Background: an optimization exercise with open tools, aiming at small area and a short achievable clock period. Do not read the settings as production practice. Only simulation tests tie the RTL to the original design; equivalence was not proved. Not every run is shown, and edits may drop behaviour that the tests do not exercise. No activity file was given, so power comes from the tool's default toggle rates.

==> design.v <==
module ALU(
   input wire [31:0] operand_a,
	input wire [31:0] operand_b,
	input wire [2:0]  operation,
	input wire        logic_arithmetic,
	input wire        add_sub,
	output reg [31:0] alu_out
);
   always@* begin
	   case(operation)
		   'h0: begin
			   if(!add_sub) begin
				   alu_out = operand_a + operand_b; 
				end
			   else begin
				   alu_out = operand_a - operand_b; 
				end
			end
			'h1: begin
			   alu_out = operand_a << operand_b; 
			end	
			'h2: begin 
			   case({operand_a[31],operand_b[31]})
				   'h1: alu_out = 'h0;
				   'h2: alu_out = 'h1;
					default: alu_out = operand_a < operand_b ?'h1:'h0;
				endcase
			end
			'h3: begin
			   alu_out = (operand_a < operand_b)?'h1:'h0; 
			end
		   'h4: begin
			   alu_out = operand_a ^ operand_b; 
			end
		   'h5: begin
			   if(!logic_arithmetic) begin
				   alu_out = operand_a >> operand_b;
            end
	         else begin			
					case(operand_b)
				      'd0 : alu_out =      operand_a;
					   'd1 : alu_out = {    operand_a[31],operand_a[31:1]};
					   'd2 : alu_out = {{2 {operand_a[31]}},operand_a[31:2]};
					   'd3 : alu_out = {{3 {operand_a[31]}},operand_a[31:3]};
					   'd4 : alu_out = {{4 {operand_a[31]}},operand_a[31:4]};
					   'd5 : alu_out = {{5 {operand_a[31]}},operand_a[31:5]};
					   'd6 : alu_out = {{6 {operand_a[31]}},operand_a[31:6]};
					   'd7 : alu_out = {{7 {operand_a[31]}},operand_a[31:7]};
					   'd8 : alu_out = {{8 {operand_a[31]}},operand_a[31:8]};
					   'd9 : alu_out = {{9 {operand_a[31]}},operand_a[31:9]};
					   'd10: alu_out = {{10{operand_a[31]}},operand_a[31:10]};
					   'd11: alu_out = {{11{operand_a[31]}},operand_a[31:11]};
					   'd12: alu_out = {{12{operand_a[31]}},operand_a[31:12]};
					   'd13: alu_out = {{13{operand_a[31]}},operand_a[31:13]};
					   'd14: alu_out = {{14{operand_a[31]}},operand_a[31:14]};
					   'd15: alu_out = {{15{operand_a[31]}},operand_a[31:15]};
					   'd16: alu_out = {{16{operand_a[31]}},operand_a[31:16]};
					   'd17: alu_out = {{17{operand_a[31]}},operand_a[31:17]};
					   'd18: alu_out = {{18{operand_a[31]}},operand_a[31:18]};
					   'd19: alu_out = {{19{operand_a[31]}},operand_a[31:19]};
					   'd20: alu_out = {{20{operand_a[31]}},operand_a[31:20]};
					   'd21: alu_out = {{21{operand_a[31]}},operand_a[31:21]};
					   'd22: alu_out = {{22{operand_a[31]}},operand_a[31:22]};
					   'd23: alu_out = {{23{operand_a[31]}},operand_a[31:23]};
					   'd24: alu_out = {{24{operand_a[31]}},operand_a[31:24]};
					   'd25: alu_out = {{25{operand_a[31]}},operand_a[31:25]};
					   'd26: alu_out = {{26{operand_a[31]}},operand_a[31:26]};
					   'd27: alu_out = {{27{operand_a[31]}},operand_a[31:27]};
					   'd28: alu_out = {{28{operand_a[31]}},operand_a[31:28]};
					   'd29: alu_out = {{29{operand_a[31]}},operand_a[31:29]};
					   'd30: alu_out = {{30{operand_a[31]}},operand_a[31:30]};
					   'd31: alu_out = {{31{operand_a[31]}},operand_a[31]};
					   default: alu_out = 'hffff_ffff;
				   endcase
				end
		   end
			'h6: begin
			   alu_out = operand_a & operand_b; 
			end
			'h7: begin
			   alu_out = operand_a | operand_b; 
			end
		endcase
	end
endmodule 
module CPU(
   input wire        clk,
	input wire        rstn,
   input wire [31:0] operand_a,
	input wire [31:0] operand_b,
	input wire [2:0]  operation,
	input wire        logic_arithmetic, 
	input wire        add_sub,
	output reg [31:0] alu_out
);
   reg  [31:0] buf_operand_a;
	reg  [31:0] buf_operand_b;
	reg  [2:0]  buf_operation;
	reg         buf_logic_arithmetic;
	reg         buf_add_sub;
	wire [31:0] buf_alu_out;
	always@(posedge clk or negedge rstn) begin
	   if(!rstn) begin
		   buf_operand_a        <= 'h0;
			buf_operand_b        <= 'h0;
			buf_operation        <= 'h0;
			buf_logic_arithmetic <= 'h0;
			buf_add_sub          <= 'h0;
			alu_out              <= 'h0;
		end
		else begin
		   buf_operand_a 		   <= operand_a;
			buf_operand_b 		   <= operand_b;
			buf_operation 		   <= operation;
			buf_logic_arithmetic <= logic_arithmetic;
			buf_add_sub   		   <= add_sub;
			alu_out       		   <= buf_alu_out;		
		end
	end
	ALU u_ALU (
      .operand_a        (buf_operand_a),
	   .operand_b        (buf_operand_b),
	   .operation        (buf_operation),
		.logic_arithmetic (buf_logic_arithmetic), 
	   .add_sub          (buf_add_sub),
	   .alu_out          (buf_alu_out)	   
   );
endmodule 
==> run.sh <==
#!/bin/bash
# synth_recipe.tcl (not shown) runs the flow's synth.tcl, then flattens the netlist and writes it again
# the make line also repeats each setting of config.mk as NAME=value (left out here)
make -C /OpenROAD-flow-scripts/flow DESIGN_CONFIG=/design/flow/config.mk WORK_HOME=/design/flow/orfs CLKGATE_MAP_FILE= SYNTH_SCRIPT=/design/flow/synth_recipe.tcl finish
==> config.mk <==
export PLATFORM = sky130hd
export DESIGN_NAME = CPU
export DESIGN_NICKNAME = CPU
export VERILOG_FILES = /design/flow/design.v
export SDC_FILE = /design/flow/constraint.sdc
export NUM_CORES = 8
export LEC_CHECK = 0
export CAP_MARGIN = 20
export CORE_MARGIN = 2
export CORE_UTILIZATION = 40
export SLEW_MARGIN = 20
==> constraint.sdc <==
create_clock -name core_clock -period 5.0 [get_ports {clk}]
set_input_delay 1.0000 -clock core_clock [delete_from_list [all_inputs] [get_ports {clk}]]
set_output_delay 1.0000 -clock core_clock [all_outputs]
set_load 0.01 [all_outputs]
==> metrics.csv, run 1 <==
metric,value,unit
status,"complete, no violations",
post-CTS setup buffers,0,
Synth Area in Simple Gates,18.6,%
Peak Freq,233,MHz
Crit Path Class,reg2reg,
"commonest non-fill, non-tap cells in the layout","167 x nor2_1, 136 x nand2_1, 125 x buf_4",
synth cell count leaders,"168 x nor2_1, 136 x nand2_1, 135 x clkbuf_1, 123 x a21oi_1, 117 x o21ai_0",
Starting DRT DRC Count,3271,
Num CTS Buffers,9,
Crit. End Element,register,
vias in the first global route,17400,
"Largest stage delay, worst path",0.77,ns
multi-input logic area,11100,sq um
Setup crit start,buf_operand_b[4]$_DFF_PN0_,
synthesized area,14900,sq um
Worst-Margin Slew,1.25,ns
max_slew headroom,16.2,%
Register Area,2540,sq um
hold_buf cts,0,
DR WL met3,13.1,mm
"Arr. time, crit path",4.58,ns
total core area,36700,sq um
Routed Antenna Nets,0,
clock buf count,10,
Synth Area in Adders,8.31,%
CTS Root Cell,clkbuf_16,
Max VDD drop,0.187,mV
design area,17000,sq um
ys async rst share,100,%
RSZ-0062 raised after global routing,no,
"count leader, synth",nor2_1,
vias per cell,7.60,
Total GRT Usage,46.2,%
YS warnings,2,
post-synthesis xor/xnor area fraction,1.52,%
"Primary FF master, synth",dfrtp_1,
gr ovfl total,0,
Final period util,85.9,%
CTS H-Tree Depth,3,
Final clock-cell share,2.11,%
Non-clock buffer share,11.7,%
#FFs+latches synth,101,
# fillers,3715,
R2R Path End,alu_out[21]$_DFF_PN0_,
Power Density,191,nW/um^2
Max Cap Viol,0,
Synth top area share,16.9,%
per-cell routed wire length,37.1,um
RR Startpoint,buf_operand_b[4]$_DFF_PN0_,
CTS tree,done,
Clock Latency Late Sink,0.40,ns
"Req. time, crit path",5.29,ns
IO Count,103,
multiplexer share of the synthesized area,10.3,%
met2 routed WL,36.2,mm
Worst-path clk slew,0.08,ns
fraction of area in registers,14.9,%
gpl congestion,1.07,
post-DP HPWL,66.0,mm
Bufs on Longest Clock Path,2,
row cnt,70,
highest routed layer,met5,
Multi-Input Combinational,1546,
Unique masters post-synth,97,
main combinational cell family by area after synthesis,compound AO/OA/AOI/OAI gates,
syn_nets,2133,
multi-input gate share of the layout cell area,65.6,%
M1 WL,35.9,mm
die width,197,um
Critical path buffers and inverters,1,
fin crit period,4.30,ns
post-synthesis average cell area,7.60,sq um
CP Cell Sequence,inv_1 > ha_1 > nor2_1 > a221oi_2 > a311o_1 > o21ai_0 > a311oi_1 > mux2i_1 > xnor2_1 > a221o_1,
residual DRC count,0,
startpoint types,register,
Setup TNS,0,ns
Critical Path Fanout Max,11,
setup ws final,0.705,ns
most common library cell in the layout ignoring fill and taps,nor2_1,
Compound-Gate Fraction of Synth Area,35.7,%
I/O Buffers,102,
R2R Setup Slk,0.70,ns
global-route wire length before repair,129,mm
post_cts resized,0,
sequential area share after synthesis,16.9,%
Max Slew Vio Count,0,
post-placement cell area,16600,sq um
largest net degree at the start of global routing,86,
Reg2Reg Depth,10,
"EDFF count, synth",0,
number of antenna violations at the first check in global routing,7,
Non-clk invs,96,
post-synth top area cell,dfrtp_1,
clock sinks,101,
# setup viols final,0,
## run 1: power by group
| group | leakage, nW | internal [mW] | switching [mW] |
|---|---|---|---|
| Sequential | 1.21 | 0.874 | 0.0961 |
| Combinational | 5.25 | 0.483 | 0.892 |
| Clock | 0.175 | 0.508 | 0.382 |
| Total | 6.63 | 1.87 | 1.37 |
## run 1: metal layers
metal | track usage, % | up-vias
li1 | - | 7563
met2 | 64.2 | 1587
met4 | 24.1 | 10
met3 | 20.0 | 382
met1 | 59.9 | 9154
met5 | 2.43 | -
## run 1: per-stage QoR
| step | power (mW) | instances | hold WS, ns |
|---|---|---|---|
| floorplan | 1.71 | 1964 | 0.704 |
| global placement | 2.28 | 2438 | 0.922 |
| detailed placement | 2.28 | 2438 | 0.922 |
| CTS | 3.17 | 2454 | 0.637 |
| global route | 3.33 | 2456 | 0.647 |
| finish | 3.23 | 2460 | 0.607 |
## run 1: flip-flops by register name, indices dropped and copies added, names as in the netlist
register,flops
buf_operand_b,32
alu_out,32
buf_add_sub,1
buf_operand_a,32
buf_logic_arithmetic,1
buf_operation,3
Run 1, met1 routing:
Supply wires on this layer in gray.
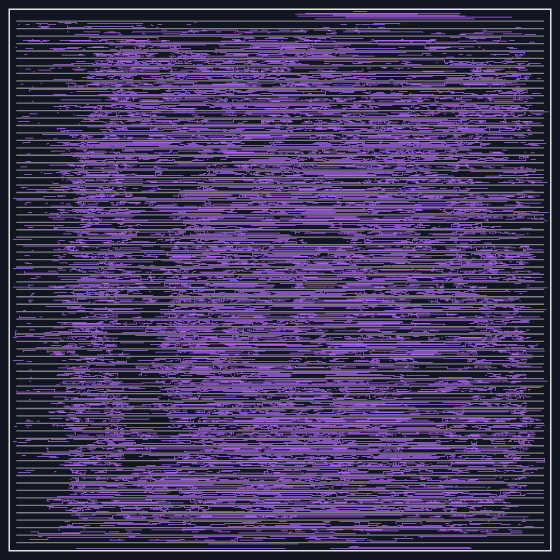
main direction: horizontal
wire length on this layer: 35.9 mm
Routed WL: 91.2 mm
vias: 18.7k
M1 GR Usage: 59.9%

Run 1, metal 2:
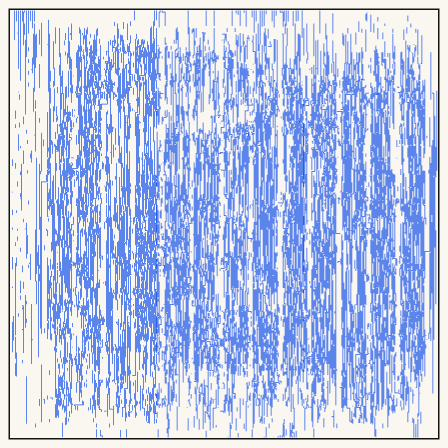
share of all routed wire: 40%
nets with wire on the layer: 1750
main direction: vertical
wire length on this layer: 36.2 mm
longest straight run: 117 um

Run 1, met3 routing:
Scale bar: 50 um.
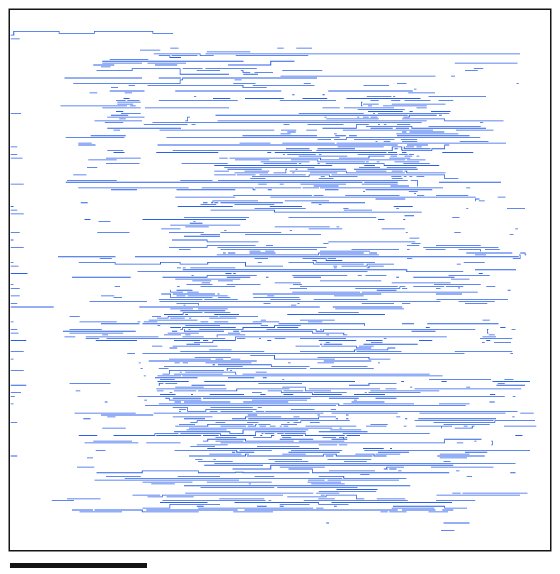
main direction: horizontal
share of all routed wire: 14%
longest straight run: 140 um

Run 1, signal wires on met4:
Supply wires on this layer in gray.
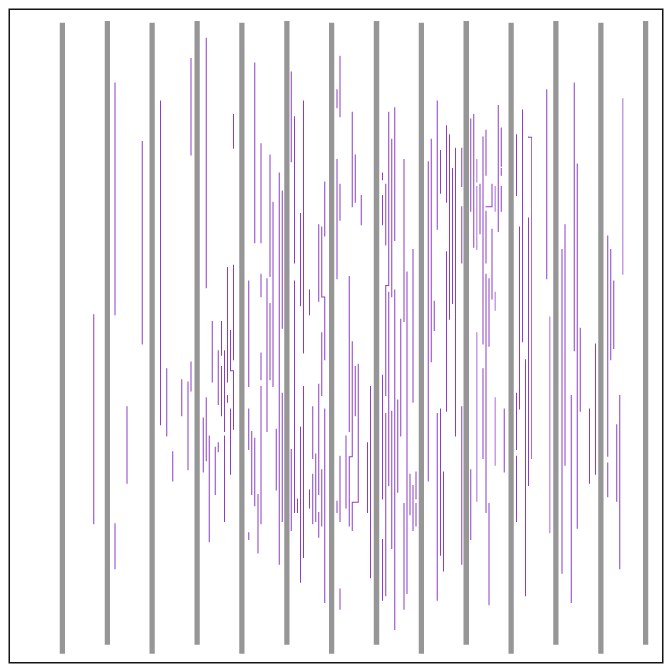

==> inputs of run 2 (changes only) <==
==> design.v (replaced) <==
module ALU(
   input wire [31:0] a,
   input wire [31:0] b,
   input wire        cin,
   input wire        m_c,
   input wire        m_p,
   input wire        m_g,
   input wire        sel_r,
   input wire        sel_l,
   input wire        fill,
   input wire        slt_s,
   input wire        slt_u,
   output reg [31:0] res
);
   wire [31:0] p = a ^ b;
   wire [31:0] g = a & b;
   wire [31:0] sum = a + b + {31'd0, cin};
   wire lt = p[31] ? sum[31] : (a[31] ^ slt_u);
   wire [31:0] s0 = b[0] ? {{1{fill}},  a[31:1]}  : a;
   wire [31:0] s1 = b[1] ? {{2{fill}},  s0[31:2]} : s0;
   wire [31:0] s2 = b[2] ? {{4{fill}},  s1[31:4]} : s1;
   wire [31:0] s3 = b[3] ? {{8{fill}},  s2[31:8]} : s2;
   wire [31:0] sh = b[4] ? {{16{fill}}, s3[31:16]} : s3;
   integer i;
   always @* begin
      for (i = 0; i < 32; i = i + 1)
         res[i] = (m_c ? sum[i] : ((p[i] & m_p) | (g[i] & m_g)))
                | (sh[i] & sel_r) | (sh[31-i] & sel_l);
      res[0] = res[0] | (lt & (slt_s | slt_u));
   end
endmodule
module CPU(
   input wire        clk,
   input wire        rstn,
   input wire [31:0] operand_a,
   input wire [31:0] operand_b,
   input wire [2:0]  operation,
   input wire        logic_arithmetic,
   input wire        add_sub,
   output reg [31:0] alu_out
);
   wire is_add  = (operation == 3'd0) & ~add_sub;
   wire is_sub  = (operation == 3'd0) &  add_sub;
   wire is_sll  = (operation == 3'd1);
   wire is_slt  = (operation == 3'd2);
   wire is_sltu = (operation == 3'd3);
   wire is_xor  = (operation == 3'd4);
   wire is_sr   = (operation == 3'd5);
   wire is_sra  = is_sr & logic_arithmetic;
   wire is_and  = (operation == 3'd6);
   wire is_or   = (operation == 3'd7);
   wire big     = |operand_b[31:5];
   wire sub     = is_sub | is_slt | is_sltu;
   reg  [31:0] a_rev;
   integer i;
   always @* for (i = 0; i < 32; i = i + 1) a_rev[i] = operand_a[31-i];
   reg [31:0] ra, rb;
   always @(posedge clk) begin
      ra <= ((is_sll | is_sr) & big) ? {32{is_sra}} : (is_sll ? a_rev : operand_a);
      rb <= operand_b ^ {32{sub}};
   end
   reg cin, m_c, m_p, m_g, sel_r, sel_l, fill, slt_s, slt_u;
   always @(posedge clk or negedge rstn) begin
      if (!rstn) begin
         {cin, m_c, m_p, m_g, sel_r, sel_l, fill, slt_s, slt_u} <= 9'd0;
      end else begin
         cin   <= sub;
         m_c   <= is_add | is_sub;
         m_p   <= is_xor | is_or;
         m_g   <= is_and | is_or;
         sel_r <= is_sr;
         sel_l <= is_sll;
         fill  <= is_sra & (operand_a[31] | big);
         slt_s <= is_slt;
         slt_u <= is_sltu;
      end
   end
   wire [31:0] alu_res;
   ALU u_ALU (
      .a(ra), .b(rb), .cin(cin), .m_c(m_c), .m_p(m_p), .m_g(m_g),
      .sel_r(sel_r), .sel_l(sel_l), .fill(fill), .slt_s(slt_s), .slt_u(slt_u),
      .res(alu_res)
   );
   always @(posedge clk or negedge rstn) begin
      if (!rstn) alu_out <= 32'd0;
      else       alu_out <= alu_res;
   end
endmodule
Run 2, signal wires on met4:
Supply wires on this layer in gray.
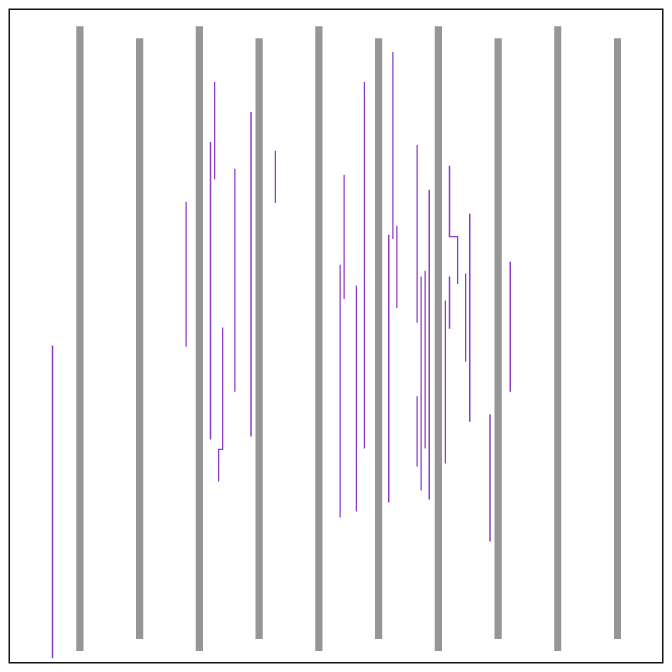
nets with wire on the layer: 24
longest straight run: 83.0 um
main direction: vertical
share of all routed wire: 4.0%
wire length on this layer: 1120 um
Routed WL: 28.3 mm
vias: 7861

Run 2, met3 routing:
Scale bar: 50 um.
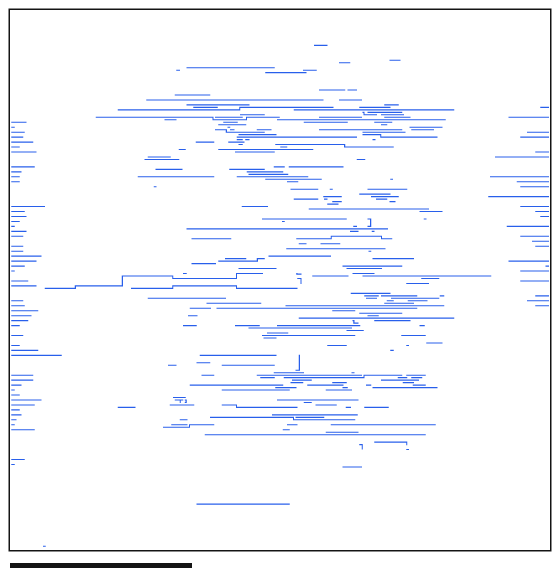
main direction: horizontal
nets with wire on the layer: 218
share of all routed wire: 9.3%
wire length on this layer: 2630 um
longest straight run: 60.3 um
met3 Use GR: 5.43%

==> run 2 against run 1 <==
Net effect:
- register-to-register slack improved by 1.1 ns
- global-route usage fell by 20 points
- count of clock-buffer cells in the layout up 2
- non-clock buffer count shrank 112
- power down 0.31%
- synthesized area decreased by 44%
- flip-flop and latch count grew 4
==> metrics.csv, run 2 <==
metric,value,unit,change
Starting DRT DRC Count,1215,,-63%
post-synth top area cell,dfxtp_1,,
M1 WL,12.6,mm,-65%
fin crit period,3.23,ns,-1.07 ns
"Primary FF master, synth",dfxtp_1,,
Synth Area in Adders,5.30,%,-3.0 points
Ant. Diodes,0,,
I/O Buffers,102,,unchanged
Int Pwr,1.96,mW,+5.1%
Unique masters post-synth,70,,-28%
syn_nets,1037,,-51%
hold_buf cts,0,,unchanged
Final period util,64.6,%,-21 points
met2 routed WL,11.9,mm,-67%
Total GRT Usage,26.1,%,-20 points
Seq power,1.06,mW,+9%
Max VDD drop,0.159,mV,-15%
Max Slew Vio Count,0,,unchanged
post-synthesis average cell area,8.91,sq um,+17%
Non-clk invs,14,,-85%
switching share of power,39.2,%,-3.1 points
Max Cap Viol,0,,unchanged
max_slew headroom,50.3,%,+34 points
fraction of layout cells with a size suffix above 1,7.70,%,
Multi-Input Combinational,736,,-52%
"EDFF count, synth",0,,unchanged
Num CTS Buffers,9,,unchanged
Non-clock buffer share,11.6,%,-0.030 points
clk pwr,0.730,mW,-18%
main combinational cell family by area after synthesis,compound AO/OA/AOI/OAI gates,,
Synth top area share,15.4,%,-1.5 points
status,"complete, no violations",,
multi-input logic area,5630,sq um,-50%
Compound-Gate Fraction of Synth Area,26.0,%,-9.7 points
die width,148,um,-25%
Clock Latency Late Sink,0.36,ns,-0.04 ns
ys async rst share,39.0,%,-61 points
CTS H-Tree Depth,3,,unchanged
CTS tree,done,,
per-cell routed wire length,22.5,um,-39%
Hold Crit Class,reg2reg,,
#FFs+latches synth,105,,+4.0%
RSZ-0062 raised after global routing,no,,
Seq pwr share,33.0,%,+3.0 points
setup ws final,1.77,ns,+1.07 ns
IO Count,103,,unchanged
Leak,3.83,nW,
post-synthesis xor/xnor area fraction,5.48,%,+4.0 points
residual DRC count,0,,unchanged
clock buf count,12,,+2
Worst-Margin Slew,0.745,ns,-0.508 ns
"Req. time, crit path",5.24,ns,-0.05 ns
fin nets,1087,,
vias per cell,6.25,,-18%
multiplexer share of the synthesized area,18.7,%,+8.5 points
clock share of power,22.6,%,-4.9 points
highest routed layer,met4,,
gr ovfl total,0,,unchanged
post-placement cell area,9460,sq um,-43%
Crit. End Element,register,,
Worst-path clk slew,0.07,ns,about the same
DR WL met3,2.63,mm,-80%
Synth Area in Simple Gates,12.1,%,-6.5 points
dpl cells,1241,,-49%
synth cell count leaders,"95 x nand2_1, 89 x o21ai_0, 64 x dfxtp_1, 63 x mux2i_1",,
design area,9760,sq um,-42%
YS warnings,2,,unchanged
total core area,20300,sq um,-45%
Critical Path Fanout Max,17,,+6
clock sinks,105,,+4.0%
row cnt,52,,-26%
Crit Path Class,reg2reg,,
post-CTS setup buffers,0,,unchanged
Largest regs,"alu_out (32), ra (32), rb (32)",,
Logic power comb,1.43,mW,+4%
"commonest non-fill, non-tap cells in the layout","101 x clkdlybuf4s50_1, 95 x nand2_1, 89 x o21ai_0",,
post_cts resized,0,,unchanged
Reg2Reg Depth,8,,-2
total power,3.22,mW,-0.31%
global-route wire length before repair,44.1,mm,-66%
# fillers,1964,,-47%
# setup viols final,0,,unchanged
Largest Pwr Group,combinational cells,,
largest net degree at the start of global routing,58,,-33%
Power Density,330,nW/um^2,+73%
Non-clk bufs,116,,
Critical path buffers and inverters,0,,-1
startpoint types,register,,
"count leader, synth",nand2_1,,
Initial Util,40.9,%,
sequential area share after synthesis,27.8,%,+11 points
Register Area,2310,sq um,-9.0%
Setup TNS,0,ns,unchanged
Bufs on Longest Clock Path,2,,unchanged
post-DP HPWL,21.4,mm,-68%
logic gate share of total power,44.4,%,+1.9 points
hold_ws,0.536,ns,-0.0711 ns
Peak Freq,310,MHz,+33%
CTS Root Cell,clkbuf_16,,
"Arr. time, crit path",3.47,ns,-1.11 ns
gpl congestion,0.958,,-10%
Net Sw Power,1.26,mW,-7.6%
"Largest stage delay, worst path",0.62,ns,-0.15 ns
most common library cell in the layout ignoring fill and taps,clkdlybuf4s50_1,,
Routed Antenna Nets,0,,unchanged
Final clock-cell share,3.08,%,+0.97 points
Die Ht,148,um,
synthesized area,8300,sq um,-44%
final hold viol count,0,,
fraction of area in registers,23.7,%,+8.7 points
vias in the first global route,7306,,-58%
CP Cell Sequence,ha_1 > a211oi_1 > o21ai_1 > nand4_1 > nand3_1 > a21oi_1 > xnor2_1 > a221o_1,,
cell family with most CP delay,compound AO/OA/AOI/OAI gates,,
multi-input gate share of the layout cell area,57.6,%,-8.0 points
number of antenna violations at the first check in global routing,0,,-7
Run 2, placed standard cells:
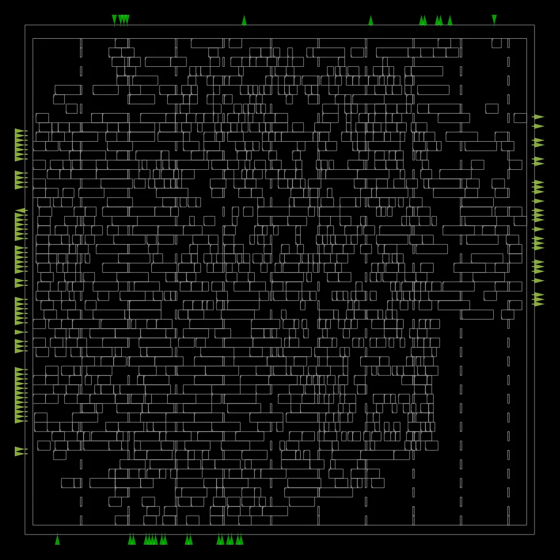
number of sequential cells: 105
Cell Count, Final, Fillers Out: 1257
post-layout util: 48.1%

Run 2, metal 2:
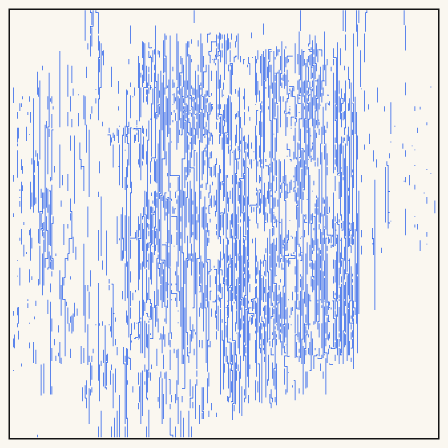
wire length on this layer: 11900 um
share of all routed wire: 42%
met2 GRT Util: 37.9%

run 2: cell count changes in the layout (fill, tap and decap cells not counted), moves of 40 or more:
cell     delta
a21oi_1    -64
a22oi_1    -77
buf_4     -111
dfrtp_1    -54
dfxtp_1    +62
ha_1       -64
inv_1      -80
nand2_1    -41
nor2_1    -113
nor3_1     -40
o22ai_1    -45
run 2: metal layers:
layer / vias to the layer above / track usage [%]
li1: 3674 / -
met1: 3661 / 37.8
met2: 468 / 37.9
met3: 58 / 5.43
met4: 0 / 10.5
met5: - / 0
run 2: final timing paths:
kind                                  from               endpoint  slack (ns)
max                          rb[1]$_DFF_P_  alu_out[27]$_DFF_PN0_        1.77
min in group asynchronous             rstn  alu_out[19]$_DFF_PN0_        0.63
min                        slt_s$_DFF_PN0_   alu_out[0]$_DFF_PN0_        0.54
max reg2reg                  rb[1]$_DFF_P_  alu_out[27]$_DFF_PN0_        1.77
min reg2reg                slt_s$_DFF_PN0_   alu_out[0]$_DFF_PN0_        0.54
max in group asynchronous             rstn          cin$_DFF_PN0_        3.97
Run 2, met1 routing:
Supply wires on this layer in gray.
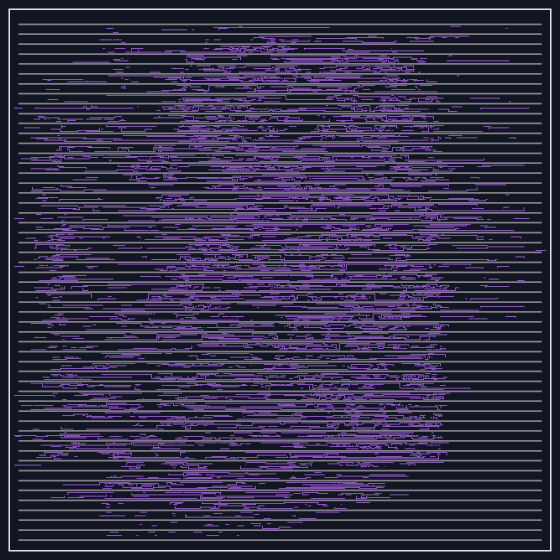

==> run 3: a larger rewrite; changed files in full <==
==> design.v <==
module ALU(
   input wire [31:0] a,       
   input wire [31:0] b,       
   input wire        cin,     
   input wire        m_c,     
   input wire        m_p,     
   input wire        m_g,     
   input wire        sel_r,   
   input wire        sel_l,   
   input wire        fill,    
   input wire        slt_s,   
   input wire        slt_u,   
   output wire [31:0] res
);
   wire [31:0] p = a ^ b;
   wire [31:0] g = a & b;
   wire g0c = g[0] | (p[0] & cin);
   wire G_1_0 = g[1] | (p[1] & g0c);
   wire G_3_2 = g[3] | (p[3] & g[2]);
   wire P_3_2 = p[3] & p[2];
   wire G_5_4 = g[5] | (p[5] & g[4]);
   wire P_5_4 = p[5] & p[4];
   wire G_7_6 = g[7] | (p[7] & g[6]);
   wire P_7_6 = p[7] & p[6];
   wire G_9_8 = g[9] | (p[9] & g[8]);
   wire P_9_8 = p[9] & p[8];
   wire G_11_10 = g[11] | (p[11] & g[10]);
   wire P_11_10 = p[11] & p[10];
   wire G_13_12 = g[13] | (p[13] & g[12]);
   wire P_13_12 = p[13] & p[12];
   wire G_15_14 = g[15] | (p[15] & g[14]);
   wire P_15_14 = p[15] & p[14];
   wire G_17_16 = g[17] | (p[17] & g[16]);
   wire P_17_16 = p[17] & p[16];
   wire G_19_18 = g[19] | (p[19] & g[18]);
   wire P_19_18 = p[19] & p[18];
   wire G_21_20 = g[21] | (p[21] & g[20]);
   wire P_21_20 = p[21] & p[20];
   wire G_23_22 = g[23] | (p[23] & g[22]);
   wire P_23_22 = p[23] & p[22];
   wire G_25_24 = g[25] | (p[25] & g[24]);
   wire P_25_24 = p[25] & p[24];
   wire G_27_26 = g[27] | (p[27] & g[26]);
   wire P_27_26 = p[27] & p[26];
   wire G_29_28 = g[29] | (p[29] & g[28]);
   wire P_29_28 = p[29] & p[28];
   wire G_31_30 = g[31] | (p[31] & g[30]);
   wire P_31_30 = p[31] & p[30];
   wire G_2_0 = g[2] | (p[2] & G_1_0);
   wire G_3_0 = G_3_2 | (P_3_2 & G_1_0);
   wire G_6_4 = g[6] | (p[6] & G_5_4);
   wire P_6_4 = p[6] & P_5_4;
   wire G_7_4 = G_7_6 | (P_7_6 & G_5_4);
   wire P_7_4 = P_7_6 & P_5_4;
   wire G_10_8 = g[10] | (p[10] & G_9_8);
   wire P_10_8 = p[10] & P_9_8;
   wire G_11_8 = G_11_10 | (P_11_10 & G_9_8);
   wire P_11_8 = P_11_10 & P_9_8;
   wire G_14_12 = g[14] | (p[14] & G_13_12);
   wire P_14_12 = p[14] & P_13_12;
   wire G_15_12 = G_15_14 | (P_15_14 & G_13_12);
   wire P_15_12 = P_15_14 & P_13_12;
   wire G_18_16 = g[18] | (p[18] & G_17_16);
   wire P_18_16 = p[18] & P_17_16;
   wire G_19_16 = G_19_18 | (P_19_18 & G_17_16);
   wire P_19_16 = P_19_18 & P_17_16;
   wire G_22_20 = g[22] | (p[22] & G_21_20);
   wire P_22_20 = p[22] & P_21_20;
   wire G_23_20 = G_23_22 | (P_23_22 & G_21_20);
   wire P_23_20 = P_23_22 & P_21_20;
   wire G_26_24 = g[26] | (p[26] & G_25_24);
   wire P_26_24 = p[26] & P_25_24;
   wire G_27_24 = G_27_26 | (P_27_26 & G_25_24);
   wire P_27_24 = P_27_26 & P_25_24;
   wire G_30_28 = g[30] | (p[30] & G_29_28);
   wire P_30_28 = p[30] & P_29_28;
   wire G_31_28 = G_31_30 | (P_31_30 & G_29_28);
   wire P_31_28 = P_31_30 & P_29_28;
   wire G_4_0 = g[4] | (p[4] & G_3_0);
   wire G_5_0 = G_5_4 | (P_5_4 & G_3_0);
   wire G_6_0 = G_6_4 | (P_6_4 & G_3_0);
   wire G_7_0 = G_7_4 | (P_7_4 & G_3_0);
   wire G_12_8 = g[12] | (p[12] & G_11_8);
   wire P_12_8 = p[12] & P_11_8;
   wire G_13_8 = G_13_12 | (P_13_12 & G_11_8);
   wire P_13_8 = P_13_12 & P_11_8;
   wire G_14_8 = G_14_12 | (P_14_12 & G_11_8);
   wire P_14_8 = P_14_12 & P_11_8;
   wire G_15_8 = G_15_12 | (P_15_12 & G_11_8);
   wire P_15_8 = P_15_12 & P_11_8;
   wire G_20_16 = g[20] | (p[20] & G_19_16);
   wire P_20_16 = p[20] & P_19_16;
   wire G_21_16 = G_21_20 | (P_21_20 & G_19_16);
   wire P_21_16 = P_21_20 & P_19_16;
   wire G_22_16 = G_22_20 | (P_22_20 & G_19_16);
   wire P_22_16 = P_22_20 & P_19_16;
   wire G_23_16 = G_23_20 | (P_23_20 & G_19_16);
   wire P_23_16 = P_23_20 & P_19_16;
   wire G_28_24 = g[28] | (p[28] & G_27_24);
   wire P_28_24 = p[28] & P_27_24;
   wire G_29_24 = G_29_28 | (P_29_28 & G_27_24);
   wire P_29_24 = P_29_28 & P_27_24;
   wire G_30_24 = G_30_28 | (P_30_28 & G_27_24);
   wire P_30_24 = P_30_28 & P_27_24;
   wire G_31_24 = G_31_28 | (P_31_28 & G_27_24);
   wire P_31_24 = P_31_28 & P_27_24;
   wire G_8_0 = g[8] | (p[8] & G_7_0);
   wire G_9_0 = G_9_8 | (P_9_8 & G_7_0);
   wire G_10_0 = G_10_8 | (P_10_8 & G_7_0);
   wire G_11_0 = G_11_8 | (P_11_8 & G_7_0);
   wire G_12_0 = G_12_8 | (P_12_8 & G_7_0);
   wire G_13_0 = G_13_8 | (P_13_8 & G_7_0);
   wire G_14_0 = G_14_8 | (P_14_8 & G_7_0);
   wire G_15_0 = G_15_8 | (P_15_8 & G_7_0);
   wire G_24_16 = g[24] | (p[24] & G_23_16);
   wire P_24_16 = p[24] & P_23_16;
   wire G_25_16 = G_25_24 | (P_25_24 & G_23_16);
   wire P_25_16 = P_25_24 & P_23_16;
   wire G_26_16 = G_26_24 | (P_26_24 & G_23_16);
   wire P_26_16 = P_26_24 & P_23_16;
   wire G_27_16 = G_27_24 | (P_27_24 & G_23_16);
   wire P_27_16 = P_27_24 & P_23_16;
   wire G_28_16 = G_28_24 | (P_28_24 & G_23_16);
   wire P_28_16 = P_28_24 & P_23_16;
   wire G_29_16 = G_29_24 | (P_29_24 & G_23_16);
   wire P_29_16 = P_29_24 & P_23_16;
   wire G_30_16 = G_30_24 | (P_30_24 & G_23_16);
   wire P_30_16 = P_30_24 & P_23_16;
   wire G_31_16 = G_31_24 | (P_31_24 & G_23_16);
   wire P_31_16 = P_31_24 & P_23_16;
   wire G_16_0 = g[16] | (p[16] & G_15_0);
   wire G_17_0 = G_17_16 | (P_17_16 & G_15_0);
   wire G_18_0 = G_18_16 | (P_18_16 & G_15_0);
   wire G_19_0 = G_19_16 | (P_19_16 & G_15_0);
   wire G_20_0 = G_20_16 | (P_20_16 & G_15_0);
   wire G_21_0 = G_21_16 | (P_21_16 & G_15_0);
   wire G_22_0 = G_22_16 | (P_22_16 & G_15_0);
   wire G_23_0 = G_23_16 | (P_23_16 & G_15_0);
   wire G_24_0 = G_24_16 | (P_24_16 & G_15_0);
   wire G_25_0 = G_25_16 | (P_25_16 & G_15_0);
   wire G_26_0 = G_26_16 | (P_26_16 & G_15_0);
   wire G_27_0 = G_27_16 | (P_27_16 & G_15_0);
   wire G_28_0 = G_28_16 | (P_28_16 & G_15_0);
   wire G_29_0 = G_29_16 | (P_29_16 & G_15_0);
   wire G_30_0 = G_30_16 | (P_30_16 & G_15_0);
   wire G_31_0 = G_31_16 | (P_31_16 & G_15_0);
   wire [31:0] c;    
   assign c[0] = cin;
   assign c[1] = g0c;
   assign c[2] = G_1_0;
   assign c[3] = G_2_0;
   assign c[4] = G_3_0;
   assign c[5] = G_4_0;
   assign c[6] = G_5_0;
   assign c[7] = G_6_0;
   assign c[8] = G_7_0;
   assign c[9] = G_8_0;
   assign c[10] = G_9_0;
   assign c[11] = G_10_0;
   assign c[12] = G_11_0;
   assign c[13] = G_12_0;
   assign c[14] = G_13_0;
   assign c[15] = G_14_0;
   assign c[16] = G_15_0;
   assign c[17] = G_16_0;
   assign c[18] = G_17_0;
   assign c[19] = G_18_0;
   assign c[20] = G_19_0;
   assign c[21] = G_20_0;
   assign c[22] = G_21_0;
   assign c[23] = G_22_0;
   assign c[24] = G_23_0;
   assign c[25] = G_24_0;
   assign c[26] = G_25_0;
   assign c[27] = G_26_0;
   assign c[28] = G_27_0;
   assign c[29] = G_28_0;
   assign c[30] = G_29_0;
   assign c[31] = G_30_0;
   wire [31:0] s0 = b[0] ? {{1{fill}}, a[31:1]}  : a;
   wire [31:0] s1 = b[1] ? {{2{fill}}, s0[31:2]} : s0;
   wire [31:0] sh = b[2] ? {{4{fill}}, s1[31:4]} : s1;
   wire [31:0] sh_rev;
   genvar k;
   generate for (k = 0; k < 32; k = k + 1) begin : rv
      assign sh_rev[k] = sh[31-k];
   end endgenerate
   wire [31:0] other = ({32{m_p}} & p) | ({32{m_g}} & g)
                     | ({32{sel_r}} & sh) | ({32{sel_l}} & sh_rev);
   wire [31:0] x0 = ({32{m_c}} &  p) | other;
   wire [31:0] x1 = ({32{m_c}} & ~p) | other;
   wire [31:0] r = (c & x1) | (~c & x0);
   wire lt = p[31] ? ~c[31] : (a[31] ^ slt_u);
   assign res = {r[31:1], r[0] | ((slt_s | slt_u) & lt)};
endmodule
module CPU(
   input wire        clk,
   input wire        rstn,
   input wire [31:0] operand_a,
   input wire [31:0] operand_b,
   input wire [2:0]  operation,
   input wire        logic_arithmetic,
   input wire        add_sub,
   output reg [31:0] alu_out
);
   wire is_add  = (operation == 3'd0) & ~add_sub;
   wire is_sub  = (operation == 3'd0) &  add_sub;
   wire is_sll  = (operation == 3'd1);
   wire is_slt  = (operation == 3'd2);
   wire is_sltu = (operation == 3'd3);
   wire is_xor  = (operation == 3'd4);
   wire is_sr   = (operation == 3'd5);
   wire is_sra  = is_sr & logic_arithmetic;
   wire is_and  = (operation == 3'd6);
   wire is_or   = (operation == 3'd7);
   wire big     = |operand_b[31:5];
   wire sub     = is_sub | is_slt | is_sltu;
   wire shift   = is_sll | is_sr;
   wire fill_in = is_sra & (operand_a[31] | big);
   reg  [31:0] a_rev;
   integer i;
   always @* for (i = 0; i < 32; i = i + 1) a_rev[i] = operand_a[31-i];
   wire [31:0] t0 = big ? {32{fill_in}} : (is_sll ? a_rev : operand_a);
   wire [31:0] t1 = operand_b[4] ? {{16{fill_in}}, t0[31:16]} : t0;
   wire [31:0] t2 = operand_b[3] ? {{8{fill_in}},  t1[31:8]}  : t1;
   reg [31:0] ra, rb;
   always @(posedge clk) begin
      ra <= shift ? t2 : operand_a;
      rb <= operand_b ^ {32{sub}};
   end
   reg cin, m_c, m_p, m_g, sel_r, sel_l, fill, slt_s, slt_u;
   always @(posedge clk or negedge rstn) begin
      if (!rstn) begin
         {cin, m_c, m_p, m_g, sel_r, sel_l, fill, slt_s, slt_u} <= 9'd0;
      end else begin
         cin   <= sub;
         m_c   <= is_add | is_sub;
         m_p   <= is_xor | is_or;
         m_g   <= is_and | is_or;
         sel_r <= is_sr;
         sel_l <= is_sll;
         fill  <= fill_in;
         slt_s <= is_slt;
         slt_u <= is_sltu;
      end
   end
   wire [31:0] alu_res;
   ALU u_ALU (
      .a(ra), .b(rb), .cin(cin), .m_c(m_c), .m_p(m_p), .m_g(m_g),
      .sel_r(sel_r), .sel_l(sel_l), .fill(fill), .slt_s(slt_s), .slt_u(slt_u),
      .res(alu_res)
   );
   always @(posedge clk or negedge rstn) begin
      if (!rstn) alu_out <= 32'd0;
      else       alu_out <= alu_res;
   end
endmodule
==> config.mk <==
export PLATFORM = sky130hd
export DESIGN_NAME = CPU
export DESIGN_NICKNAME = CPU
export VERILOG_FILES = /design/flow/design.v
export SDC_FILE = /design/flow/constraint.sdc
export NUM_CORES = 8
export LEC_CHECK = 0
export CAP_MARGIN = 20
export CORE_MARGIN = 2
export CORE_UTILIZATION = 40
export SETUP_SLACK_MARGIN = 3.0
export SLEW_MARGIN = 20
Run 3, met1 routing:
Supply wires on this layer in gray.
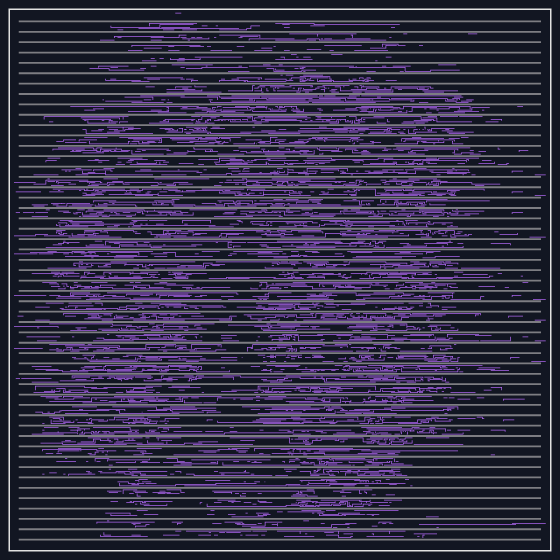
wire length on this layer: 12200 um
share of all routed wire: 44%
longest straight run: 34.0 um

Run 3, signal wires on met4:
Supply wires on this layer in gray.
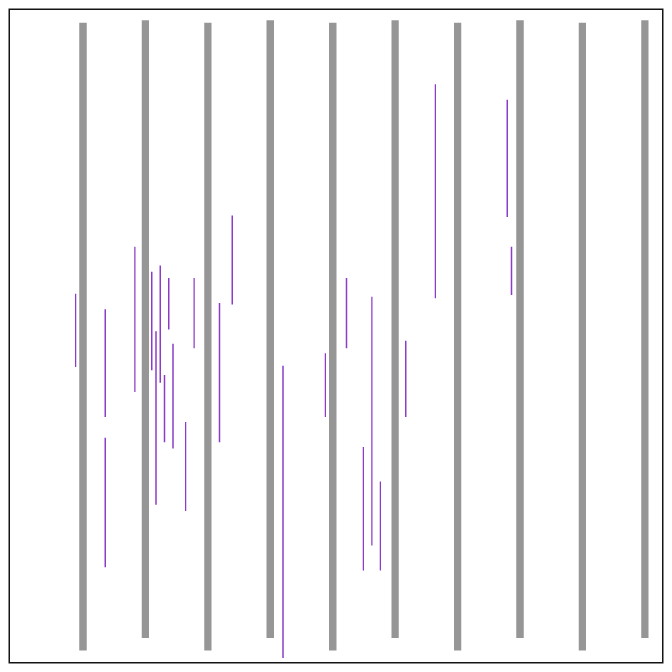
nets with wire on the layer: 20
main direction: vertical
wire length on this layer: 601 um
share of all routed wire: 2.2%
longest straight run: 63.2 um
Routed WL: 27.8 mm
vias: 7837

Run 3, placed standard cells:
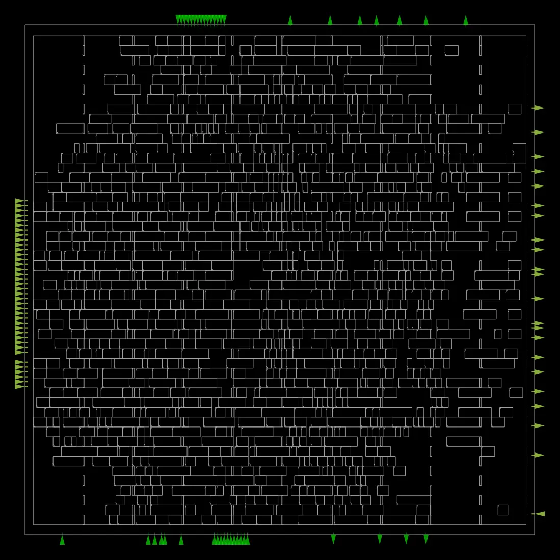
row cnt: 50
fraction of area in registers: 20.8%

Run 3, metal 2:
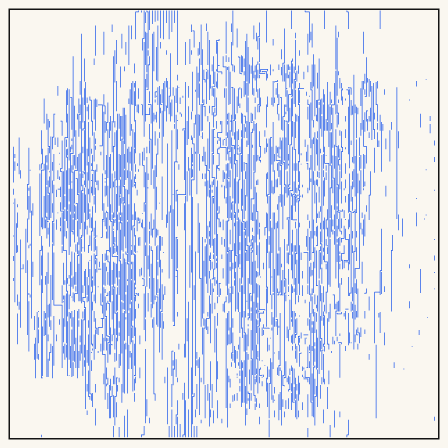
share of all routed wire: 47%
longest straight run: 65.3 um
wire length on this layer: 13200 um
main direction: vertical
met2 GRT Util: 43.7%

==> run 3 against run 2 <==
Net effect:
- still clean
- core utilization is 12 points higher
- die area is 8.4% lower
- clock power is 6.4% lower
- sequential power hardly changed
- critical path depth is 2 higher
- critical endpoint is now ra[21]$_DFF_P_
- largest power group unchanged
- highest routed layer unchanged
==> metrics.csv, run 3 <==
metric,value,unit,change
per-cell routed wire length,22.0,um,-2.3%
Reg2Reg Depth,10,,+2
Syn Inst Count,870,,
CP max stage cell,nor4_4,,
Max Cap Viol,0,,unchanged
ys async rst share,39.0,%,unchanged
RR Startpoint,ra[12]$_DFF_P_,,
Worst-path clk slew,0.07,ns,about the same
hold_ws,0.608,ns,+0.0723 ns
fin nets,1129,,+3.9%
largest net degree at the start of global routing,72,,+24%
Bufs on Longest Clock Path,2,,unchanged
Crit Path Class,in2reg,,
"Primary FF master, synth",dfxtp_1,,
Setup crit end,ra[21]$_DFF_P_,,
Num CTS Buffers,9,,unchanged
die width,142,um,-4.3%
cell family with most CP delay,simple AND/OR/NAND/NOR gates,,
syn_nets,973,,-6.2%
"EDFF count, synth",0,,unchanged
Setup crit start,operand_b[10],,
Worst-Margin Slew,1.03,ns,+0.283 ns
final clock skew,0.0122,ns,
Crit. End Element,register,,
synthesized area,7590,sq um,-8.6%
post-CTS setup buffers,50,,+50
Power Density,276,nW/um^2,-17%
IO Count,103,,unchanged
"commonest non-fill, non-tap cells in the layout","117 x nand2_1, 56 x buf_4, 51 x dfxtp_1",,
Synth area leaders,"dfxtp_1 17%, dfrtp_1 14%, nand2_1 6.0%, mux2i_1 5.8%, ha_1 5.3%",,
"Largest stage delay, worst path",0.31,ns,-0.31 ns
vias in the first global route,7386,,+1.1%
I/O Buffers,102,,unchanged
Area Growth Syn to Fin,47.8,%,
CP Cell Sequence,buf_2 > nor4_4 > nand4_1 > buf_4 > nor3_4 > buf_6 > buf_12 > a21oi_4 > mux2_4 > o21ai_2,,
Synth top area share,16.9,%,+1.5 points
Max VDD drop,0.171,mV,+7.4%
Setup TNS,0,ns,unchanged
startpoint types,input port,,
synth cell count leaders,"122 x nand2_1, 69 x a21oi_1, 64 x dfxtp_1, 52 x o21ai_0, 44 x mux2i_1",,
clock sinks,105,,unchanged
gr ovfl total,0,,unchanged
# fillers,1570,,-20%
final hold viol count,0,,unchanged
post-DP HPWL,18.4,mm,-14%
CTS tree,done,,
fraction of layout cells with a size suffix above 1,33.8,%,+26 points
CTS H-Tree Depth,3,,unchanged
"count leader, synth",nand2_1,,
Critical Path Fanout Max,8,,-9
Critical path buffers and inverters,4,,+4
sequential area share after synthesis,30.4,%,+2.6 points
Die ar.,20100,sq um,
Hold Crit Class,in2async,,
"Arr. time, crit path",2.87,ns,-0.60 ns
RSZ-0062 raised after global routing,yes,,
Unique masters post-synth,72,,+2.9%
Clock Latency Late Sink,0.37,ns,about the same
gpl congestion,0.916,,-4.4%
setup ws final,2.42,ns,+0.645 ns
Crit. path cell count,10,,
Ant. Diodes,0,,unchanged
#FFs+latches synth,105,,unchanged
Max Slew Vio Count,0,,unchanged
residual DRC count,0,,unchanged
1st-pass router iterations,5,,
number of antenna violations at the first check in global routing,0,,unchanged
Initial Util,40.7,%,-0.21 points
total core area,18600,sq um,-8.2%
"Req. time, crit path",5.28,ns,+0.04 ns
most common library cell in the layout ignoring fill and taps,nand2_1,,
post-synth top area cell,dfxtp_1,,
max_slew headroom,31.4,%,-19 points
dpl ws,1.20,ns,
Largest regs,"alu_out (32), ra (32), rb (32)",,
fin crit period,2.58,ns,-0.645 ns
post-synthesis average cell area,8.72,sq um,-2.1%
Final period util,51.7,%,-13 points
Total GRT Usage,27.1,%,+1.0 points
Starting DRT DRC Count,832,,-32%
CTS Root Cell,clkbuf_16,,
post-placement cell area,9050,sq um,-4.3%
YS warnings,1,,-1
Peak Freq,387,MHz,+25%
post_cts resized,329,,+329
vias per cell,6.20,,-0.94%
Routed Antenna Nets,0,,unchanged
Leak,4.52,nW,+18%
R2R Setup Slk,2.42,ns,+0.65 ns
Die Ht,142,um,-4.3%
R2R Path End,alu_out[25]$_DFF_PN0_,,
design area,11200,sq um,+15%
# setup viols final,0,,unchanged
hold_buf cts,0,,unchanged
status,"complete, no violations",,
global-route wire length before repair,42.2,mm,-4.3%
run 3: layer usage:
metal  global-route usage (%)  share of wire (%)
met1                     37.5                 44
met2                     43.7                 47
met3                     3.91                6.8
met4                     8.84                2.2
met5                        0                  0
run 3: cells by family after synthesis:
family / share of synthesized area, %
compound gates: 26.8
xor+xnor: 4.96
fa+ha+maj: 5.28
buf+inv: 4.17
flops: 30.4
mux: 14.3
simple gates: 14.1
run 3: cell type report:
type / instances / area, sq um / area share (%)
sequential: 105 / 2340 / 20.8
clock inverter: 5 / 40.0 / 0.357
clock buffer: 11 / 233 / 2.08
multi-input combinational: 689 / 6110 / 54.5
inverter: 18 / 78.8 / 0.703
timing repair buffer: 202 / 2110 / 18.8
tap: 234 / 293 / 2.61
timing repair inverter: 1 / 7.51 / 0.0669
run 3: power breakdown:
part | switching (mW) | internal, mW
Clock | 0.340 | 0.344
Sequential | 0.0816 | 0.954
Combinational | 0.708 | 0.665
Total | 1.13 | 1.96
run 3: per-stage QoR:
stage	power, mW	utilization, %	instances
floorplan	1.78	-	870
global placement	2.17	48.6	1163
detailed placement	2.17	48.6	1163
CTS	2.97	57.2	1237
global route	3.25	60.2	1265
finish	3.09	60.2	1265
Run 3, met3 routing:
Scale bar: 50 um.
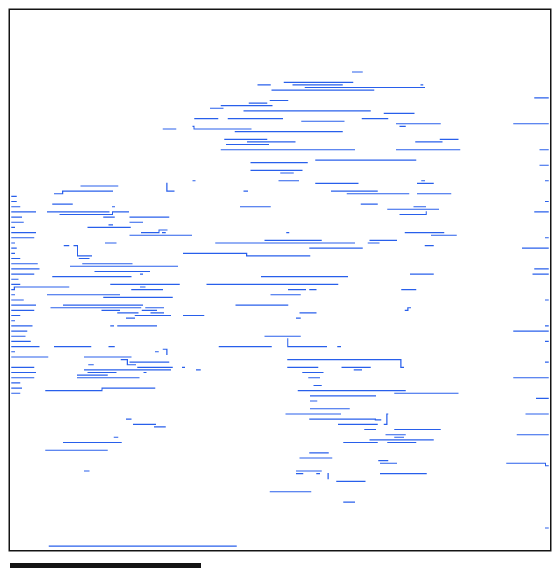

==> inputs of run 4 (changes only) <==
--- a/design.v
+++ b/design.v
@@ -1,19 +1,18 @@
 module ALU(
-   input wire [31:0] a,       
-   input wire [31:0] b,       
+   input wire [31:0] p,       
+   input wire [31:0] g,       
    input wire        cin,     
    input wire        m_c,     
    input wire        m_p,     
    input wire        m_g,     
    input wire        sel_r,   
    input wire        sel_l,   
+   input wire        ones,    
    input wire        fill,    
    input wire        slt_s,   
    input wire        slt_u,   
    output wire [31:0] res
 );
-   wire [31:0] p = a ^ b;
-   wire [31:0] g = a & b;
    wire g0c = g[0] | (p[0] & cin);
    wire G_1_0 = g[1] | (p[1] & g0c);
    wire G_3_2 = g[3] | (p[3] & g[2]);
@@ -177,20 +176,20 @@
    assign c[29] = G_28_0;
    assign c[30] = G_29_0;
    assign c[31] = G_30_0;
-   wire [31:0] s0 = b[0] ? {{1{fill}}, a[31:1]}  : a;
-   wire [31:0] s1 = b[1] ? {{2{fill}}, s0[31:2]} : s0;
-   wire [31:0] sh = b[2] ? {{4{fill}}, s1[31:4]} : s1;
+   wire [31:0] s0 = g[0] ? {{1{fill}}, p[31:1]}  : p;
+   wire [31:0] s1 = g[1] ? {{2{fill}}, s0[31:2]} : s0;
+   wire [31:0] sh = g[2] ? {{4{fill}}, s1[31:4]} : s1;
    wire [31:0] sh_rev;
    genvar k;
    generate for (k = 0; k < 32; k = k + 1) begin : rv
       assign sh_rev[k] = sh[31-k];
    end endgenerate
    wire [31:0] other = ({32{m_p}} & p) | ({32{m_g}} & g)
-                     | ({32{sel_r}} & sh) | ({32{sel_l}} & sh_rev);
+                     | ({32{sel_r}} & sh) | ({32{sel_l}} & sh_rev) | {32{ones}};
    wire [31:0] x0 = ({32{m_c}} &  p) | other;
    wire [31:0] x1 = ({32{m_c}} & ~p) | other;
    wire [31:0] r = (c & x1) | (~c & x0);
-   wire lt = p[31] ? ~c[31] : (a[31] ^ slt_u);
+   wire lt = p[31] ? ~c[31] : (g[31] ^ slt_u);
    assign res = {r[31:1], r[0] | ((slt_s | slt_u) & lt)};
 endmodule
 module CPU(
@@ -216,29 +215,31 @@
    wire big     = |operand_b[31:5];
    wire sub     = is_sub | is_slt | is_sltu;
    wire shift   = is_sll | is_sr;
-   wire fill_in = is_sra & (operand_a[31] | big);
+   wire fill_in = is_sra & operand_a[31];
    reg  [31:0] a_rev;
    integer i;
    always @* for (i = 0; i < 32; i = i + 1) a_rev[i] = operand_a[31-i];
-   wire [31:0] t0 = big ? {32{fill_in}} : (is_sll ? a_rev : operand_a);
+   wire [31:0] t0 = is_sll ? a_rev : operand_a;
    wire [31:0] t1 = operand_b[4] ? {{16{fill_in}}, t0[31:16]} : t0;
    wire [31:0] t2 = operand_b[3] ? {{8{fill_in}},  t1[31:8]}  : t1;
-   reg [31:0] ra, rb;
+   wire [31:0] bx = operand_b ^ {32{sub}};
+   reg [31:0] rp, rg;
    always @(posedge clk) begin
-      ra <= shift ? t2 : operand_a;
-      rb <= operand_b ^ {32{sub}};
+      rp <= shift ? t2 : (operand_a ^ bx);
+      rg <= shift ? {29'd0, operand_b[2:0]} : (operand_a & bx);
    end
-   reg cin, m_c, m_p, m_g, sel_r, sel_l, fill, slt_s, slt_u;
+   reg cin, m_c, m_p, m_g, sel_r, sel_l, ones, fill, slt_s, slt_u;
    always @(posedge clk or negedge rstn) begin
       if (!rstn) begin
-         {cin, m_c, m_p, m_g, sel_r, sel_l, fill, slt_s, slt_u} <= 9'd0;
+         {cin, m_c, m_p, m_g, sel_r, sel_l, ones, fill, slt_s, slt_u} <= 10'd0;
       end else begin
          cin   <= sub;
          m_c   <= is_add | is_sub;
          m_p   <= is_xor | is_or;
          m_g   <= is_and | is_or;
-         sel_r <= is_sr;
-         sel_l <= is_sll;
+         sel_r <= is_sr & ~big;
+         sel_l <= is_sll & ~big;
+         ones  <= is_sra & big;
          fill  <= fill_in;
          slt_s <= is_slt;
          slt_u <= is_sltu;
@@ -246,8 +247,8 @@
    end
    wire [31:0] alu_res;
    ALU u_ALU (
-      .a(ra), .b(rb), .cin(cin), .m_c(m_c), .m_p(m_p), .m_g(m_g),
-      .sel_r(sel_r), .sel_l(sel_l), .fill(fill), .slt_s(slt_s), .slt_u(slt_u),
+      .p(rp), .g(rg), .cin(cin), .m_c(m_c), .m_p(m_p), .m_g(m_g),
+      .sel_r(sel_r), .sel_l(sel_l), .ones(ones), .fill(fill), .slt_s(slt_s), .slt_u(slt_u),
       .res(alu_res)
    );
    always @(posedge clk or negedge rstn) begin
==> flow/run.sh (new file) <==
#!/bin/bash
set -euo pipefail
W=$(pwd)
sed 's|log_cmd abc {\*}$abc_args|log_cmd abc -script '"$W"'/flow/speed.abc {*}[lrange $abc_args 2 end]|' \
  "$FLOW_HOME/scripts/synth.tcl" > "$W/synth_mod.tcl"
grep -q "flow/speed.abc" "$W/synth_mod.tcl"
sed "s|\$::env(SCRIPTS_DIR)/synth.tcl|$W/synth_mod.tcl|" synth_recipe.tcl > "$W/synth_top.tcl"
grep -q "synth_mod.tcl" "$W/synth_top.tcl"
bash standard.sh SYNTH_SCRIPT="$W/synth_top.tcl" ABC_CLOCK_PERIOD_IN_PS=1200 \
  BUFFER_PORTS_ARGS="-buffer_cell sky130_fd_sc_hd__buf_1" finish > "$W/flow_make.log" 2>&1
==> flow/speed.abc (new file) <==
strash
dch -f
map {D}
topo
buffer -p
upsize {D}
dnsize {D}
stime -p
==> standard.sh (new file) <==
#!/bin/bash
# synth_recipe.tcl (not shown) runs the flow's synth.tcl, then flattens the netlist and writes it again
# the make line also repeats each setting of config.mk as NAME=value (left out here)
make -C /OpenROAD-flow-scripts/flow DESIGN_CONFIG=/design/flow/config.mk WORK_HOME=/design/flow/orfs CLKGATE_MAP_FILE= SYNTH_SCRIPT=/design/flow/synth_recipe.tcl "${@:-finish}"
removed: run.sh
Run 4, met3 routing:
Scale bar: 50 um.
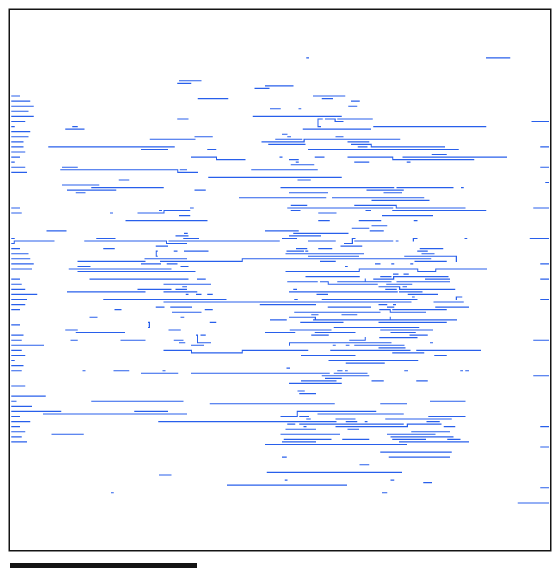
longest straight run: 66.0 um
nets with wire on the layer: 249
Routed WL: 32.8 mm
met3 Use GR: 4.90%

Run 4, metal 2:
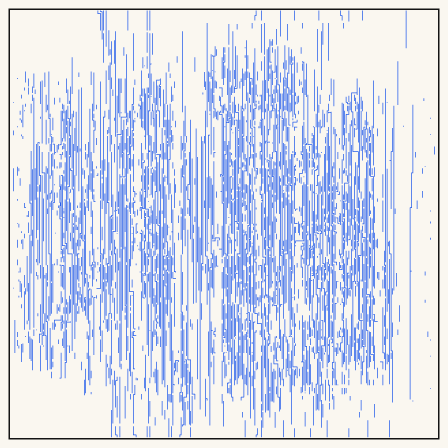
main direction: vertical
nets with wire on the layer: 1086
wire length on this layer: 14800 um

==> run 4 against run 3 <==
Net effect:
- largest cell class unchanged
- cell area down 8.4%
- synthesized cell count up 32%
- core utilization down 7.2 points
- combinational power down 15%
- register-to-register slack better by 0.51 ns
- global-route usage up 3.7 points
- count of clock-buffer cells in the layout unchanged
- final cell count up 22%
- largest power group unchanged
- first-iteration DRC count up 45%
- non-clock buffer count down 29
- critical path depth up 2
- via count up 17%
- still clean on timing, DRC and antenna
==> metrics.csv, run 4 <==
metric,value,unit,change
Max Slew Vio Count,0,,unchanged
residual DRC count,0,,unchanged
Ant. Diodes,0,,unchanged
"Largest stage delay, worst path",0.21,ns,-0.10 ns
dpl cells,1452,,+25%
highest routed layer,met4,,
row cnt,51,,+2.0%
per-cell routed wire length,21.3,um,-3.3%
post-placement cell area,8410,sq um,-7.1%
"Req. time, crit path",5.26,ns,-0.02 ns
die width,144,um,+1.9%
cell family with most CP delay,buffers and inverters,,
Clock Latency Late Sink,0.37,ns,about the same
Setup crit start,operation[0],,
Max Cap Viol,0,,unchanged
1st-pass router iterations,8,,+3
# fillers,1921,,+22%
Leak,4.31,nW,-4.8%
Multi-Input Combinational,864,,+25%
Crit. path cell count,12,,+2
met2 routed WL,14.8,mm,+13%
Tapcells,265,,+13%
"Arr. time, crit path",2.38,ns,-0.49 ns
design area,10300,sq um,-8.4%
Seq pwr share,37.1,%,+3.6 points
Unique masters post-synth,58,,-19%
Final clock-cell share,2.86,%,+0.43 points
fin crit period,2.12,ns,-0.464 ns
"Primary FF master, synth",dfxtp_1,,
Critical Path Fanout Max,7,,-1
Non-clk invs,115,,+96
M1 GR Usage,39.8,%,+2.3 points
Register Area,2370,sq um,+1.3%
R2R Path End,alu_out[16]$_DFF_PN0_,,
Peak Freq,472,MHz,+22%
"Cell Count, Final, Fillers Out",1539,,+22%
RR Startpoint,rg[1]$_DFF_P_,,
Power Density,292,nW/um^2,+5.9%
Bufs on Longest Clock Path,2,,unchanged
Final period util,42.4,%,-9.3 points
multi-input gate share of the layout cell area,52.8,%,-1.7 points
RSZ-0062 raised after global routing,yes,,
Net Sw Power,1.21,mW,+7.1%
GRT Max-Usage Layer,met2,,
most used cell along the critical path,buf_12,,
met2 GRT Util,49.1,%,+5.4 points
Routed Antenna Nets,0,,unchanged
Starting DRT DRC Count,1206,,+45%
fin nets,1372,,+22%
clock sinks,106,,+0.95%
CP Cell Sequence,buf_12 > buf_12 > nand2_8 > nor2_4 > buf_6 > buf_12 > nor2_4 > a21oi_2 > nand2_1 > o21ai_2 > a21oi_2 > a22o_1,,
final clock skew,0.0115,ns,-0.000726 ns
total power,3.00,mW,-3.0%
Initial Util,40.6,%,-0.057 points
R2R Setup Slk,2.93,ns,+0.51 ns
IO Count,103,,unchanged
number of antenna violations at the first check in global routing,0,,unchanged
clock buf count,11,,unchanged
# setup viols final,0,,unchanged
hold_ws,0.606,ns,-0.00174 ns
ys async rst share,39.6,%,+0.58 points
max_slew headroom,37.4,%,+6.0 points
gpl congestion,1.01,,+11%
final hold viol count,0,,unchanged
global-route wire length before repair,47.9,mm,+13%
most common library cell in the layout ignoring fill and taps,nand2_1,,
synth cell count leaders,"206 x nand2_1, 125 x o21ai_0, 107 x nor2_1, 101 x a21oi_1, 100 x inv_1",,
DR WL met3,3.23,mm,+70%
YS warnings,1,,unchanged
Syn Inst Count,1146,,+32%
Reg2Reg Depth,10,,unchanged
Non-clock buffer share,13.2,%,-5.7 points
Worst Hold Launch,slt_s$_DFF_PN0_,,
Critical path buffers and inverters,4,,unchanged
post-DP HPWL,21.4,mm,+16%
Die Ht,144,um,+1.9%
CTS H-Tree Depth,3,,unchanged
#FFs+latches synth,106,,+0.95%
Die ar.,20800,sq um,+3.8%
"count leader, synth",nand2_1,,
Largest regs,"alu_out (32), rg (32), rp (32)",,
largest net degree at the start of global routing,43,,-40%
fraction of layout cells with a size suffix above 1,18.8,%,-15 points
status,"complete, no violations",,
CP max stage cell,nor2_4,,
Max VDD drop,0.145,mV,-15%
"commonest non-fill, non-tap cells in the layout","198 x nand2_1, 99 x nor2_1, 97 x buf_1",,
syn_nets,1249,,+28%
total core area,19400,sq um,+4.1%
Synth area leaders,"dfxtp_1 16%, dfrtp_1 13%, nand2_1 9.8%, o21ai_0 7.9%, a21oi_1 6.4%",,
vias per cell,5.94,,-4.2%
post-synthesis average cell area,6.88,sq um,-21%
worst hold path endpoint,alu_out[0]$_DFF_PN0_,,
Crit. End Element,register,,
synthesized area,7880,sq um,+3.9%
Setup crit end,rp[9]$_DFF_P_,,
gr ovfl total,0,,unchanged
"EDFF count, synth",0,,unchanged
vias in the first global route,8268,,+12%
Num CTS Buffers,9,,unchanged
Worst-path clk slew,0.08,ns,about the same
Area Growth Syn to Fin,30.3,%,
Worst-Margin Slew,0.939,ns,-0.0885 ns
startpoint types,input port,,
hold path cells,2,,
CTS tree,done,,
Setup TNS,0,ns,unchanged
multi-input logic area,5430,sq um,-11%
setup ws final,2.88,ns,+0.464 ns
dpl ws,1.48,ns,+0.284 ns
logic gate share of total power,38.5,%,-5.9 points
post-layout util,53.0,%,-7.2 points
switching share of power,40.3,%,+3.8 points
sequential area share after synthesis,29.6,%,-0.83 points
I/O Buffers,102,,unchanged
Total GRT Usage,30.8,%,+3.7 points
post-synth top area cell,dfxtp_1,,
Crit Path Class,in2reg,,
CTS Root Cell,clkbuf_16,,
dominant class by area,multi-input combinational cells,,
M1 WL,12.8,mm,+5.0%
Synth top area share,16.3,%,-0.64 points
Non-clk bufs,173,,-14%
clock share of power,24.4,%,+2.3 points
Int Pwr,1.79,mW,-8.8%
Hold Crit Class,reg2reg,,
Run 4, signal wires on met4:
Supply wires on this layer in gray.
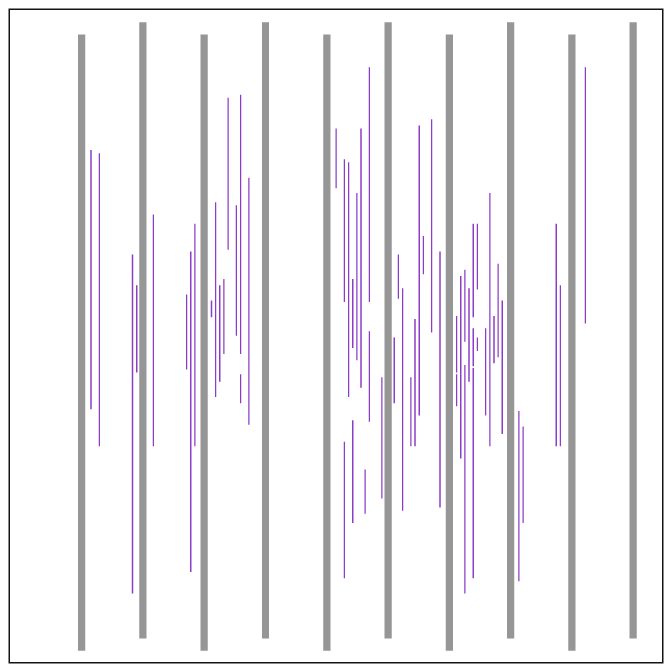
share of all routed wire: 5.8%
nets with wire on the layer: 53
main direction: vertical
wire length on this layer: 1890 um
vias: 9136

Run 4, placed standard cells:
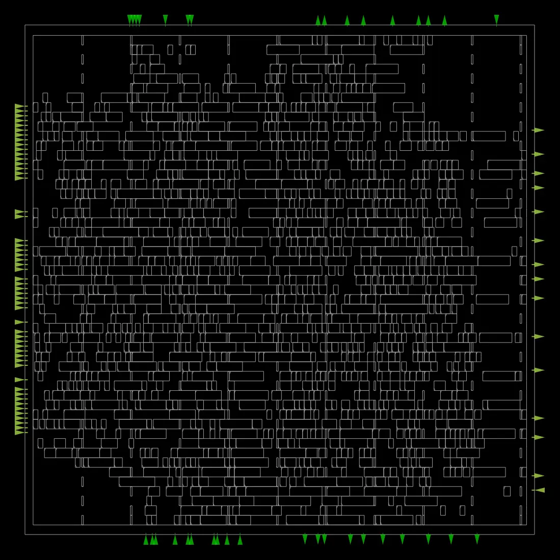
number of sequential cells: 106
fraction of area in registers: 23.0%

[run 4: repair_timing]
item,4_1_cts,5_1_grt
cloned,17,3
setup endpoints to repair,99,61
resized for setup,116,130
pin swaps,19,29
setup buffers,32,19
hold buffers,0,0
[run 4: power by group through the flow]
stage / clock network, mW / logic (mW) / registers, mW
6_report: 0.731 / 1.16 / 1.11
5_1_grt: 0.775 / 1.26 / 1.12
4_1_cts: 0.741 / 1.03 / 1.09
3_5_place_dp: 0 / 0.879 / 1.11
3_3_place_gp: 0 / 0.877 / 1.11
2_1_floorplan: 0 / 0.612 / 1.07
[run 4: cells by family (layout without fill, tap and decap cells)]
| logic type | after synthesis | count (layout) | synth area share, % |
|---|---|---|---|
| xor gates and xnor gates | 34 | 34 | 3.78 |
| AOI/OAI and AO/OA | 407 | 408 | 31.7 |
| and+or+nand+nor | 384 | 388 | 20.4 |
| muxes | 2 | 2 | 0.254 |
| buffers and inverters | 181 | 304 | 9.25 |
| DFF | 106 | 106 | 29.6 |
| adders and majority gates | 32 | 32 | 5.08 |
[run 4: tightest hold or removal path, stage by stage (launching register included)]
cell      delay [ns]
dfrtp_1         0.32
o21ai_0         0.10
o21bai_1        0.16
Run 4, met1 routing:
Supply wires on this layer in gray.
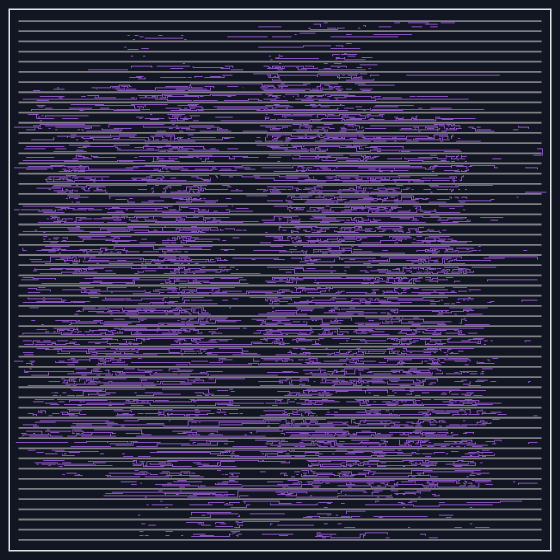

==> inputs of run 5 (changes only) <==
==> flow/speed.abc (replaced) <==
strash
dch -f
map {D}
topo
stime -p
Run 5, met1 routing:
Supply wires on this layer in gray.
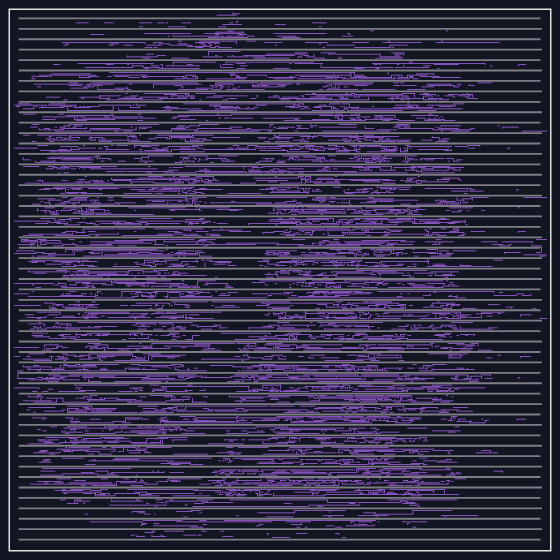
share of all routed wire: 41%
wire length on this layer: 12700 um

Run 5, signal wires on met4:
Supply wires on this layer in gray.
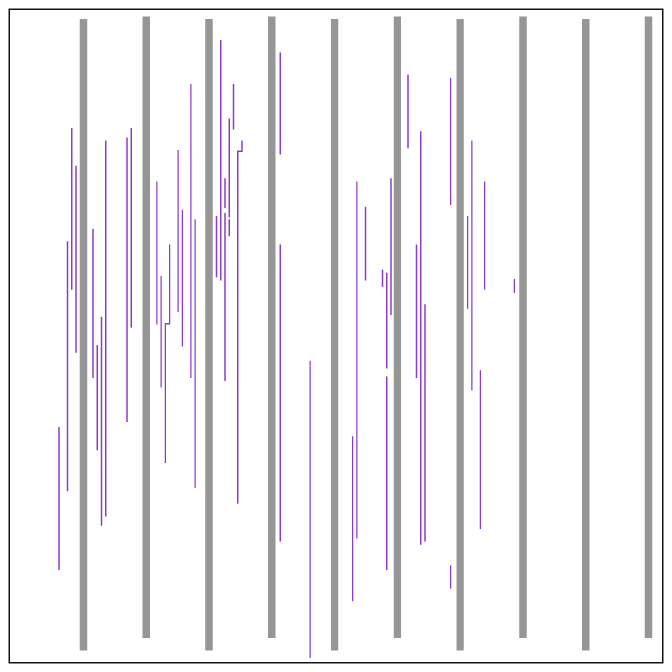
wire length on this layer: 1670 um
nets with wire on the layer: 42
share of all routed wire: 5.4%
main direction: vertical
longest straight run: 89.1 um

Run 5, metal 2:
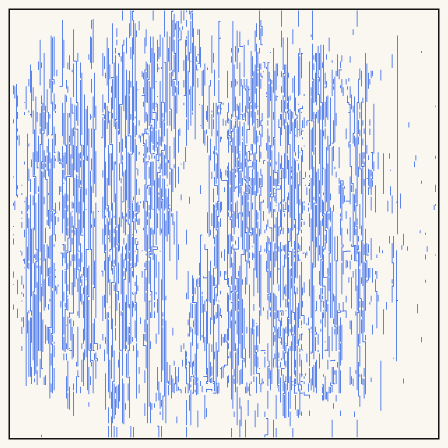
wire length on this layer: 14100 um
nets with wire on the layer: 1065

Run 5, placed standard cells:
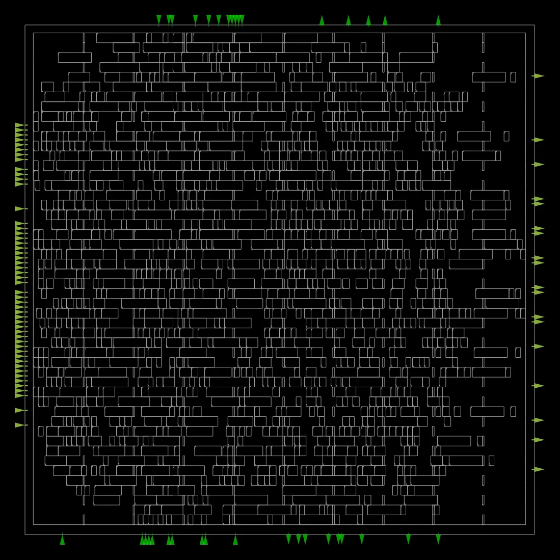
Tapcells: 234
Cell Count, Final, Fillers Out: 1490
total core area: 18500 sq um
# fillers: 1813
fraction of area in registers: 23.2%

==> run 5 against run 4 <==
Net effect:
- cell area fell by 0.52%
- clock skew fell by 0.0013 ns
- final cell count fell by 3.2%
- flip-flop and latch count did not move
- sequential power barely moved
- non-clock buffer count fell by 11
- highest routed layer is now met5
- still clean
- setup slack got worse by 0.016 ns
- wire length fell by 5.3%
- fmax fell by 0.74%
- synthesized cell count fell by 6.4%
- critical path type unchanged
- combinational power fell by 4%
==> metrics.csv, run 5 <==
metric,value,unit,change
IO Count,103,,unchanged
most common library cell in the layout ignoring fill and taps,nand2_1,,
Leak,4.02,nW,-6.7%
vias per cell,5.93,,-0.11%
Synth area leaders,"dfxtp_1 17%, dfrtp_1 14%, nand2_1 10%, o21ai_0 10%, a21oi_1 6.9%",,
Ant. Diodes,0,,unchanged
multi-input gate share of the layout cell area,53.5,%,+0.61 points
"EDFF count, synth",0,,unchanged
CTS H-Tree Depth,3,,unchanged
post-synthesis average cell area,6.99,sq um,+1.6%
vias,8835,,-3.3%
Hold Crit Class,reg2reg,,
M1 GR Usage,40.3,%,+0.43 points
"Req. time, crit path",5.26,ns,about the same
highest routed layer,met5,,
fin crit period,2.14,ns,+0.0157 ns
row cnt,50,,-2.0%
"commonest non-fill, non-tap cells in the layout","202 x nand2_1, 96 x buf_1, 94 x clkinv_1",,
Syn Inst Count,1073,,-6.4%
Worst-Margin Slew,0.563,ns,-0.376 ns
post-DP HPWL,20.0,mm,-6.4%
number of sequential cells,106,,unchanged
Die Ht,141,um,-2.4%
Critical path buffers and inverters,4,,unchanged
gr ovfl total,0,,unchanged
Largest regs,"alu_out (32), rg (32), rp (32)",,
Max Slew Vio Count,0,,unchanged
sequential area share after synthesis,31.1,%,+1.5 points
total power,2.95,mW,-1.8%
Total GRT Usage,29.7,%,-1.1 points
Non-clk bufs,162,,-6.4%
#FFs+latches synth,106,,unchanged
Starting DRT DRC Count,1018,,-16%
Synth top area share,17.1,%,+0.84 points
Register Area,2370,sq um,about the same
CP max stage cell,a22o_2,,
clock sinks,106,,unchanged
met2 GRT Util,46.9,%,-2.2 points
logic gate share of total power,37.8,%,-0.7 points
Power Density,288,nW/um^2,-1.2%
CTS tree,done,,
met3 Use GR,4.28,%,-0.62 points
Worst Hold Launch,slt_s$_DFF_PN0_,,
max_slew headroom,62.4,%,+25 points
Bufs on Longest Clock Path,2,,unchanged
Num CTS Buffers,9,,unchanged
fraction of layout cells with a size suffix above 1,20.9,%,+2.1 points
Non-clock buffer share,12.3,%,-0.91 points
RR Startpoint,rg[0]$_DFF_P_,,
Logic power comb,1.11,mW,-4%
most used cell along the critical path,buf_16,,
RSZ-0062 raised after global routing,yes,,
Max VDD drop,0.159,mV,+9.5%
hold_ws,0.552,ns,-0.0538 ns
Peak Freq,468,MHz,-0.74%
dpl cells,1421,,-2.1%
ys async rst share,39.6,%,unchanged
Critical Path Fanout Max,8,,+1
"Arr. time, crit path",2.39,ns,about the same
R2R Path End,alu_out[27]$_DFF_PN0_,,
synthesized area,7500,sq um,-4.9%
post-synth top area cell,dfxtp_1,,
post-placement cell area,8440,sq um,+0.39%
design area,10200,sq um,-0.52%
status,"complete, no violations",,
switching share of power,40.4,%,+0.10 points
residual DRC count,0,,unchanged
dominant class by area,multi-input combinational cells,,
Setup crit end,rp[3]$_DFF_P_,,
largest net degree at the start of global routing,49,,+14%
fin nets,1354,,-1.3%
1st-pass router iterations,5,,-3
startpoint types,input port,,
hold path cells,2,,unchanged
final hold viol count,0,,unchanged
Seq pwr share,37.5,%,+0.4 points
number of antenna violations at the first check in global routing,1,,+1
Routed Antenna Nets,0,,unchanged
# setup viols final,0,,unchanged
Largest Pwr Group,combinational cells,,
met2 routed WL,14.1,mm,-5.2%
Worst-path clk slew,0.08,ns,about the same
YS warnings,1,,unchanged
cell family with most CP delay,buffers and inverters,,
DR WL met3,2.58,mm,-20%
Crit Path Class,in2reg,,
global-route wire length before repair,45.4,mm,-5.1%
vias in the first global route,7957,,-3.8%
Reg2Reg Depth,9,,-1
Setup crit start,operation[0],,
Clock Latency Late Sink,0.37,ns,about the same
Max Cap Viol,0,,unchanged
M1 WL,12.7,mm,-0.70%
final clock skew,0.0102,ns,-0.00134 ns
Final period util,42.7,%,+0.31 points
Crit. End Element,register,,
"Largest stage delay, worst path",0.27,ns,+0.06 ns
"Primary FF master, synth",dfxtp_1,,
Routed WL,31.0,mm,-5.3%
Area Growth Syn to Fin,36.3,%,
Die ar.,19900,sq um,-4.8%
GRT Max-Usage Layer,met2,,
CP Cell Sequence,buf_16 > clkinv_16 > nand2_8 > a21oi_4 > buf_12 > buf_16 > xor2_2 > ha_1 > a22o_2,,
Initial Util,40.5,%,-0.15 points
Net Sw Power,1.19,mW,-1.5%
R2R Setup Slk,3.03,ns,+0.10 ns
Int Pwr,1.75,mW,-1.9%
dpl ws,1.01,ns,-0.477 ns
clock buf count,10,,-1
Non-clk invs,110,,-4.3%
syn_nets,1176,,-5.8%
Seq power,1.10,mW,about the same
post-layout util,55.2,%,+2.2 points
die width,141,um,-2.4%
CTS Root Cell,clkbuf_16,,
"count leader, synth",nand2_1,,
clock share of power,24.7,%,+0.3 points
gpl congestion,0.990,,-2.2%
Crit. path cell count,9,,-3
Multi-Input Combinational,862,,-0.23%
synth cell count leaders,"206 x nand2_1, 154 x o21ai_0, 108 x clkinv_1, 108 x nor2_1, 104 x a21oi_1",,
multi-input logic area,5460,sq um,+0.62%
per-cell routed wire length,20.8,um,-2.2%
worst hold path endpoint,alu_out[0]$_DFF_PN0_,,
setup ws final,2.86,ns,-0.0157 ns
clk pwr,0.728,mW,about the same
I/O Buffers,102,,unchanged
Setup TNS,0,ns,unchanged
hold_buf cts,0,,unchanged
Unique masters post-synth,35,,-40%
Final clock-cell share,2.90,%,+0.040 points
## run 5: cell count changes in the layout (fill, tap and decap cells not counted), moves of 7 or more
| cell | before | now |
|---|---|---|
| ha_1 | 32 | 21 |
| clkinv_1 | 0 | 94 |
| clkinvlp_4 | 11 | 1 |
| or2_2 | 0 | 7 |
| inv_1 | 95 | 0 |
| ha_2 | 0 | 9 |
| a22o_1 | 16 | 0 |
| a22o_2 | 0 | 16 |
| o21ai_1 | 61 | 44 |
| o21ai_2 | 14 | 23 |
| o21ai_0 | 78 | 87 |
## run 5: worst reg2reg max path: cells and delay by family (launching register included)
family	cells	cell delay, ns
AOI/OAI and AO/OA	6	1.06
buffers and inverters	1	0.20
DFF	1	0.44
and+or+nand+nor	2	0.20
## run 5: logic make-up after synthesis
group / Yosys count / share of synthesized area, %
buffers and inverters: 108 / 5.41
adders and majority gates: 32 / 5.34
muxes: 2 / 0.267
DFF: 106 / 31.1
AOI/OAI and AO/OA: 407 / 33.1
xor gates and xnor gates: 34 / 3.97
and+or+nand+nor: 384 / 20.8
## run 5: repair_timing
action | in CTS | in global routing
gates resized for setup | 98 | 151
setup buffers | 24 | 16
pin swaps | 24 | 43
endpoints found under the setup margin | 101 | 67
cloned | 8 | 5
Run 5, met3 routing:
Scale bar: 50 um.
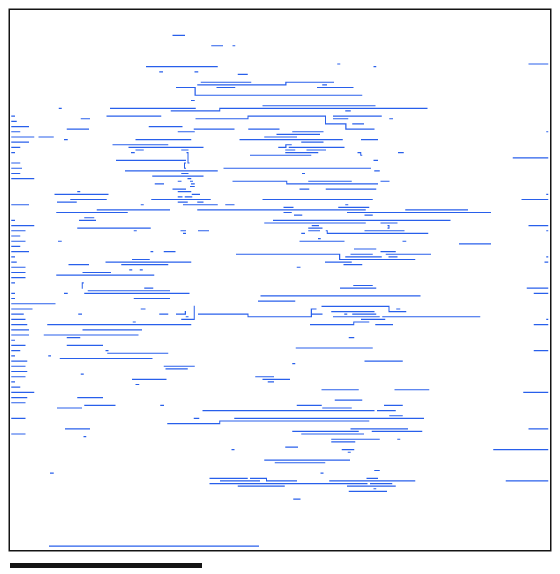

==> inputs of run 6 (changes only) <==
--- a/design.v
+++ b/design.v
@@ -176,16 +176,17 @@
    assign c[29] = G_28_0;
    assign c[30] = G_29_0;
    assign c[31] = G_30_0;
-   wire [31:0] s0 = g[0] ? {{1{fill}}, p[31:1]}  : p;
-   wire [31:0] s1 = g[1] ? {{2{fill}}, s0[31:2]} : s0;
-   wire [31:0] sh = g[2] ? {{4{fill}}, s1[31:4]} : s1;
-   wire [31:0] sh_rev;
-   genvar k;
-   generate for (k = 0; k < 32; k = k + 1) begin : rv
-      assign sh_rev[k] = sh[31-k];
-   end endgenerate
+   wire        l0 = g[0] & sel_l, r0 = g[0] & ~sel_l;
+   wire [31:0] s0 = ({32{l0}} & {p[30:0], 1'b0}) | ({32{r0}} & {fill, p[31:1]})
+                  | ({32{~g[0]}} & p);
+   wire        l1 = g[1] & sel_l, r1 = g[1] & ~sel_l;
+   wire [31:0] s1 = ({32{l1}} & {s0[29:0], 2'b0}) | ({32{r1}} & {{2{fill}}, s0[31:2]})
+                  | ({32{~g[1]}} & s0);
+   wire        l2 = g[2] & sel_l, r2 = g[2] & sel_r, n2 = ~g[2] & (sel_l | sel_r);
+   wire [31:0] sh = ({32{l2}} & {s1[27:0], 4'b0}) | ({32{r2}} & {{4{fill}}, s1[31:4]})
+                  | ({32{n2}} & s1);
    wire [31:0] other = ({32{m_p}} & p) | ({32{m_g}} & g)
-                     | ({32{sel_r}} & sh) | ({32{sel_l}} & sh_rev) | {32{ones}};
+                     | sh | {32{ones}};
    wire [31:0] x0 = ({32{m_c}} &  p) | other;
    wire [31:0] x1 = ({32{m_c}} & ~p) | other;
    wire [31:0] r = (c & x1) | (~c & x0);
@@ -216,17 +217,21 @@
    wire sub     = is_sub | is_slt | is_sltu;
    wire shift   = is_sll | is_sr;
    wire fill_in = is_sra & operand_a[31];
-   reg  [31:0] a_rev;
-   integer i;
-   always @* for (i = 0; i < 32; i = i + 1) a_rev[i] = operand_a[31-i];
-   wire [31:0] t0 = is_sll ? a_rev : operand_a;
-   wire [31:0] t1 = operand_b[4] ? {{16{fill_in}}, t0[31:16]} : t0;
-   wire [31:0] t2 = operand_b[3] ? {{8{fill_in}},  t1[31:8]}  : t1;
-   wire [31:0] bx = operand_b ^ {32{sub}};
+   wire        l4 = operand_b[4] & is_sll, r4 = operand_b[4] & is_sr;
+   wire        n4 = ~(operand_b[4] & shift);
+   wire [31:0] t1 = ({32{l4}} & {operand_a[15:0], 16'd0})
+                  | ({32{r4}} & {{16{fill_in}}, operand_a[31:16]})
+                  | ({32{n4}} & operand_a);
+   wire        l3 = operand_b[3] & is_sll, r3 = operand_b[3] & is_sr;
+   wire        n3 = ~(operand_b[3] & shift);
+   wire [31:0] t2 = ({32{l3}} & {t1[23:0], 8'd0})
+                  | ({32{r3}} & {{8{fill_in}}, t1[31:8]})
+                  | ({32{n3}} & t1);
+   wire [31:0] bx = (operand_b ^ {32{sub}}) & {32{~shift}};
    reg [31:0] rp, rg;
    always @(posedge clk) begin
-      rp <= shift ? t2 : (operand_a ^ bx);
-      rg <= shift ? {29'd0, operand_b[2:0]} : (operand_a & bx);
+      rp <= t2 ^ bx;
+      rg <= (operand_a & bx) | {29'd0, operand_b[2:0] & {3{shift}}};
    end
    reg cin, m_c, m_p, m_g, sel_r, sel_l, ones, fill, slt_s, slt_u;
    always @(posedge clk or negedge rstn) begin
==> flow/speed.abc (replaced) <==
strash
dch -f
map {D}
topo
buffer -p
stime -p
--- a/config.mk
+++ b/config.mk
@@ -8,5 +8,5 @@
 export CAP_MARGIN = 20
 export CORE_MARGIN = 2
 export CORE_UTILIZATION = 40
-export SETUP_SLACK_MARGIN = 3.0
+export SETUP_SLACK_MARGIN = 2.9
 export SLEW_MARGIN = 20
Run 6, met3 routing:
Scale bar: 50 um.
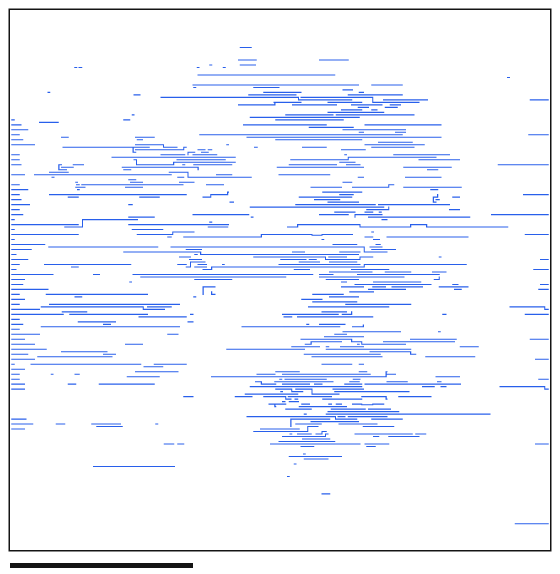
main direction: horizontal
longest straight run: 55.2 um
share of all routed wire: 12%

Run 6, metal 2:
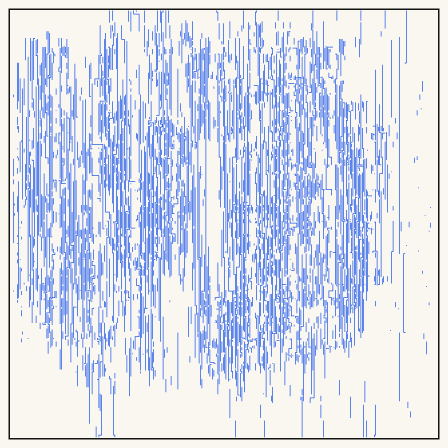
wire length on this layer: 14800 um
longest straight run: 75.8 um
vias: 9673
Routed WL: 34.0 mm
met2 GRT Util: 44.6%

==> run 6 against run 5 <==
Net effect:
- count of clock-buffer cells in the layout did not move
- setup slack got worse by 0.019 ns
- clock power barely moved
- power fell by 5.3%
- via count rose by 9.5%
- combinational power fell by 11%
- critical path depth rose by 1
- final cell count rose by 2.8%
- first-iteration DRC count rose by 54%
- highest routed layer is now met4
- cell area fell by 2.7%
- wire length rose by 9.6%
==> metrics.csv, run 6 <==
metric,value,unit,change
cell family with most CP delay,compound AO/OA/AOI/OAI gates,,
Register Area,2340,sq um,-0.95%
synthesized area,8210,sq um,+9.5%
Clock Latency Late Sink,0.37,ns,about the same
dpl cells,1470,,+3.4%
Setup TNS,0,ns,unchanged
I/O Buffers,102,,unchanged
Bufs on Longest Clock Path,2,,unchanged
multi-input logic area,5470,sq um,about the same
residual DRC count,0,,unchanged
hold_ws,0.540,ns,-0.0123 ns
"Arr. time, crit path",2.41,ns,+0.02 ns
max_slew headroom,29.9,%,-33 points
die width,147,um,+4.5%
startpoint types,input port,,
status,"complete, no violations",,
Num CTS Buffers,9,,unchanged
Starting DRT DRC Count,1569,,+54%
Crit Path Class,in2reg,,
ys async rst share,39.6,%,unchanged
largest net degree at the start of global routing,47,,-4.1%
R2R Setup Slk,2.90,ns,-0.13 ns
Setup crit end,rp[19]$_DFF_P_,,
final hold viol count,0,,unchanged
post-CTS setup buffers,19,,-21%
Worst Hold Launch,rg[3]$_DFF_P_,,
Initial Util,40.7,%,+0.21 points
vias per cell,6.31,,+6.5%
vias in the first global route,8653,,+8.7%
"Largest stage delay, worst path",0.27,ns,about the same
"count leader, synth",nand2_1,,
worst hold path endpoint,alu_out[3]$_DFF_PN0_,,
number of antenna violations at the first check in global routing,0,,-1
Final period util,43.1,%,+0.38 points
fin nets,1328,,-1.9%
highest routed layer,met4,,
1st-pass router iterations,8,,+3
CTS Root Cell,clkbuf_16,,
post-synthesis average cell area,7.15,sq um,+2.3%
"Cell Count, Final, Fillers Out",1532,,+2.8%
Max Cap Viol,0,,unchanged
CP max stage cell,a22oi_1,,
synth cell count leaders,"264 x nand2_1, 147 x nor2_1, 118 x inv_1, 64 x dfxtp_1, 62 x clkbuf_8",,
multiplexer share of the synthesized area,0,%,-0.27 points
DR WL met3,4.19,mm,+62%
YS warnings,1,,unchanged
Total GRT Usage,29.3,%,-0.39 points
Reg2Reg Depth,7,,-2
CTS tree,done,,
Hold Crit Class,reg2reg,,
syn_nets,1219,,+3.7%
post-synth top area cell,dfxtp_1,,
Area Growth Syn to Fin,21.2,%,
Routed Antenna Nets,0,,unchanged
Setup crit start,operation[0],,
# setup viols final,0,,unchanged
hold path cells,2,,unchanged
Ant. Diodes,0,,unchanged
# fillers,2042,,+13%
Max VDD drop,0.191,mV,+21%
Die ar.,21700,sq um,+9.2%
Synth Area in Simple Gates,27.1,%,+6.2 points
RSZ-0062 raised after global routing,yes,,
row cnt,52,,+4.0%
Max Slew Vio Count,0,,unchanged
Unique masters post-synth,37,,+5.7%
Critical path buffers and inverters,4,,unchanged
Run 6, met1 routing:
Supply wires on this layer in gray.
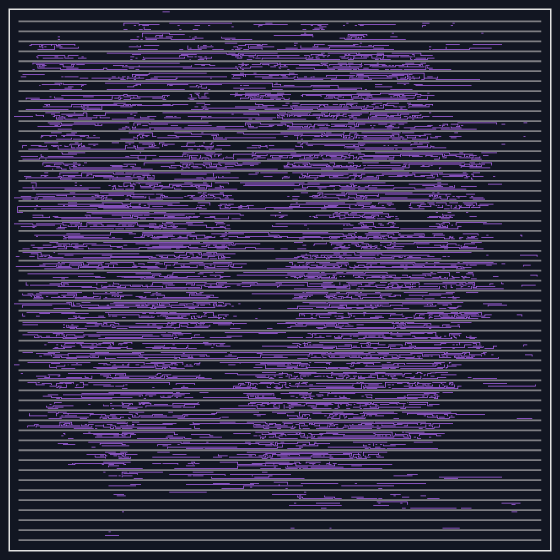
longest straight run: 45.5 um
share of all routed wire: 40%
nets with wire on the layer: 1224
main direction: horizontal
wire length on this layer: 13400 um
M1 GR Usage: 40.7%

Run 6, signal wires on met4:
Supply wires on this layer in gray.
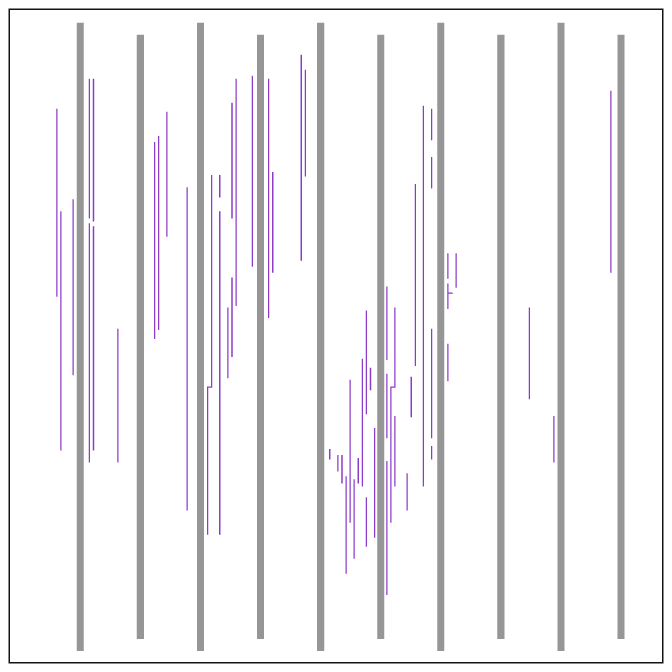
wire length on this layer: 1570 um
share of all routed wire: 4.6%
nets with wire on the layer: 47
longest straight run: 85.7 um

-- run 6: cell type report --
| cell class | count | share of cell area [%] |
|---|---|---|
| clock buffers | 10 | 2.30 |
| inverters | 121 | 5.11 |
| multi-input cells | 861 | 54.9 |
| flip-flops and latches | 106 | 23.6 |
| well taps | 270 | 3.40 |
| repair inverters | 1 | 0.0755 |
| repair buffers | 157 | 10.0 |
| clock inverters | 6 | 0.579 |
-- run 6: stage by stage --
| stage | instance area [sq um] | setup slack, ns |
|---|---|---|
| 3_5_place_dp | 8310 | 1.50 |
| 4_1_cts | 9110 | 2.88 |
| 3_3_place_gp | 8310 | 1.60 |
| 6_report | 9950 | 2.85 |
| 2_1_floorplan | 8350 | 2.75 |
| 5_1_grt | 9950 | 2.80 |
-- run 6: per-layer routing --
layer | up-vias | global-route usage, %
li1 | 4319 | -
met1 | 4468 | 40.7
met2 | 763 | 44.6
met3 | 123 | 5.59
met4 | 0 | 12.4
met5 | - | 0
-- run 6: power breakdown --
part           total, mW  switching, mW  leakage [nW]  internal (mW)
Clock              0.730          0.378         0.141          0.352
Combinational      0.993          0.639          2.89          0.354
Sequential          1.07          0.115          1.08          0.952
Run 6, placed standard cells:
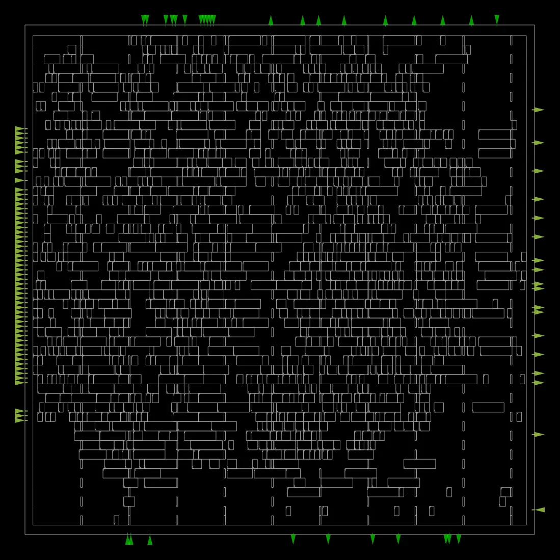

==> inputs of run 7 (changes only) <==
==> flow/speed.abc (replaced) <==
strash
dch -f
map
topo
buffer -p
upsize -D 1300
dnsize -D 1300
stime -p
--- a/config.mk
+++ b/config.mk
@@ -8,5 +8,6 @@
 export CAP_MARGIN = 20
 export CORE_MARGIN = 2
 export CORE_UTILIZATION = 40
-export SETUP_SLACK_MARGIN = 2.9
+export SETUP_SLACK_MARGIN = 3.0
 export SLEW_MARGIN = 20
+export TNS_END_PERCENT = 0
Run 7, placed standard cells:
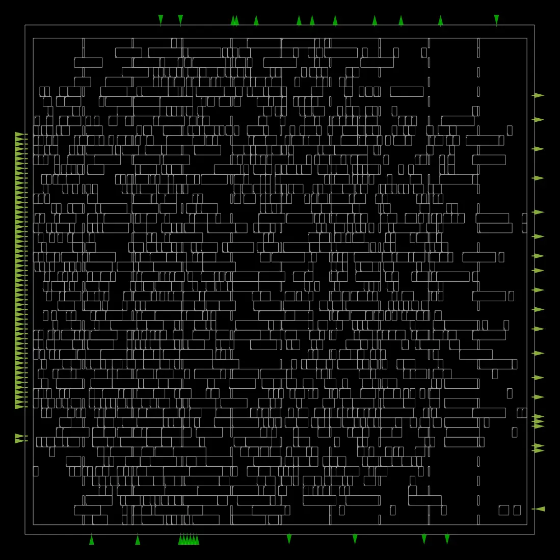
Cell Count, Final, Fillers Out: 1477
total core area: 18800 sq um
fraction of area in registers: 25.0%
# fillers: 1944

Run 7, met3 routing:
Scale bar: 50 um.
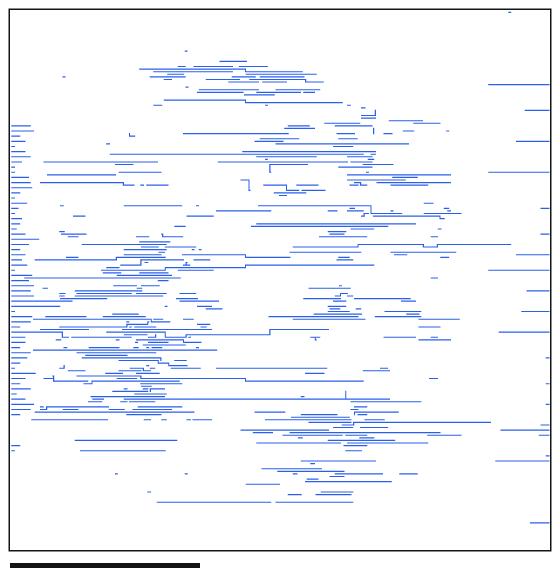
share of all routed wire: 11%
nets with wire on the layer: 271
longest straight run: 69.9 um
main direction: horizontal

==> run 7 against run 6 <==
Net effect:
- critical path type unchanged
- hold slack gained 0.041 ns
- via count decreased by 3.5%
- still clean on timing, DRC and antenna
- wire length decreased by 5.8%
- register-to-register slack about the same
- clock skew decreased by 0.00065 ns
- flip-flop and latch count unchanged
- synthesized area decreased by 6.6%
- setup slack improved by 0.0051 ns
- die area fell by 6.5%
==> metrics.csv, run 7 <==
metric,value,unit,change
status,"complete, no violations",,
hold path cells,2,,unchanged
hold_buf cts,0,,
multi-input gate share of the layout cell area,54.8,%,-0.16 points
#FFs+latches synth,106,,
Peak Freq,465,MHz,
"count leader, synth",nand2_1,,
final hold viol count,0,,unchanged
Power Density,294,nW/um^2,
Synth Area in Simple Gates,29.2,%,+2.2 points
multi-input logic area,5120,sq um,-6.3%
post-synthesis xor/xnor area fraction,0.114,%,
syn_nets,1219,,unchanged
CP Cell Sequence,buf_1 > nor4_1 > nand3_1 > nor3_2 > inv_1 > nor3_1,,
Critical path buffers and inverters,2,,-2
fraction of layout cells with a size suffix above 1,14.0,%,
Synth top area share,16.7,%,
post-layout util,49.8,%,
Leak,3.99,nW,
Routed Antenna Nets,0,,unchanged
sequential area share after synthesis,30.4,%,
1st-pass router iterations,7,,-1
RSZ-0062 raised after global routing,yes,,
Unique masters post-synth,48,,+30%
CP max stage cell,nor4_1,,
clock sinks,106,,
Worst Hold Launch,rg[3]$_DFF_P_,,
number of sequential cells,106,,unchanged
die width,142,um,-3.3%
Bufs on Longest Clock Path,2,,unchanged
Non-clk bufs,140,,-11%
Synth area leaders,"dfxtp_1 17%, dfrtp_1 14%, nand2_1 13%, nor2_1 7.1%, a22oi_1 5.4%",,
fin crit period,2.15,ns,
"commonest non-fill, non-tap cells in the layout","258 x nand2_1, 120 x nor2_1, 110 x inv_1",,
fin nets,1309,,-1.4%
most common library cell in the layout ignoring fill and taps,nand2_1,,
residual DRC count,0,,unchanged
Hold Crit Class,reg2reg,,
# setup viols final,0,,unchanged
vias per cell,6.32,,about the same
Setup TNS,0,ns,unchanged
gpl congestion,0.965,,
ys async rst share,39.6,%,unchanged
Compound-Gate Fraction of Synth Area,30.5,%,
Max Slew Vio Count,0,,unchanged
vias in the first global route,8584,,-0.80%
Non-clock buffer share,8.36,%,-1.7 points
Area Growth Syn to Fin,22.0,%,
post_cts resized,84,,
Setup crit start,operand_b[10],,
max_slew headroom,62.7,%,+33 points
post-CTS setup buffers,12,,-7
Tapcells,234,,-13%
vias,9334,,-3.5%
Die ar.,20300,sq um,-6.5%
Crit. End Element,register,,
startpoint types,input port,,
Die Ht,142,um,
Setup crit end,sel_r$_DFF_PN0_,,
cell family with most CP delay,simple AND/OR/NAND/NOR gates,,
Initial Util,40.8,%,+0.13 points
dpl ws,1.45,ns,-0.0457 ns
Syn Inst Count,1148,,
multiplexer share of the synthesized area,0,%,unchanged
Starting DRT DRC Count,1263,,-20%
post-synthesis average cell area,6.68,sq um,-6.6%
R2R Setup Slk,2.91,ns,about the same
number of antenna violations at the first check in global routing,0,,unchanged
"Req. time, crit path",5.25,ns,
CTS tree,done,,
main combinational cell family by area after synthesis,compound AO/OA/AOI/OAI gates,,
Max VDD drop,0.162,mV,-16%
largest net degree at the start of global routing,59,,+26%
Worst-Margin Slew,0.559,ns,
Final period util,43.0,%,-0.10 points
CTS Root Cell,clkbuf_16,,
"Primary FF master, synth",dfxtp_1,,
Ant. Diodes,0,,unchanged
Worst-path clk slew,0.08,ns,
RR Startpoint,rp[18]$_DFF_P_,,
Largest regs,"alu_out (32), rg (32), rp (32)",,
Critical Path Fanout Max,3,,
Register Area,2340,sq um,-0.16%
"Largest stage delay, worst path",0.39,ns,+0.12 ns
CTS H-Tree Depth,3,,
YS warnings,1,,unchanged
synthesized area,7660,sq um,-6.6%
per-cell routed wire length,21.7,um,
Synth Area in Adders,0,%,
row cnt,50,,-3.8%
Non-clk invs,121,,-0.82%
IO Count,103,,
Total GRT Usage,31.4,%,+2.1 points
dominant class by area,multi-input combinational cells,,
"Arr. time, crit path",2.40,ns,about the same
Crit Path Class,in2reg,,
post-DP HPWL,22.3,mm,
R2R Path End,alu_out[31]$_DFF_PN0_,,
post-synth top area cell,dfxtp_1,,
setup ws final,2.85,ns,+0.00511 ns
global-route wire length before repair,49.1,mm,
Clock Latency Late Sink,0.37,ns,about the same
I/O Buffers,102,,unchanged
"EDFF count, synth",0,,
Max Cap Viol,0,,unchanged
final clock skew,0.00796,ns,
Multi-Input Combinational,860,,-0.12%
clock buf count,10,,unchanged
Crit. path cell count,6,,
worst hold path endpoint,alu_out[3]$_DFF_PN0_,,
Num CTS Buffers,9,,unchanged
synth cell count leaders,"263 x nand2_1, 145 x nor2_1, 110 x inv_1, 64 x dfxtp_1, 55 x a22oi_1",,
Reg2Reg Depth,6,,-1
Final clock-cell share,3.28,%,+0.40 points
gr ovfl total,0,,
Run 7, signal wires on met4:
Supply wires on this layer in gray.
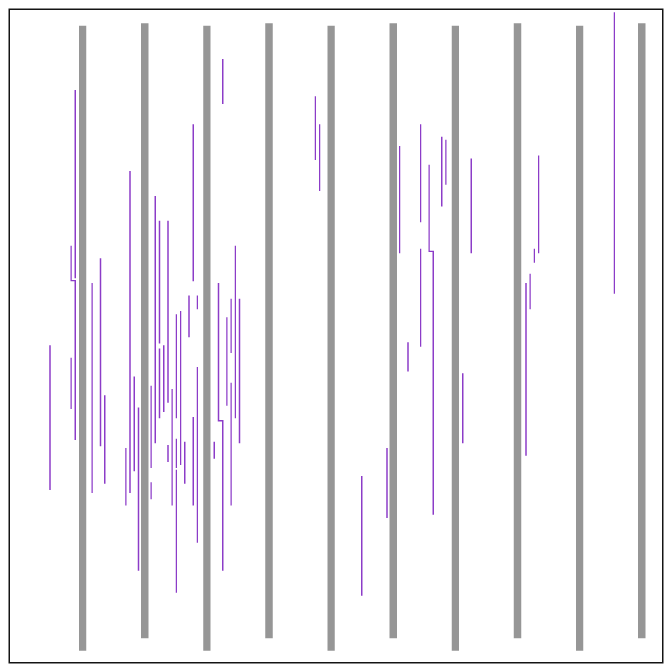
main direction: vertical
longest straight run: 70.0 um
share of all routed wire: 4.3%
wire length on this layer: 1380 um
nets with wire on the layer: 51

Run 7, metal 2:
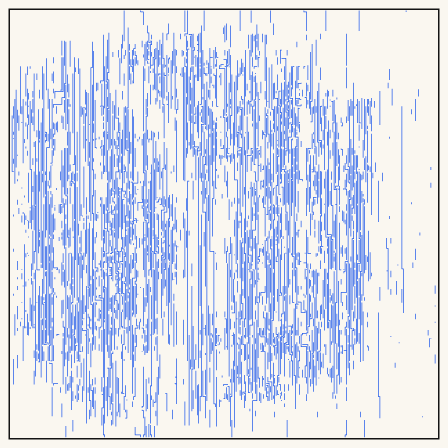
main direction: vertical
wire length on this layer: 14100 um
share of all routed wire: 44%
met2 GRT Util: 48.5%
Routed WL: 32.0 mm

==> run 7: cell count changes in the layout (fill, tap and decap cells not counted), sizes merged <==
cell      delta
clkinvlp     -6
nor2         +2
buf         -17
a21oi        -1
inv          +3
clkinv       +2
nand2        -2
==> run 7: where the power goes <==
group / switching, mW / leakage (nW) / internal (mW) / total, mW
Sequential: 0.111 / 1.07 / 0.951 / 1.06
Combinational: 0.602 / 2.76 / 0.314 / 0.916
Clock: 0.399 / 0.152 / 0.371 / 0.770
Total: 1.11 / 3.99 / 1.64 / 2.75
==> run 7: routing by layer <==
layer / part of all wire (%) / up-vias / global-route usage (%)
met3: 11 / 125 / 5.65
met2: 44 / 659 / 48.5
li1: - / 4273 / -
met1: 40 / 4277 / 43.1
met4: 4.3 / 0 / 13.6
met5: 0 / - / 0
==> run 7: metrics by stage <==
step                      hold WS [ns]  power [mW]  std cells  instance area [sq um]
final                            0.581        2.75       1477                   9350
after global routing             0.592        2.87       1477                   9350
after CTS                        0.574        2.70       1463                   9080
after detailed placement         0.557        1.88       1432                   8270
after global placement           0.565        1.88       1432                   8270
after floorplan                  0.488        1.61       1148                   7800
Run 7, met1 routing:
Supply wires on this layer in gray.
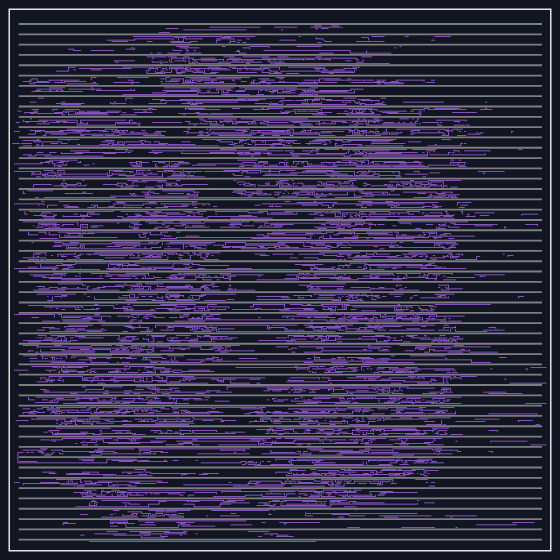

==> inputs of run 8 (changes only) <==
--- a/design.v
+++ b/design.v
@@ -5,8 +5,9 @@
    input wire        m_c,     
    input wire        m_p,     
    input wire        m_g,     
-   input wire        sel_r,   
-   input wire        sel_l,   
+   input wire        l2,      
+   input wire        r2,      
+   input wire        n2,      
    input wire        ones,    
    input wire        fill,    
    input wire        slt_s,   
@@ -176,13 +177,10 @@
    assign c[29] = G_28_0;
    assign c[30] = G_29_0;
    assign c[31] = G_30_0;
-   wire        l0 = g[0] & sel_l, r0 = g[0] & ~sel_l;
-   wire [31:0] s0 = ({32{l0}} & {p[30:0], 1'b0}) | ({32{r0}} & {fill, p[31:1]})
-                  | ({32{~g[0]}} & p);
-   wire        l1 = g[1] & sel_l, r1 = g[1] & ~sel_l;
-   wire [31:0] s1 = ({32{l1}} & {s0[29:0], 2'b0}) | ({32{r1}} & {{2{fill}}, s0[31:2]})
-                  | ({32{~g[1]}} & s0);
-   wire        l2 = g[2] & sel_l, r2 = g[2] & sel_r, n2 = ~g[2] & (sel_l | sel_r);
+   wire [31:0] s0 = ({32{g[3]}} & {p[30:0], 1'b0}) | ({32{g[4]}} & {fill, p[31:1]})
+                  | ({32{g[5]}} & p);
+   wire [31:0] s1 = ({32{g[6]}} & {s0[29:0], 2'b0}) | ({32{g[7]}} & {{2{fill}}, s0[31:2]})
+                  | ({32{g[8]}} & s0);
    wire [31:0] sh = ({32{l2}} & {s1[27:0], 4'b0}) | ({32{r2}} & {{4{fill}}, s1[31:4]})
                   | ({32{n2}} & s1);
    wire [31:0] other = ({32{m_p}} & p) | ({32{m_g}} & g)
@@ -228,22 +226,26 @@
                   | ({32{r3}} & {{8{fill_in}}, t1[31:8]})
                   | ({32{n3}} & t1);
    wire [31:0] bx = (operand_b ^ {32{sub}}) & {32{~shift}};
+   wire [8:0] sh_ctl = {~operand_b[1], operand_b[1] & ~is_sll, operand_b[1] & is_sll,
+                        ~operand_b[0], operand_b[0] & ~is_sll, operand_b[0] & is_sll,
+                        operand_b[2:0]};
    reg [31:0] rp, rg;
    always @(posedge clk) begin
       rp <= t2 ^ bx;
-      rg <= (operand_a & bx) | {29'd0, operand_b[2:0] & {3{shift}}};
+      rg <= (operand_a & bx) | ({23'd0, sh_ctl} & {32{shift}});
    end
-   reg cin, m_c, m_p, m_g, sel_r, sel_l, ones, fill, slt_s, slt_u;
+   reg cin, m_c, m_p, m_g, l2, r2, n2, ones, fill, slt_s, slt_u;
    always @(posedge clk or negedge rstn) begin
       if (!rstn) begin
-         {cin, m_c, m_p, m_g, sel_r, sel_l, ones, fill, slt_s, slt_u} <= 10'd0;
+         {cin, m_c, m_p, m_g, l2, r2, n2, ones, fill, slt_s, slt_u} <= 11'd0;
       end else begin
          cin   <= sub;
          m_c   <= is_add | is_sub;
          m_p   <= is_xor | is_or;
          m_g   <= is_and | is_or;
-         sel_r <= is_sr & ~big;
-         sel_l <= is_sll & ~big;
+         l2    <= is_sll & operand_b[2] & ~big;
+         r2    <= is_sr & operand_b[2] & ~big;
+         n2    <= shift & ~operand_b[2] & ~big;
          ones  <= is_sra & big;
          fill  <= fill_in;
          slt_s <= is_slt;
@@ -253,7 +255,7 @@
    wire [31:0] alu_res;
    ALU u_ALU (
       .p(rp), .g(rg), .cin(cin), .m_c(m_c), .m_p(m_p), .m_g(m_g),
-      .sel_r(sel_r), .sel_l(sel_l), .ones(ones), .fill(fill), .slt_s(slt_s), .slt_u(slt_u),
+      .l2(l2), .r2(r2), .n2(n2), .ones(ones), .fill(fill), .slt_s(slt_s), .slt_u(slt_u),
       .res(alu_res)
    );
    always @(posedge clk or negedge rstn) begin
==> flow/run.sh (replaced) <==
#!/bin/bash
# Layout flow: the standard ORFS flow (standard.sh) with these changes:
#  - synthesis keeps the shift-select and decode wires listed in KEEP as
#    nets of their own, so ABC maps each of them as its own gate (the
#    registers, and all else in synthesis, are the standard synthesis's);
#  - ABC maps the logic with flow/speed.abc (delay-driven map with area
#    recovery, buffering and gate sizing) instead of ORFS's abc_speed script;
#  - the port buffers are buf_1 cells instead of buffer_ports' default pick;
set -euo pipefail
W=$(pwd)
KEEP="l4 r4 n4 l3 r3 n3 sub shift is_sll is_sr"
sed -e 's|log_cmd abc {\*}$abc_args|log_cmd abc -script '"$W"'/flow/speed.abc {*}[lrange $abc_args 2 end]|' \
    -e 's|^hierarchy -check -top $::env(DESIGN_NAME)$|&\nforeach w {'"$KEEP"'} { setattr -set keep 1 $::env(DESIGN_NAME)/w:$w }|' \
  "$FLOW_HOME/scripts/synth.tcl" > "$W/synth_mod.tcl"
grep -q "flow/speed.abc" "$W/synth_mod.tcl"
grep -q "setattr -set keep 1" "$W/synth_mod.tcl"
sed "s|\$::env(SCRIPTS_DIR)/synth.tcl|$W/synth_mod.tcl|" synth_recipe.tcl > "$W/synth_top.tcl"
grep -q "synth_mod.tcl" "$W/synth_top.tcl"
bash standard.sh SYNTH_SCRIPT="$W/synth_top.tcl" ABC_CLOCK_PERIOD_IN_PS=1200 \
  BUFFER_PORTS_ARGS="-buffer_cell sky130_fd_sc_hd__buf_1" finish > "$W/flow_make.log" 2>&1
Run 8, met1 routing:
Supply wires on this layer in gray.
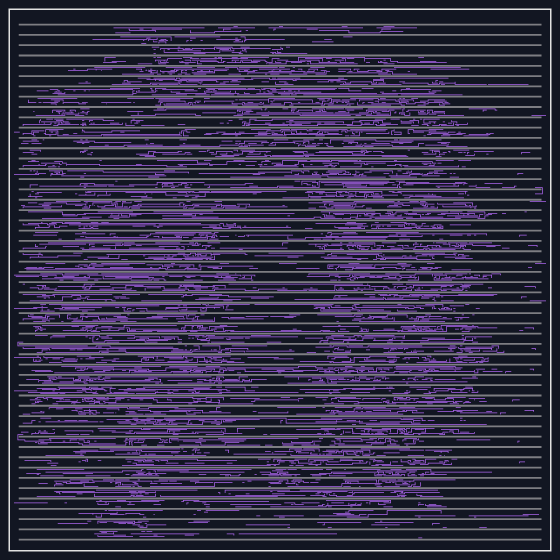
share of all routed wire: 43%
nets with wire on the layer: 1176
main direction: horizontal
wire length on this layer: 13400 um

Run 8, signal wires on met4:
Supply wires on this layer in gray.
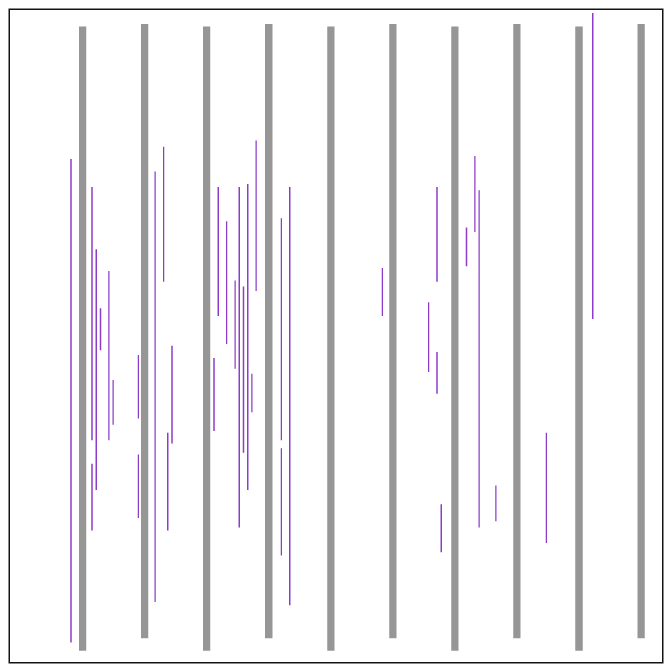
main direction: vertical
share of all routed wire: 3.9%
longest straight run: 105 um

Run 8, met3 routing:
Scale bar: 50 um.
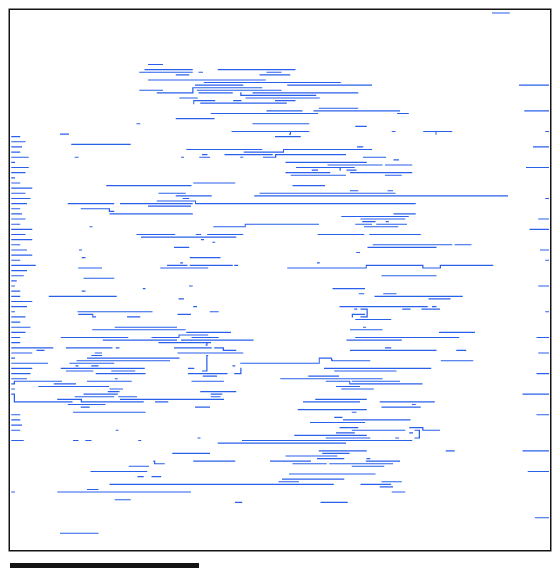
nets with wire on the layer: 251
main direction: horizontal
vias: 9002
met3 Use GR: 4.81%
Routed WL: 30.9 mm

Run 8, metal 2:
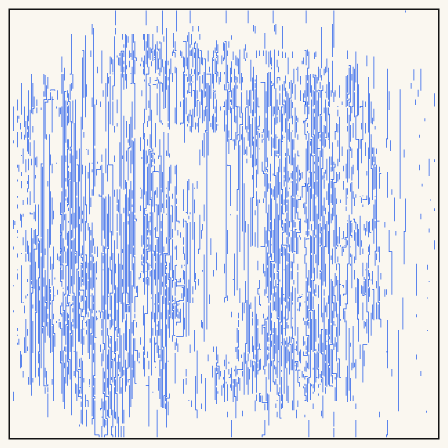
main direction: vertical
nets with wire on the layer: 994
wire length on this layer: 13200 um
longest straight run: 65.6 um
met2 GRT Util: 45.9%

==> run 8 against run 7 <==
Net effect:
- still clean on timing, DRC and antenna
- setup slack gained 0.027 ns
- register-to-register slack better by 0.04 ns
- flip-flop and latch count rose by 1
- count of clock-buffer cells in the layout stayed put
- critical endpoint is now rp[2]$_DFF_P_
- highest routed layer unchanged
==> metrics.csv, run 8 <==
metric,value,unit,change
Peak Freq,471,MHz,+1.3%
dpl cells,1391,,-2.9%
clk pwr,0.738,mW,-4.2%
synthesized area,7680,sq um,+0.23%
switching share of power,40.0,%,-0.52 points
Clock Latency Late Sink,0.36,ns,about the same
Reg2Reg Depth,6,,unchanged
Unique masters post-synth,59,,+23%
hold path cells,2,,unchanged
Net Sw Power,1.10,mW,-0.97%
final hold viol count,0,,unchanged
Hold Crit Class,reg2reg,,
Synth area leaders,"dfxtp_1 17%, dfrtp_1 14%, nand2_1 11%, a22oi_1 8.0%, a21oi_1 4.6%",,
CP max stage cell,nor2_2,,
cell family with most CP delay,compound AO/OA/AOI/OAI gates,,
total core area,18800,sq um,unchanged
fin nets,1289,,-1.5%
gpl congestion,0.938,,-2.8%
Power Density,297,nW/um^2,+0.95%
GRT Max-Usage Layer,met2,,
Synth top area share,16.7,%,-0.038 points
"Req. time, crit path",5.24,ns,about the same
Largest regs,"alu_out (32), rg (32), rp (32)",,
# setup viols final,0,,unchanged
Die Ht,143,um,+0.11%
clock share of power,26.8,%,-1.2 points
gr ovfl total,0,,unchanged
vias in the first global route,8211,,-4.3%
die width,143,um,+0.11%
post-placement cell area,8170,sq um,-1.2%
largest net degree at the start of global routing,44,,-25%
Final period util,42.4,%,-0.54 points
residual DRC count,0,,unchanged
Logic power comb,0.929,mW,+1%
Setup crit end,rp[2]$_DFF_P_,,
per-cell routed wire length,21.2,um,-2.3%
post-DP HPWL,21.5,mm,-3.6%
R2R Path End,alu_out[22]$_DFF_PN0_,,
post-synth top area cell,dfxtp_1,,
clock sinks,107,,+0.94%
hold_ws,0.599,ns,+0.0181 ns
Max VDD drop,0.156,mV,-3.2%
Num CTS Buffers,9,,unchanged
total power,2.76,mW,+0.33%
Worst Hold Launch,rg[1]$_DFF_P_,,
Die ar.,20300,sq um,+0.22%
fraction of layout cells with a size suffix above 1,14.6,%,+0.56 points
startpoint types,input port,,
hold_buf cts,0,,unchanged
Starting DRT DRC Count,1277,,+1.1%
Crit. path cell count,8,,+2
Crit Path Class,in2reg,,
row cnt,50,,unchanged
IO Count,103,,unchanged
Total GRT Usage,30.9,%,-0.48 points
I/O Buffers,102,,unchanged
Worst-path clk slew,0.08,ns,about the same
logic gate share of total power,33.7,%,+0.4 points
Seq pwr share,39.5,%,+0.8 points
Crit. End Element,register,,
Worst-Margin Slew,0.611,ns,+0.0516 ns
fin crit period,2.12,ns,-0.0268 ns
global-route wire length before repair,48.3,mm,-1.5%
CTS tree,done,,
1st-pass router iterations,6,,-1
CTS H-Tree Depth,3,,unchanged
YS warnings,1,,unchanged
synth cell count leaders,"233 x nand2_1, 90 x inv_1, 86 x nor2_1, 82 x a22oi_1, 70 x a21oi_1",,
RR Startpoint,m_p$_DFF_PN0_,,
Max Slew Vio Count,0,,unchanged
M1 GR Usage,44.8,%,+1.7 points
CTS Root Cell,clkbuf_16,,
Initial Util,40.9,%,+0.093 points
ys async rst share,40.2,%,+0.56 points
CP Cell Sequence,buf_6 > inv_8 > o21ai_4 > buf_12 > nor2_2 > a21oi_1 > a221oi_1 > a21oi_1,,
status,"complete, no violations",,
sequential area share after synthesis,30.7,%,+0.26 points
Ant. Diodes,0,,unchanged
Setup crit start,operation[2],,
RSZ-0062 raised after global routing,yes,,
max_slew headroom,59.3,%,-3.4 points
Critical path buffers and inverters,3,,+1
"Cell Count, Final, Fillers Out",1457,,-1.4%
post-layout util,49.5,%,-0.31 points
"count leader, synth",nand2_1,,
setup ws final,2.88,ns,+0.0268 ns
syn_nets,1182,,-3.0%
R2R Setup Slk,2.95,ns,+0.04 ns
Syn Inst Count,1111,,-3.2%
#FFs+latches synth,107,,+0.94%
dpl ws,1.27,ns,-0.176 ns
number of antenna violations at the first check in global routing,0,,unchanged
Routed Antenna Nets,0,,unchanged
post_cts resized,72,,-14%
worst hold path endpoint,alu_out[1]$_DFF_PN0_,,
design area,9290,sq um,-0.62%
"Primary FF master, synth",dfxtp_1,,
Bufs on Longest Clock Path,2,,unchanged
"EDFF count, synth",0,,unchanged
post-CTS setup buffers,30,,+18
Largest Pwr Group,sequential cells,,
post-synthesis average cell area,6.91,sq um,+3.6%
vias per cell,6.18,,-2.2%
Setup TNS,0,ns,unchanged
"commonest non-fill, non-tap cells in the layout","230 x nand2_1, 96 x buf_1, 88 x inv_1",,
"Largest stage delay, worst path",0.29,ns,-0.10 ns
most common library cell in the layout ignoring fill and taps,nand2_1,,
Max Cap Viol,0,,unchanged
Leak,3.93,nW,-1.4%
Seq power,1.09,mW,about the same
Area Growth Syn to Fin,21.0,%,
final clock skew,0.0100,ns,+0.00205 ns
Int Pwr,1.66,mW,+1.2%
Critical Path Fanout Max,11,,+8
"Arr. time, crit path",2.37,ns,-0.03 ns
## run 8: cell count changes after synthesis, moves of 21 or more
cell,delta
nor4_1,-28
o221ai_1,-32
a22oi_1,+27
o21ai_0,+44
o21ai_1,+21
nand2_1,-30
nor2_1,-59
## run 8: cell families (layout without fill, tap and decap cells)
family / count (synthesis) / count (layout) / synth area share (%)
flops: 107 / 107 / 30.7
simple gates: 421 / 433 / 24.1
buf+inv: 171 / 270 / 9.15
compound gates: 403 / 404 / 35.0
xor+xnor: 9 / 9 / 1.03
## run 8: area by class of cell
type | instances | area, sq um
fill | 1953 | 9480
multi-input combinational | 846 | 4970
sequential | 107 | 2370
timing repair buffer | 152 | 920
inverter | 102 | 440
tap | 234 | 293
clock buffer | 10 | 239
clock inverter | 6 | 65.1
## run 8: layer usage
metal / vias up / wire length, um / share of wire, %
met5: - / 0 / 0
met4: 0 / 1200 / 3.9
met3: 78 / 3120 / 10
met2: 588 / 13200 / 43
met1: 4140 / 13400 / 43
li1: 4196 / - / -
## run 8: worst min-delay path, stage by stage, from the launching register on
cell and delay, ns:
dfxtp_1 0.36, a221oi_1 0.09, o2111ai_1 0.12

[re-timing with driven ports]
The flow's constraints put no driver on any port. The routed layouts listed below were extracted and timed again, unchanged, in two steps. Step 1: set_driving_cell puts a clkbuf_16 on clk and a buf_2 on each other input, an assumption about the parent block. Step 2, shift: input delay + t, output delay - t, t = (earliest + latest rising clock arrival at the registers) / 2. This alone moves slack from input paths to output paths. a / b / c = ideal ports / drivers / drivers and shift; a / b = the first two.
| run | shift t [ns] | slack for setup (ns) | worst setup path after step 2 | worst slew at a driven data input, ns | cell pins on the clock port's net |
|---|---|---|---|---|---|
| run 1 | 0.452 | 0.705 / 0.705 / 0.705 | register to register | 0.10 | 1 |
| run 2 | 0.404 | 1.771 / 1.771 / 1.771 | register to register | 0.04 | 1 |
| run 3 | 0.404 | 2.416 / 2.424 / 2.031 | input to register | 0.05 | 1 |
| run 4 | 0.411 | 2.881 / 2.863 / 2.452 | input to register | 0.06 | 1 |
| run 5 | 0.406 | 2.865 / 2.845 / 2.438 | input to register | 0.08 | 1 |
| run 6 | 0.409 | 2.846 / 2.819 / 2.409 | input to register | 0.07 | 1 |
| run 7 | 0.412 | 2.851 / 2.848 / 2.435 | input to register | 0.06 | 1 |
| run 8 | 0.401 | 2.878 / 2.888 / 2.487 | input to register | 0.07 | 1 |
After both steps every run listed still meets setup and hold. The setup slack of run 6, which loses most, moves by -0.027 ns with the drivers and by -0.437 ns with both steps.
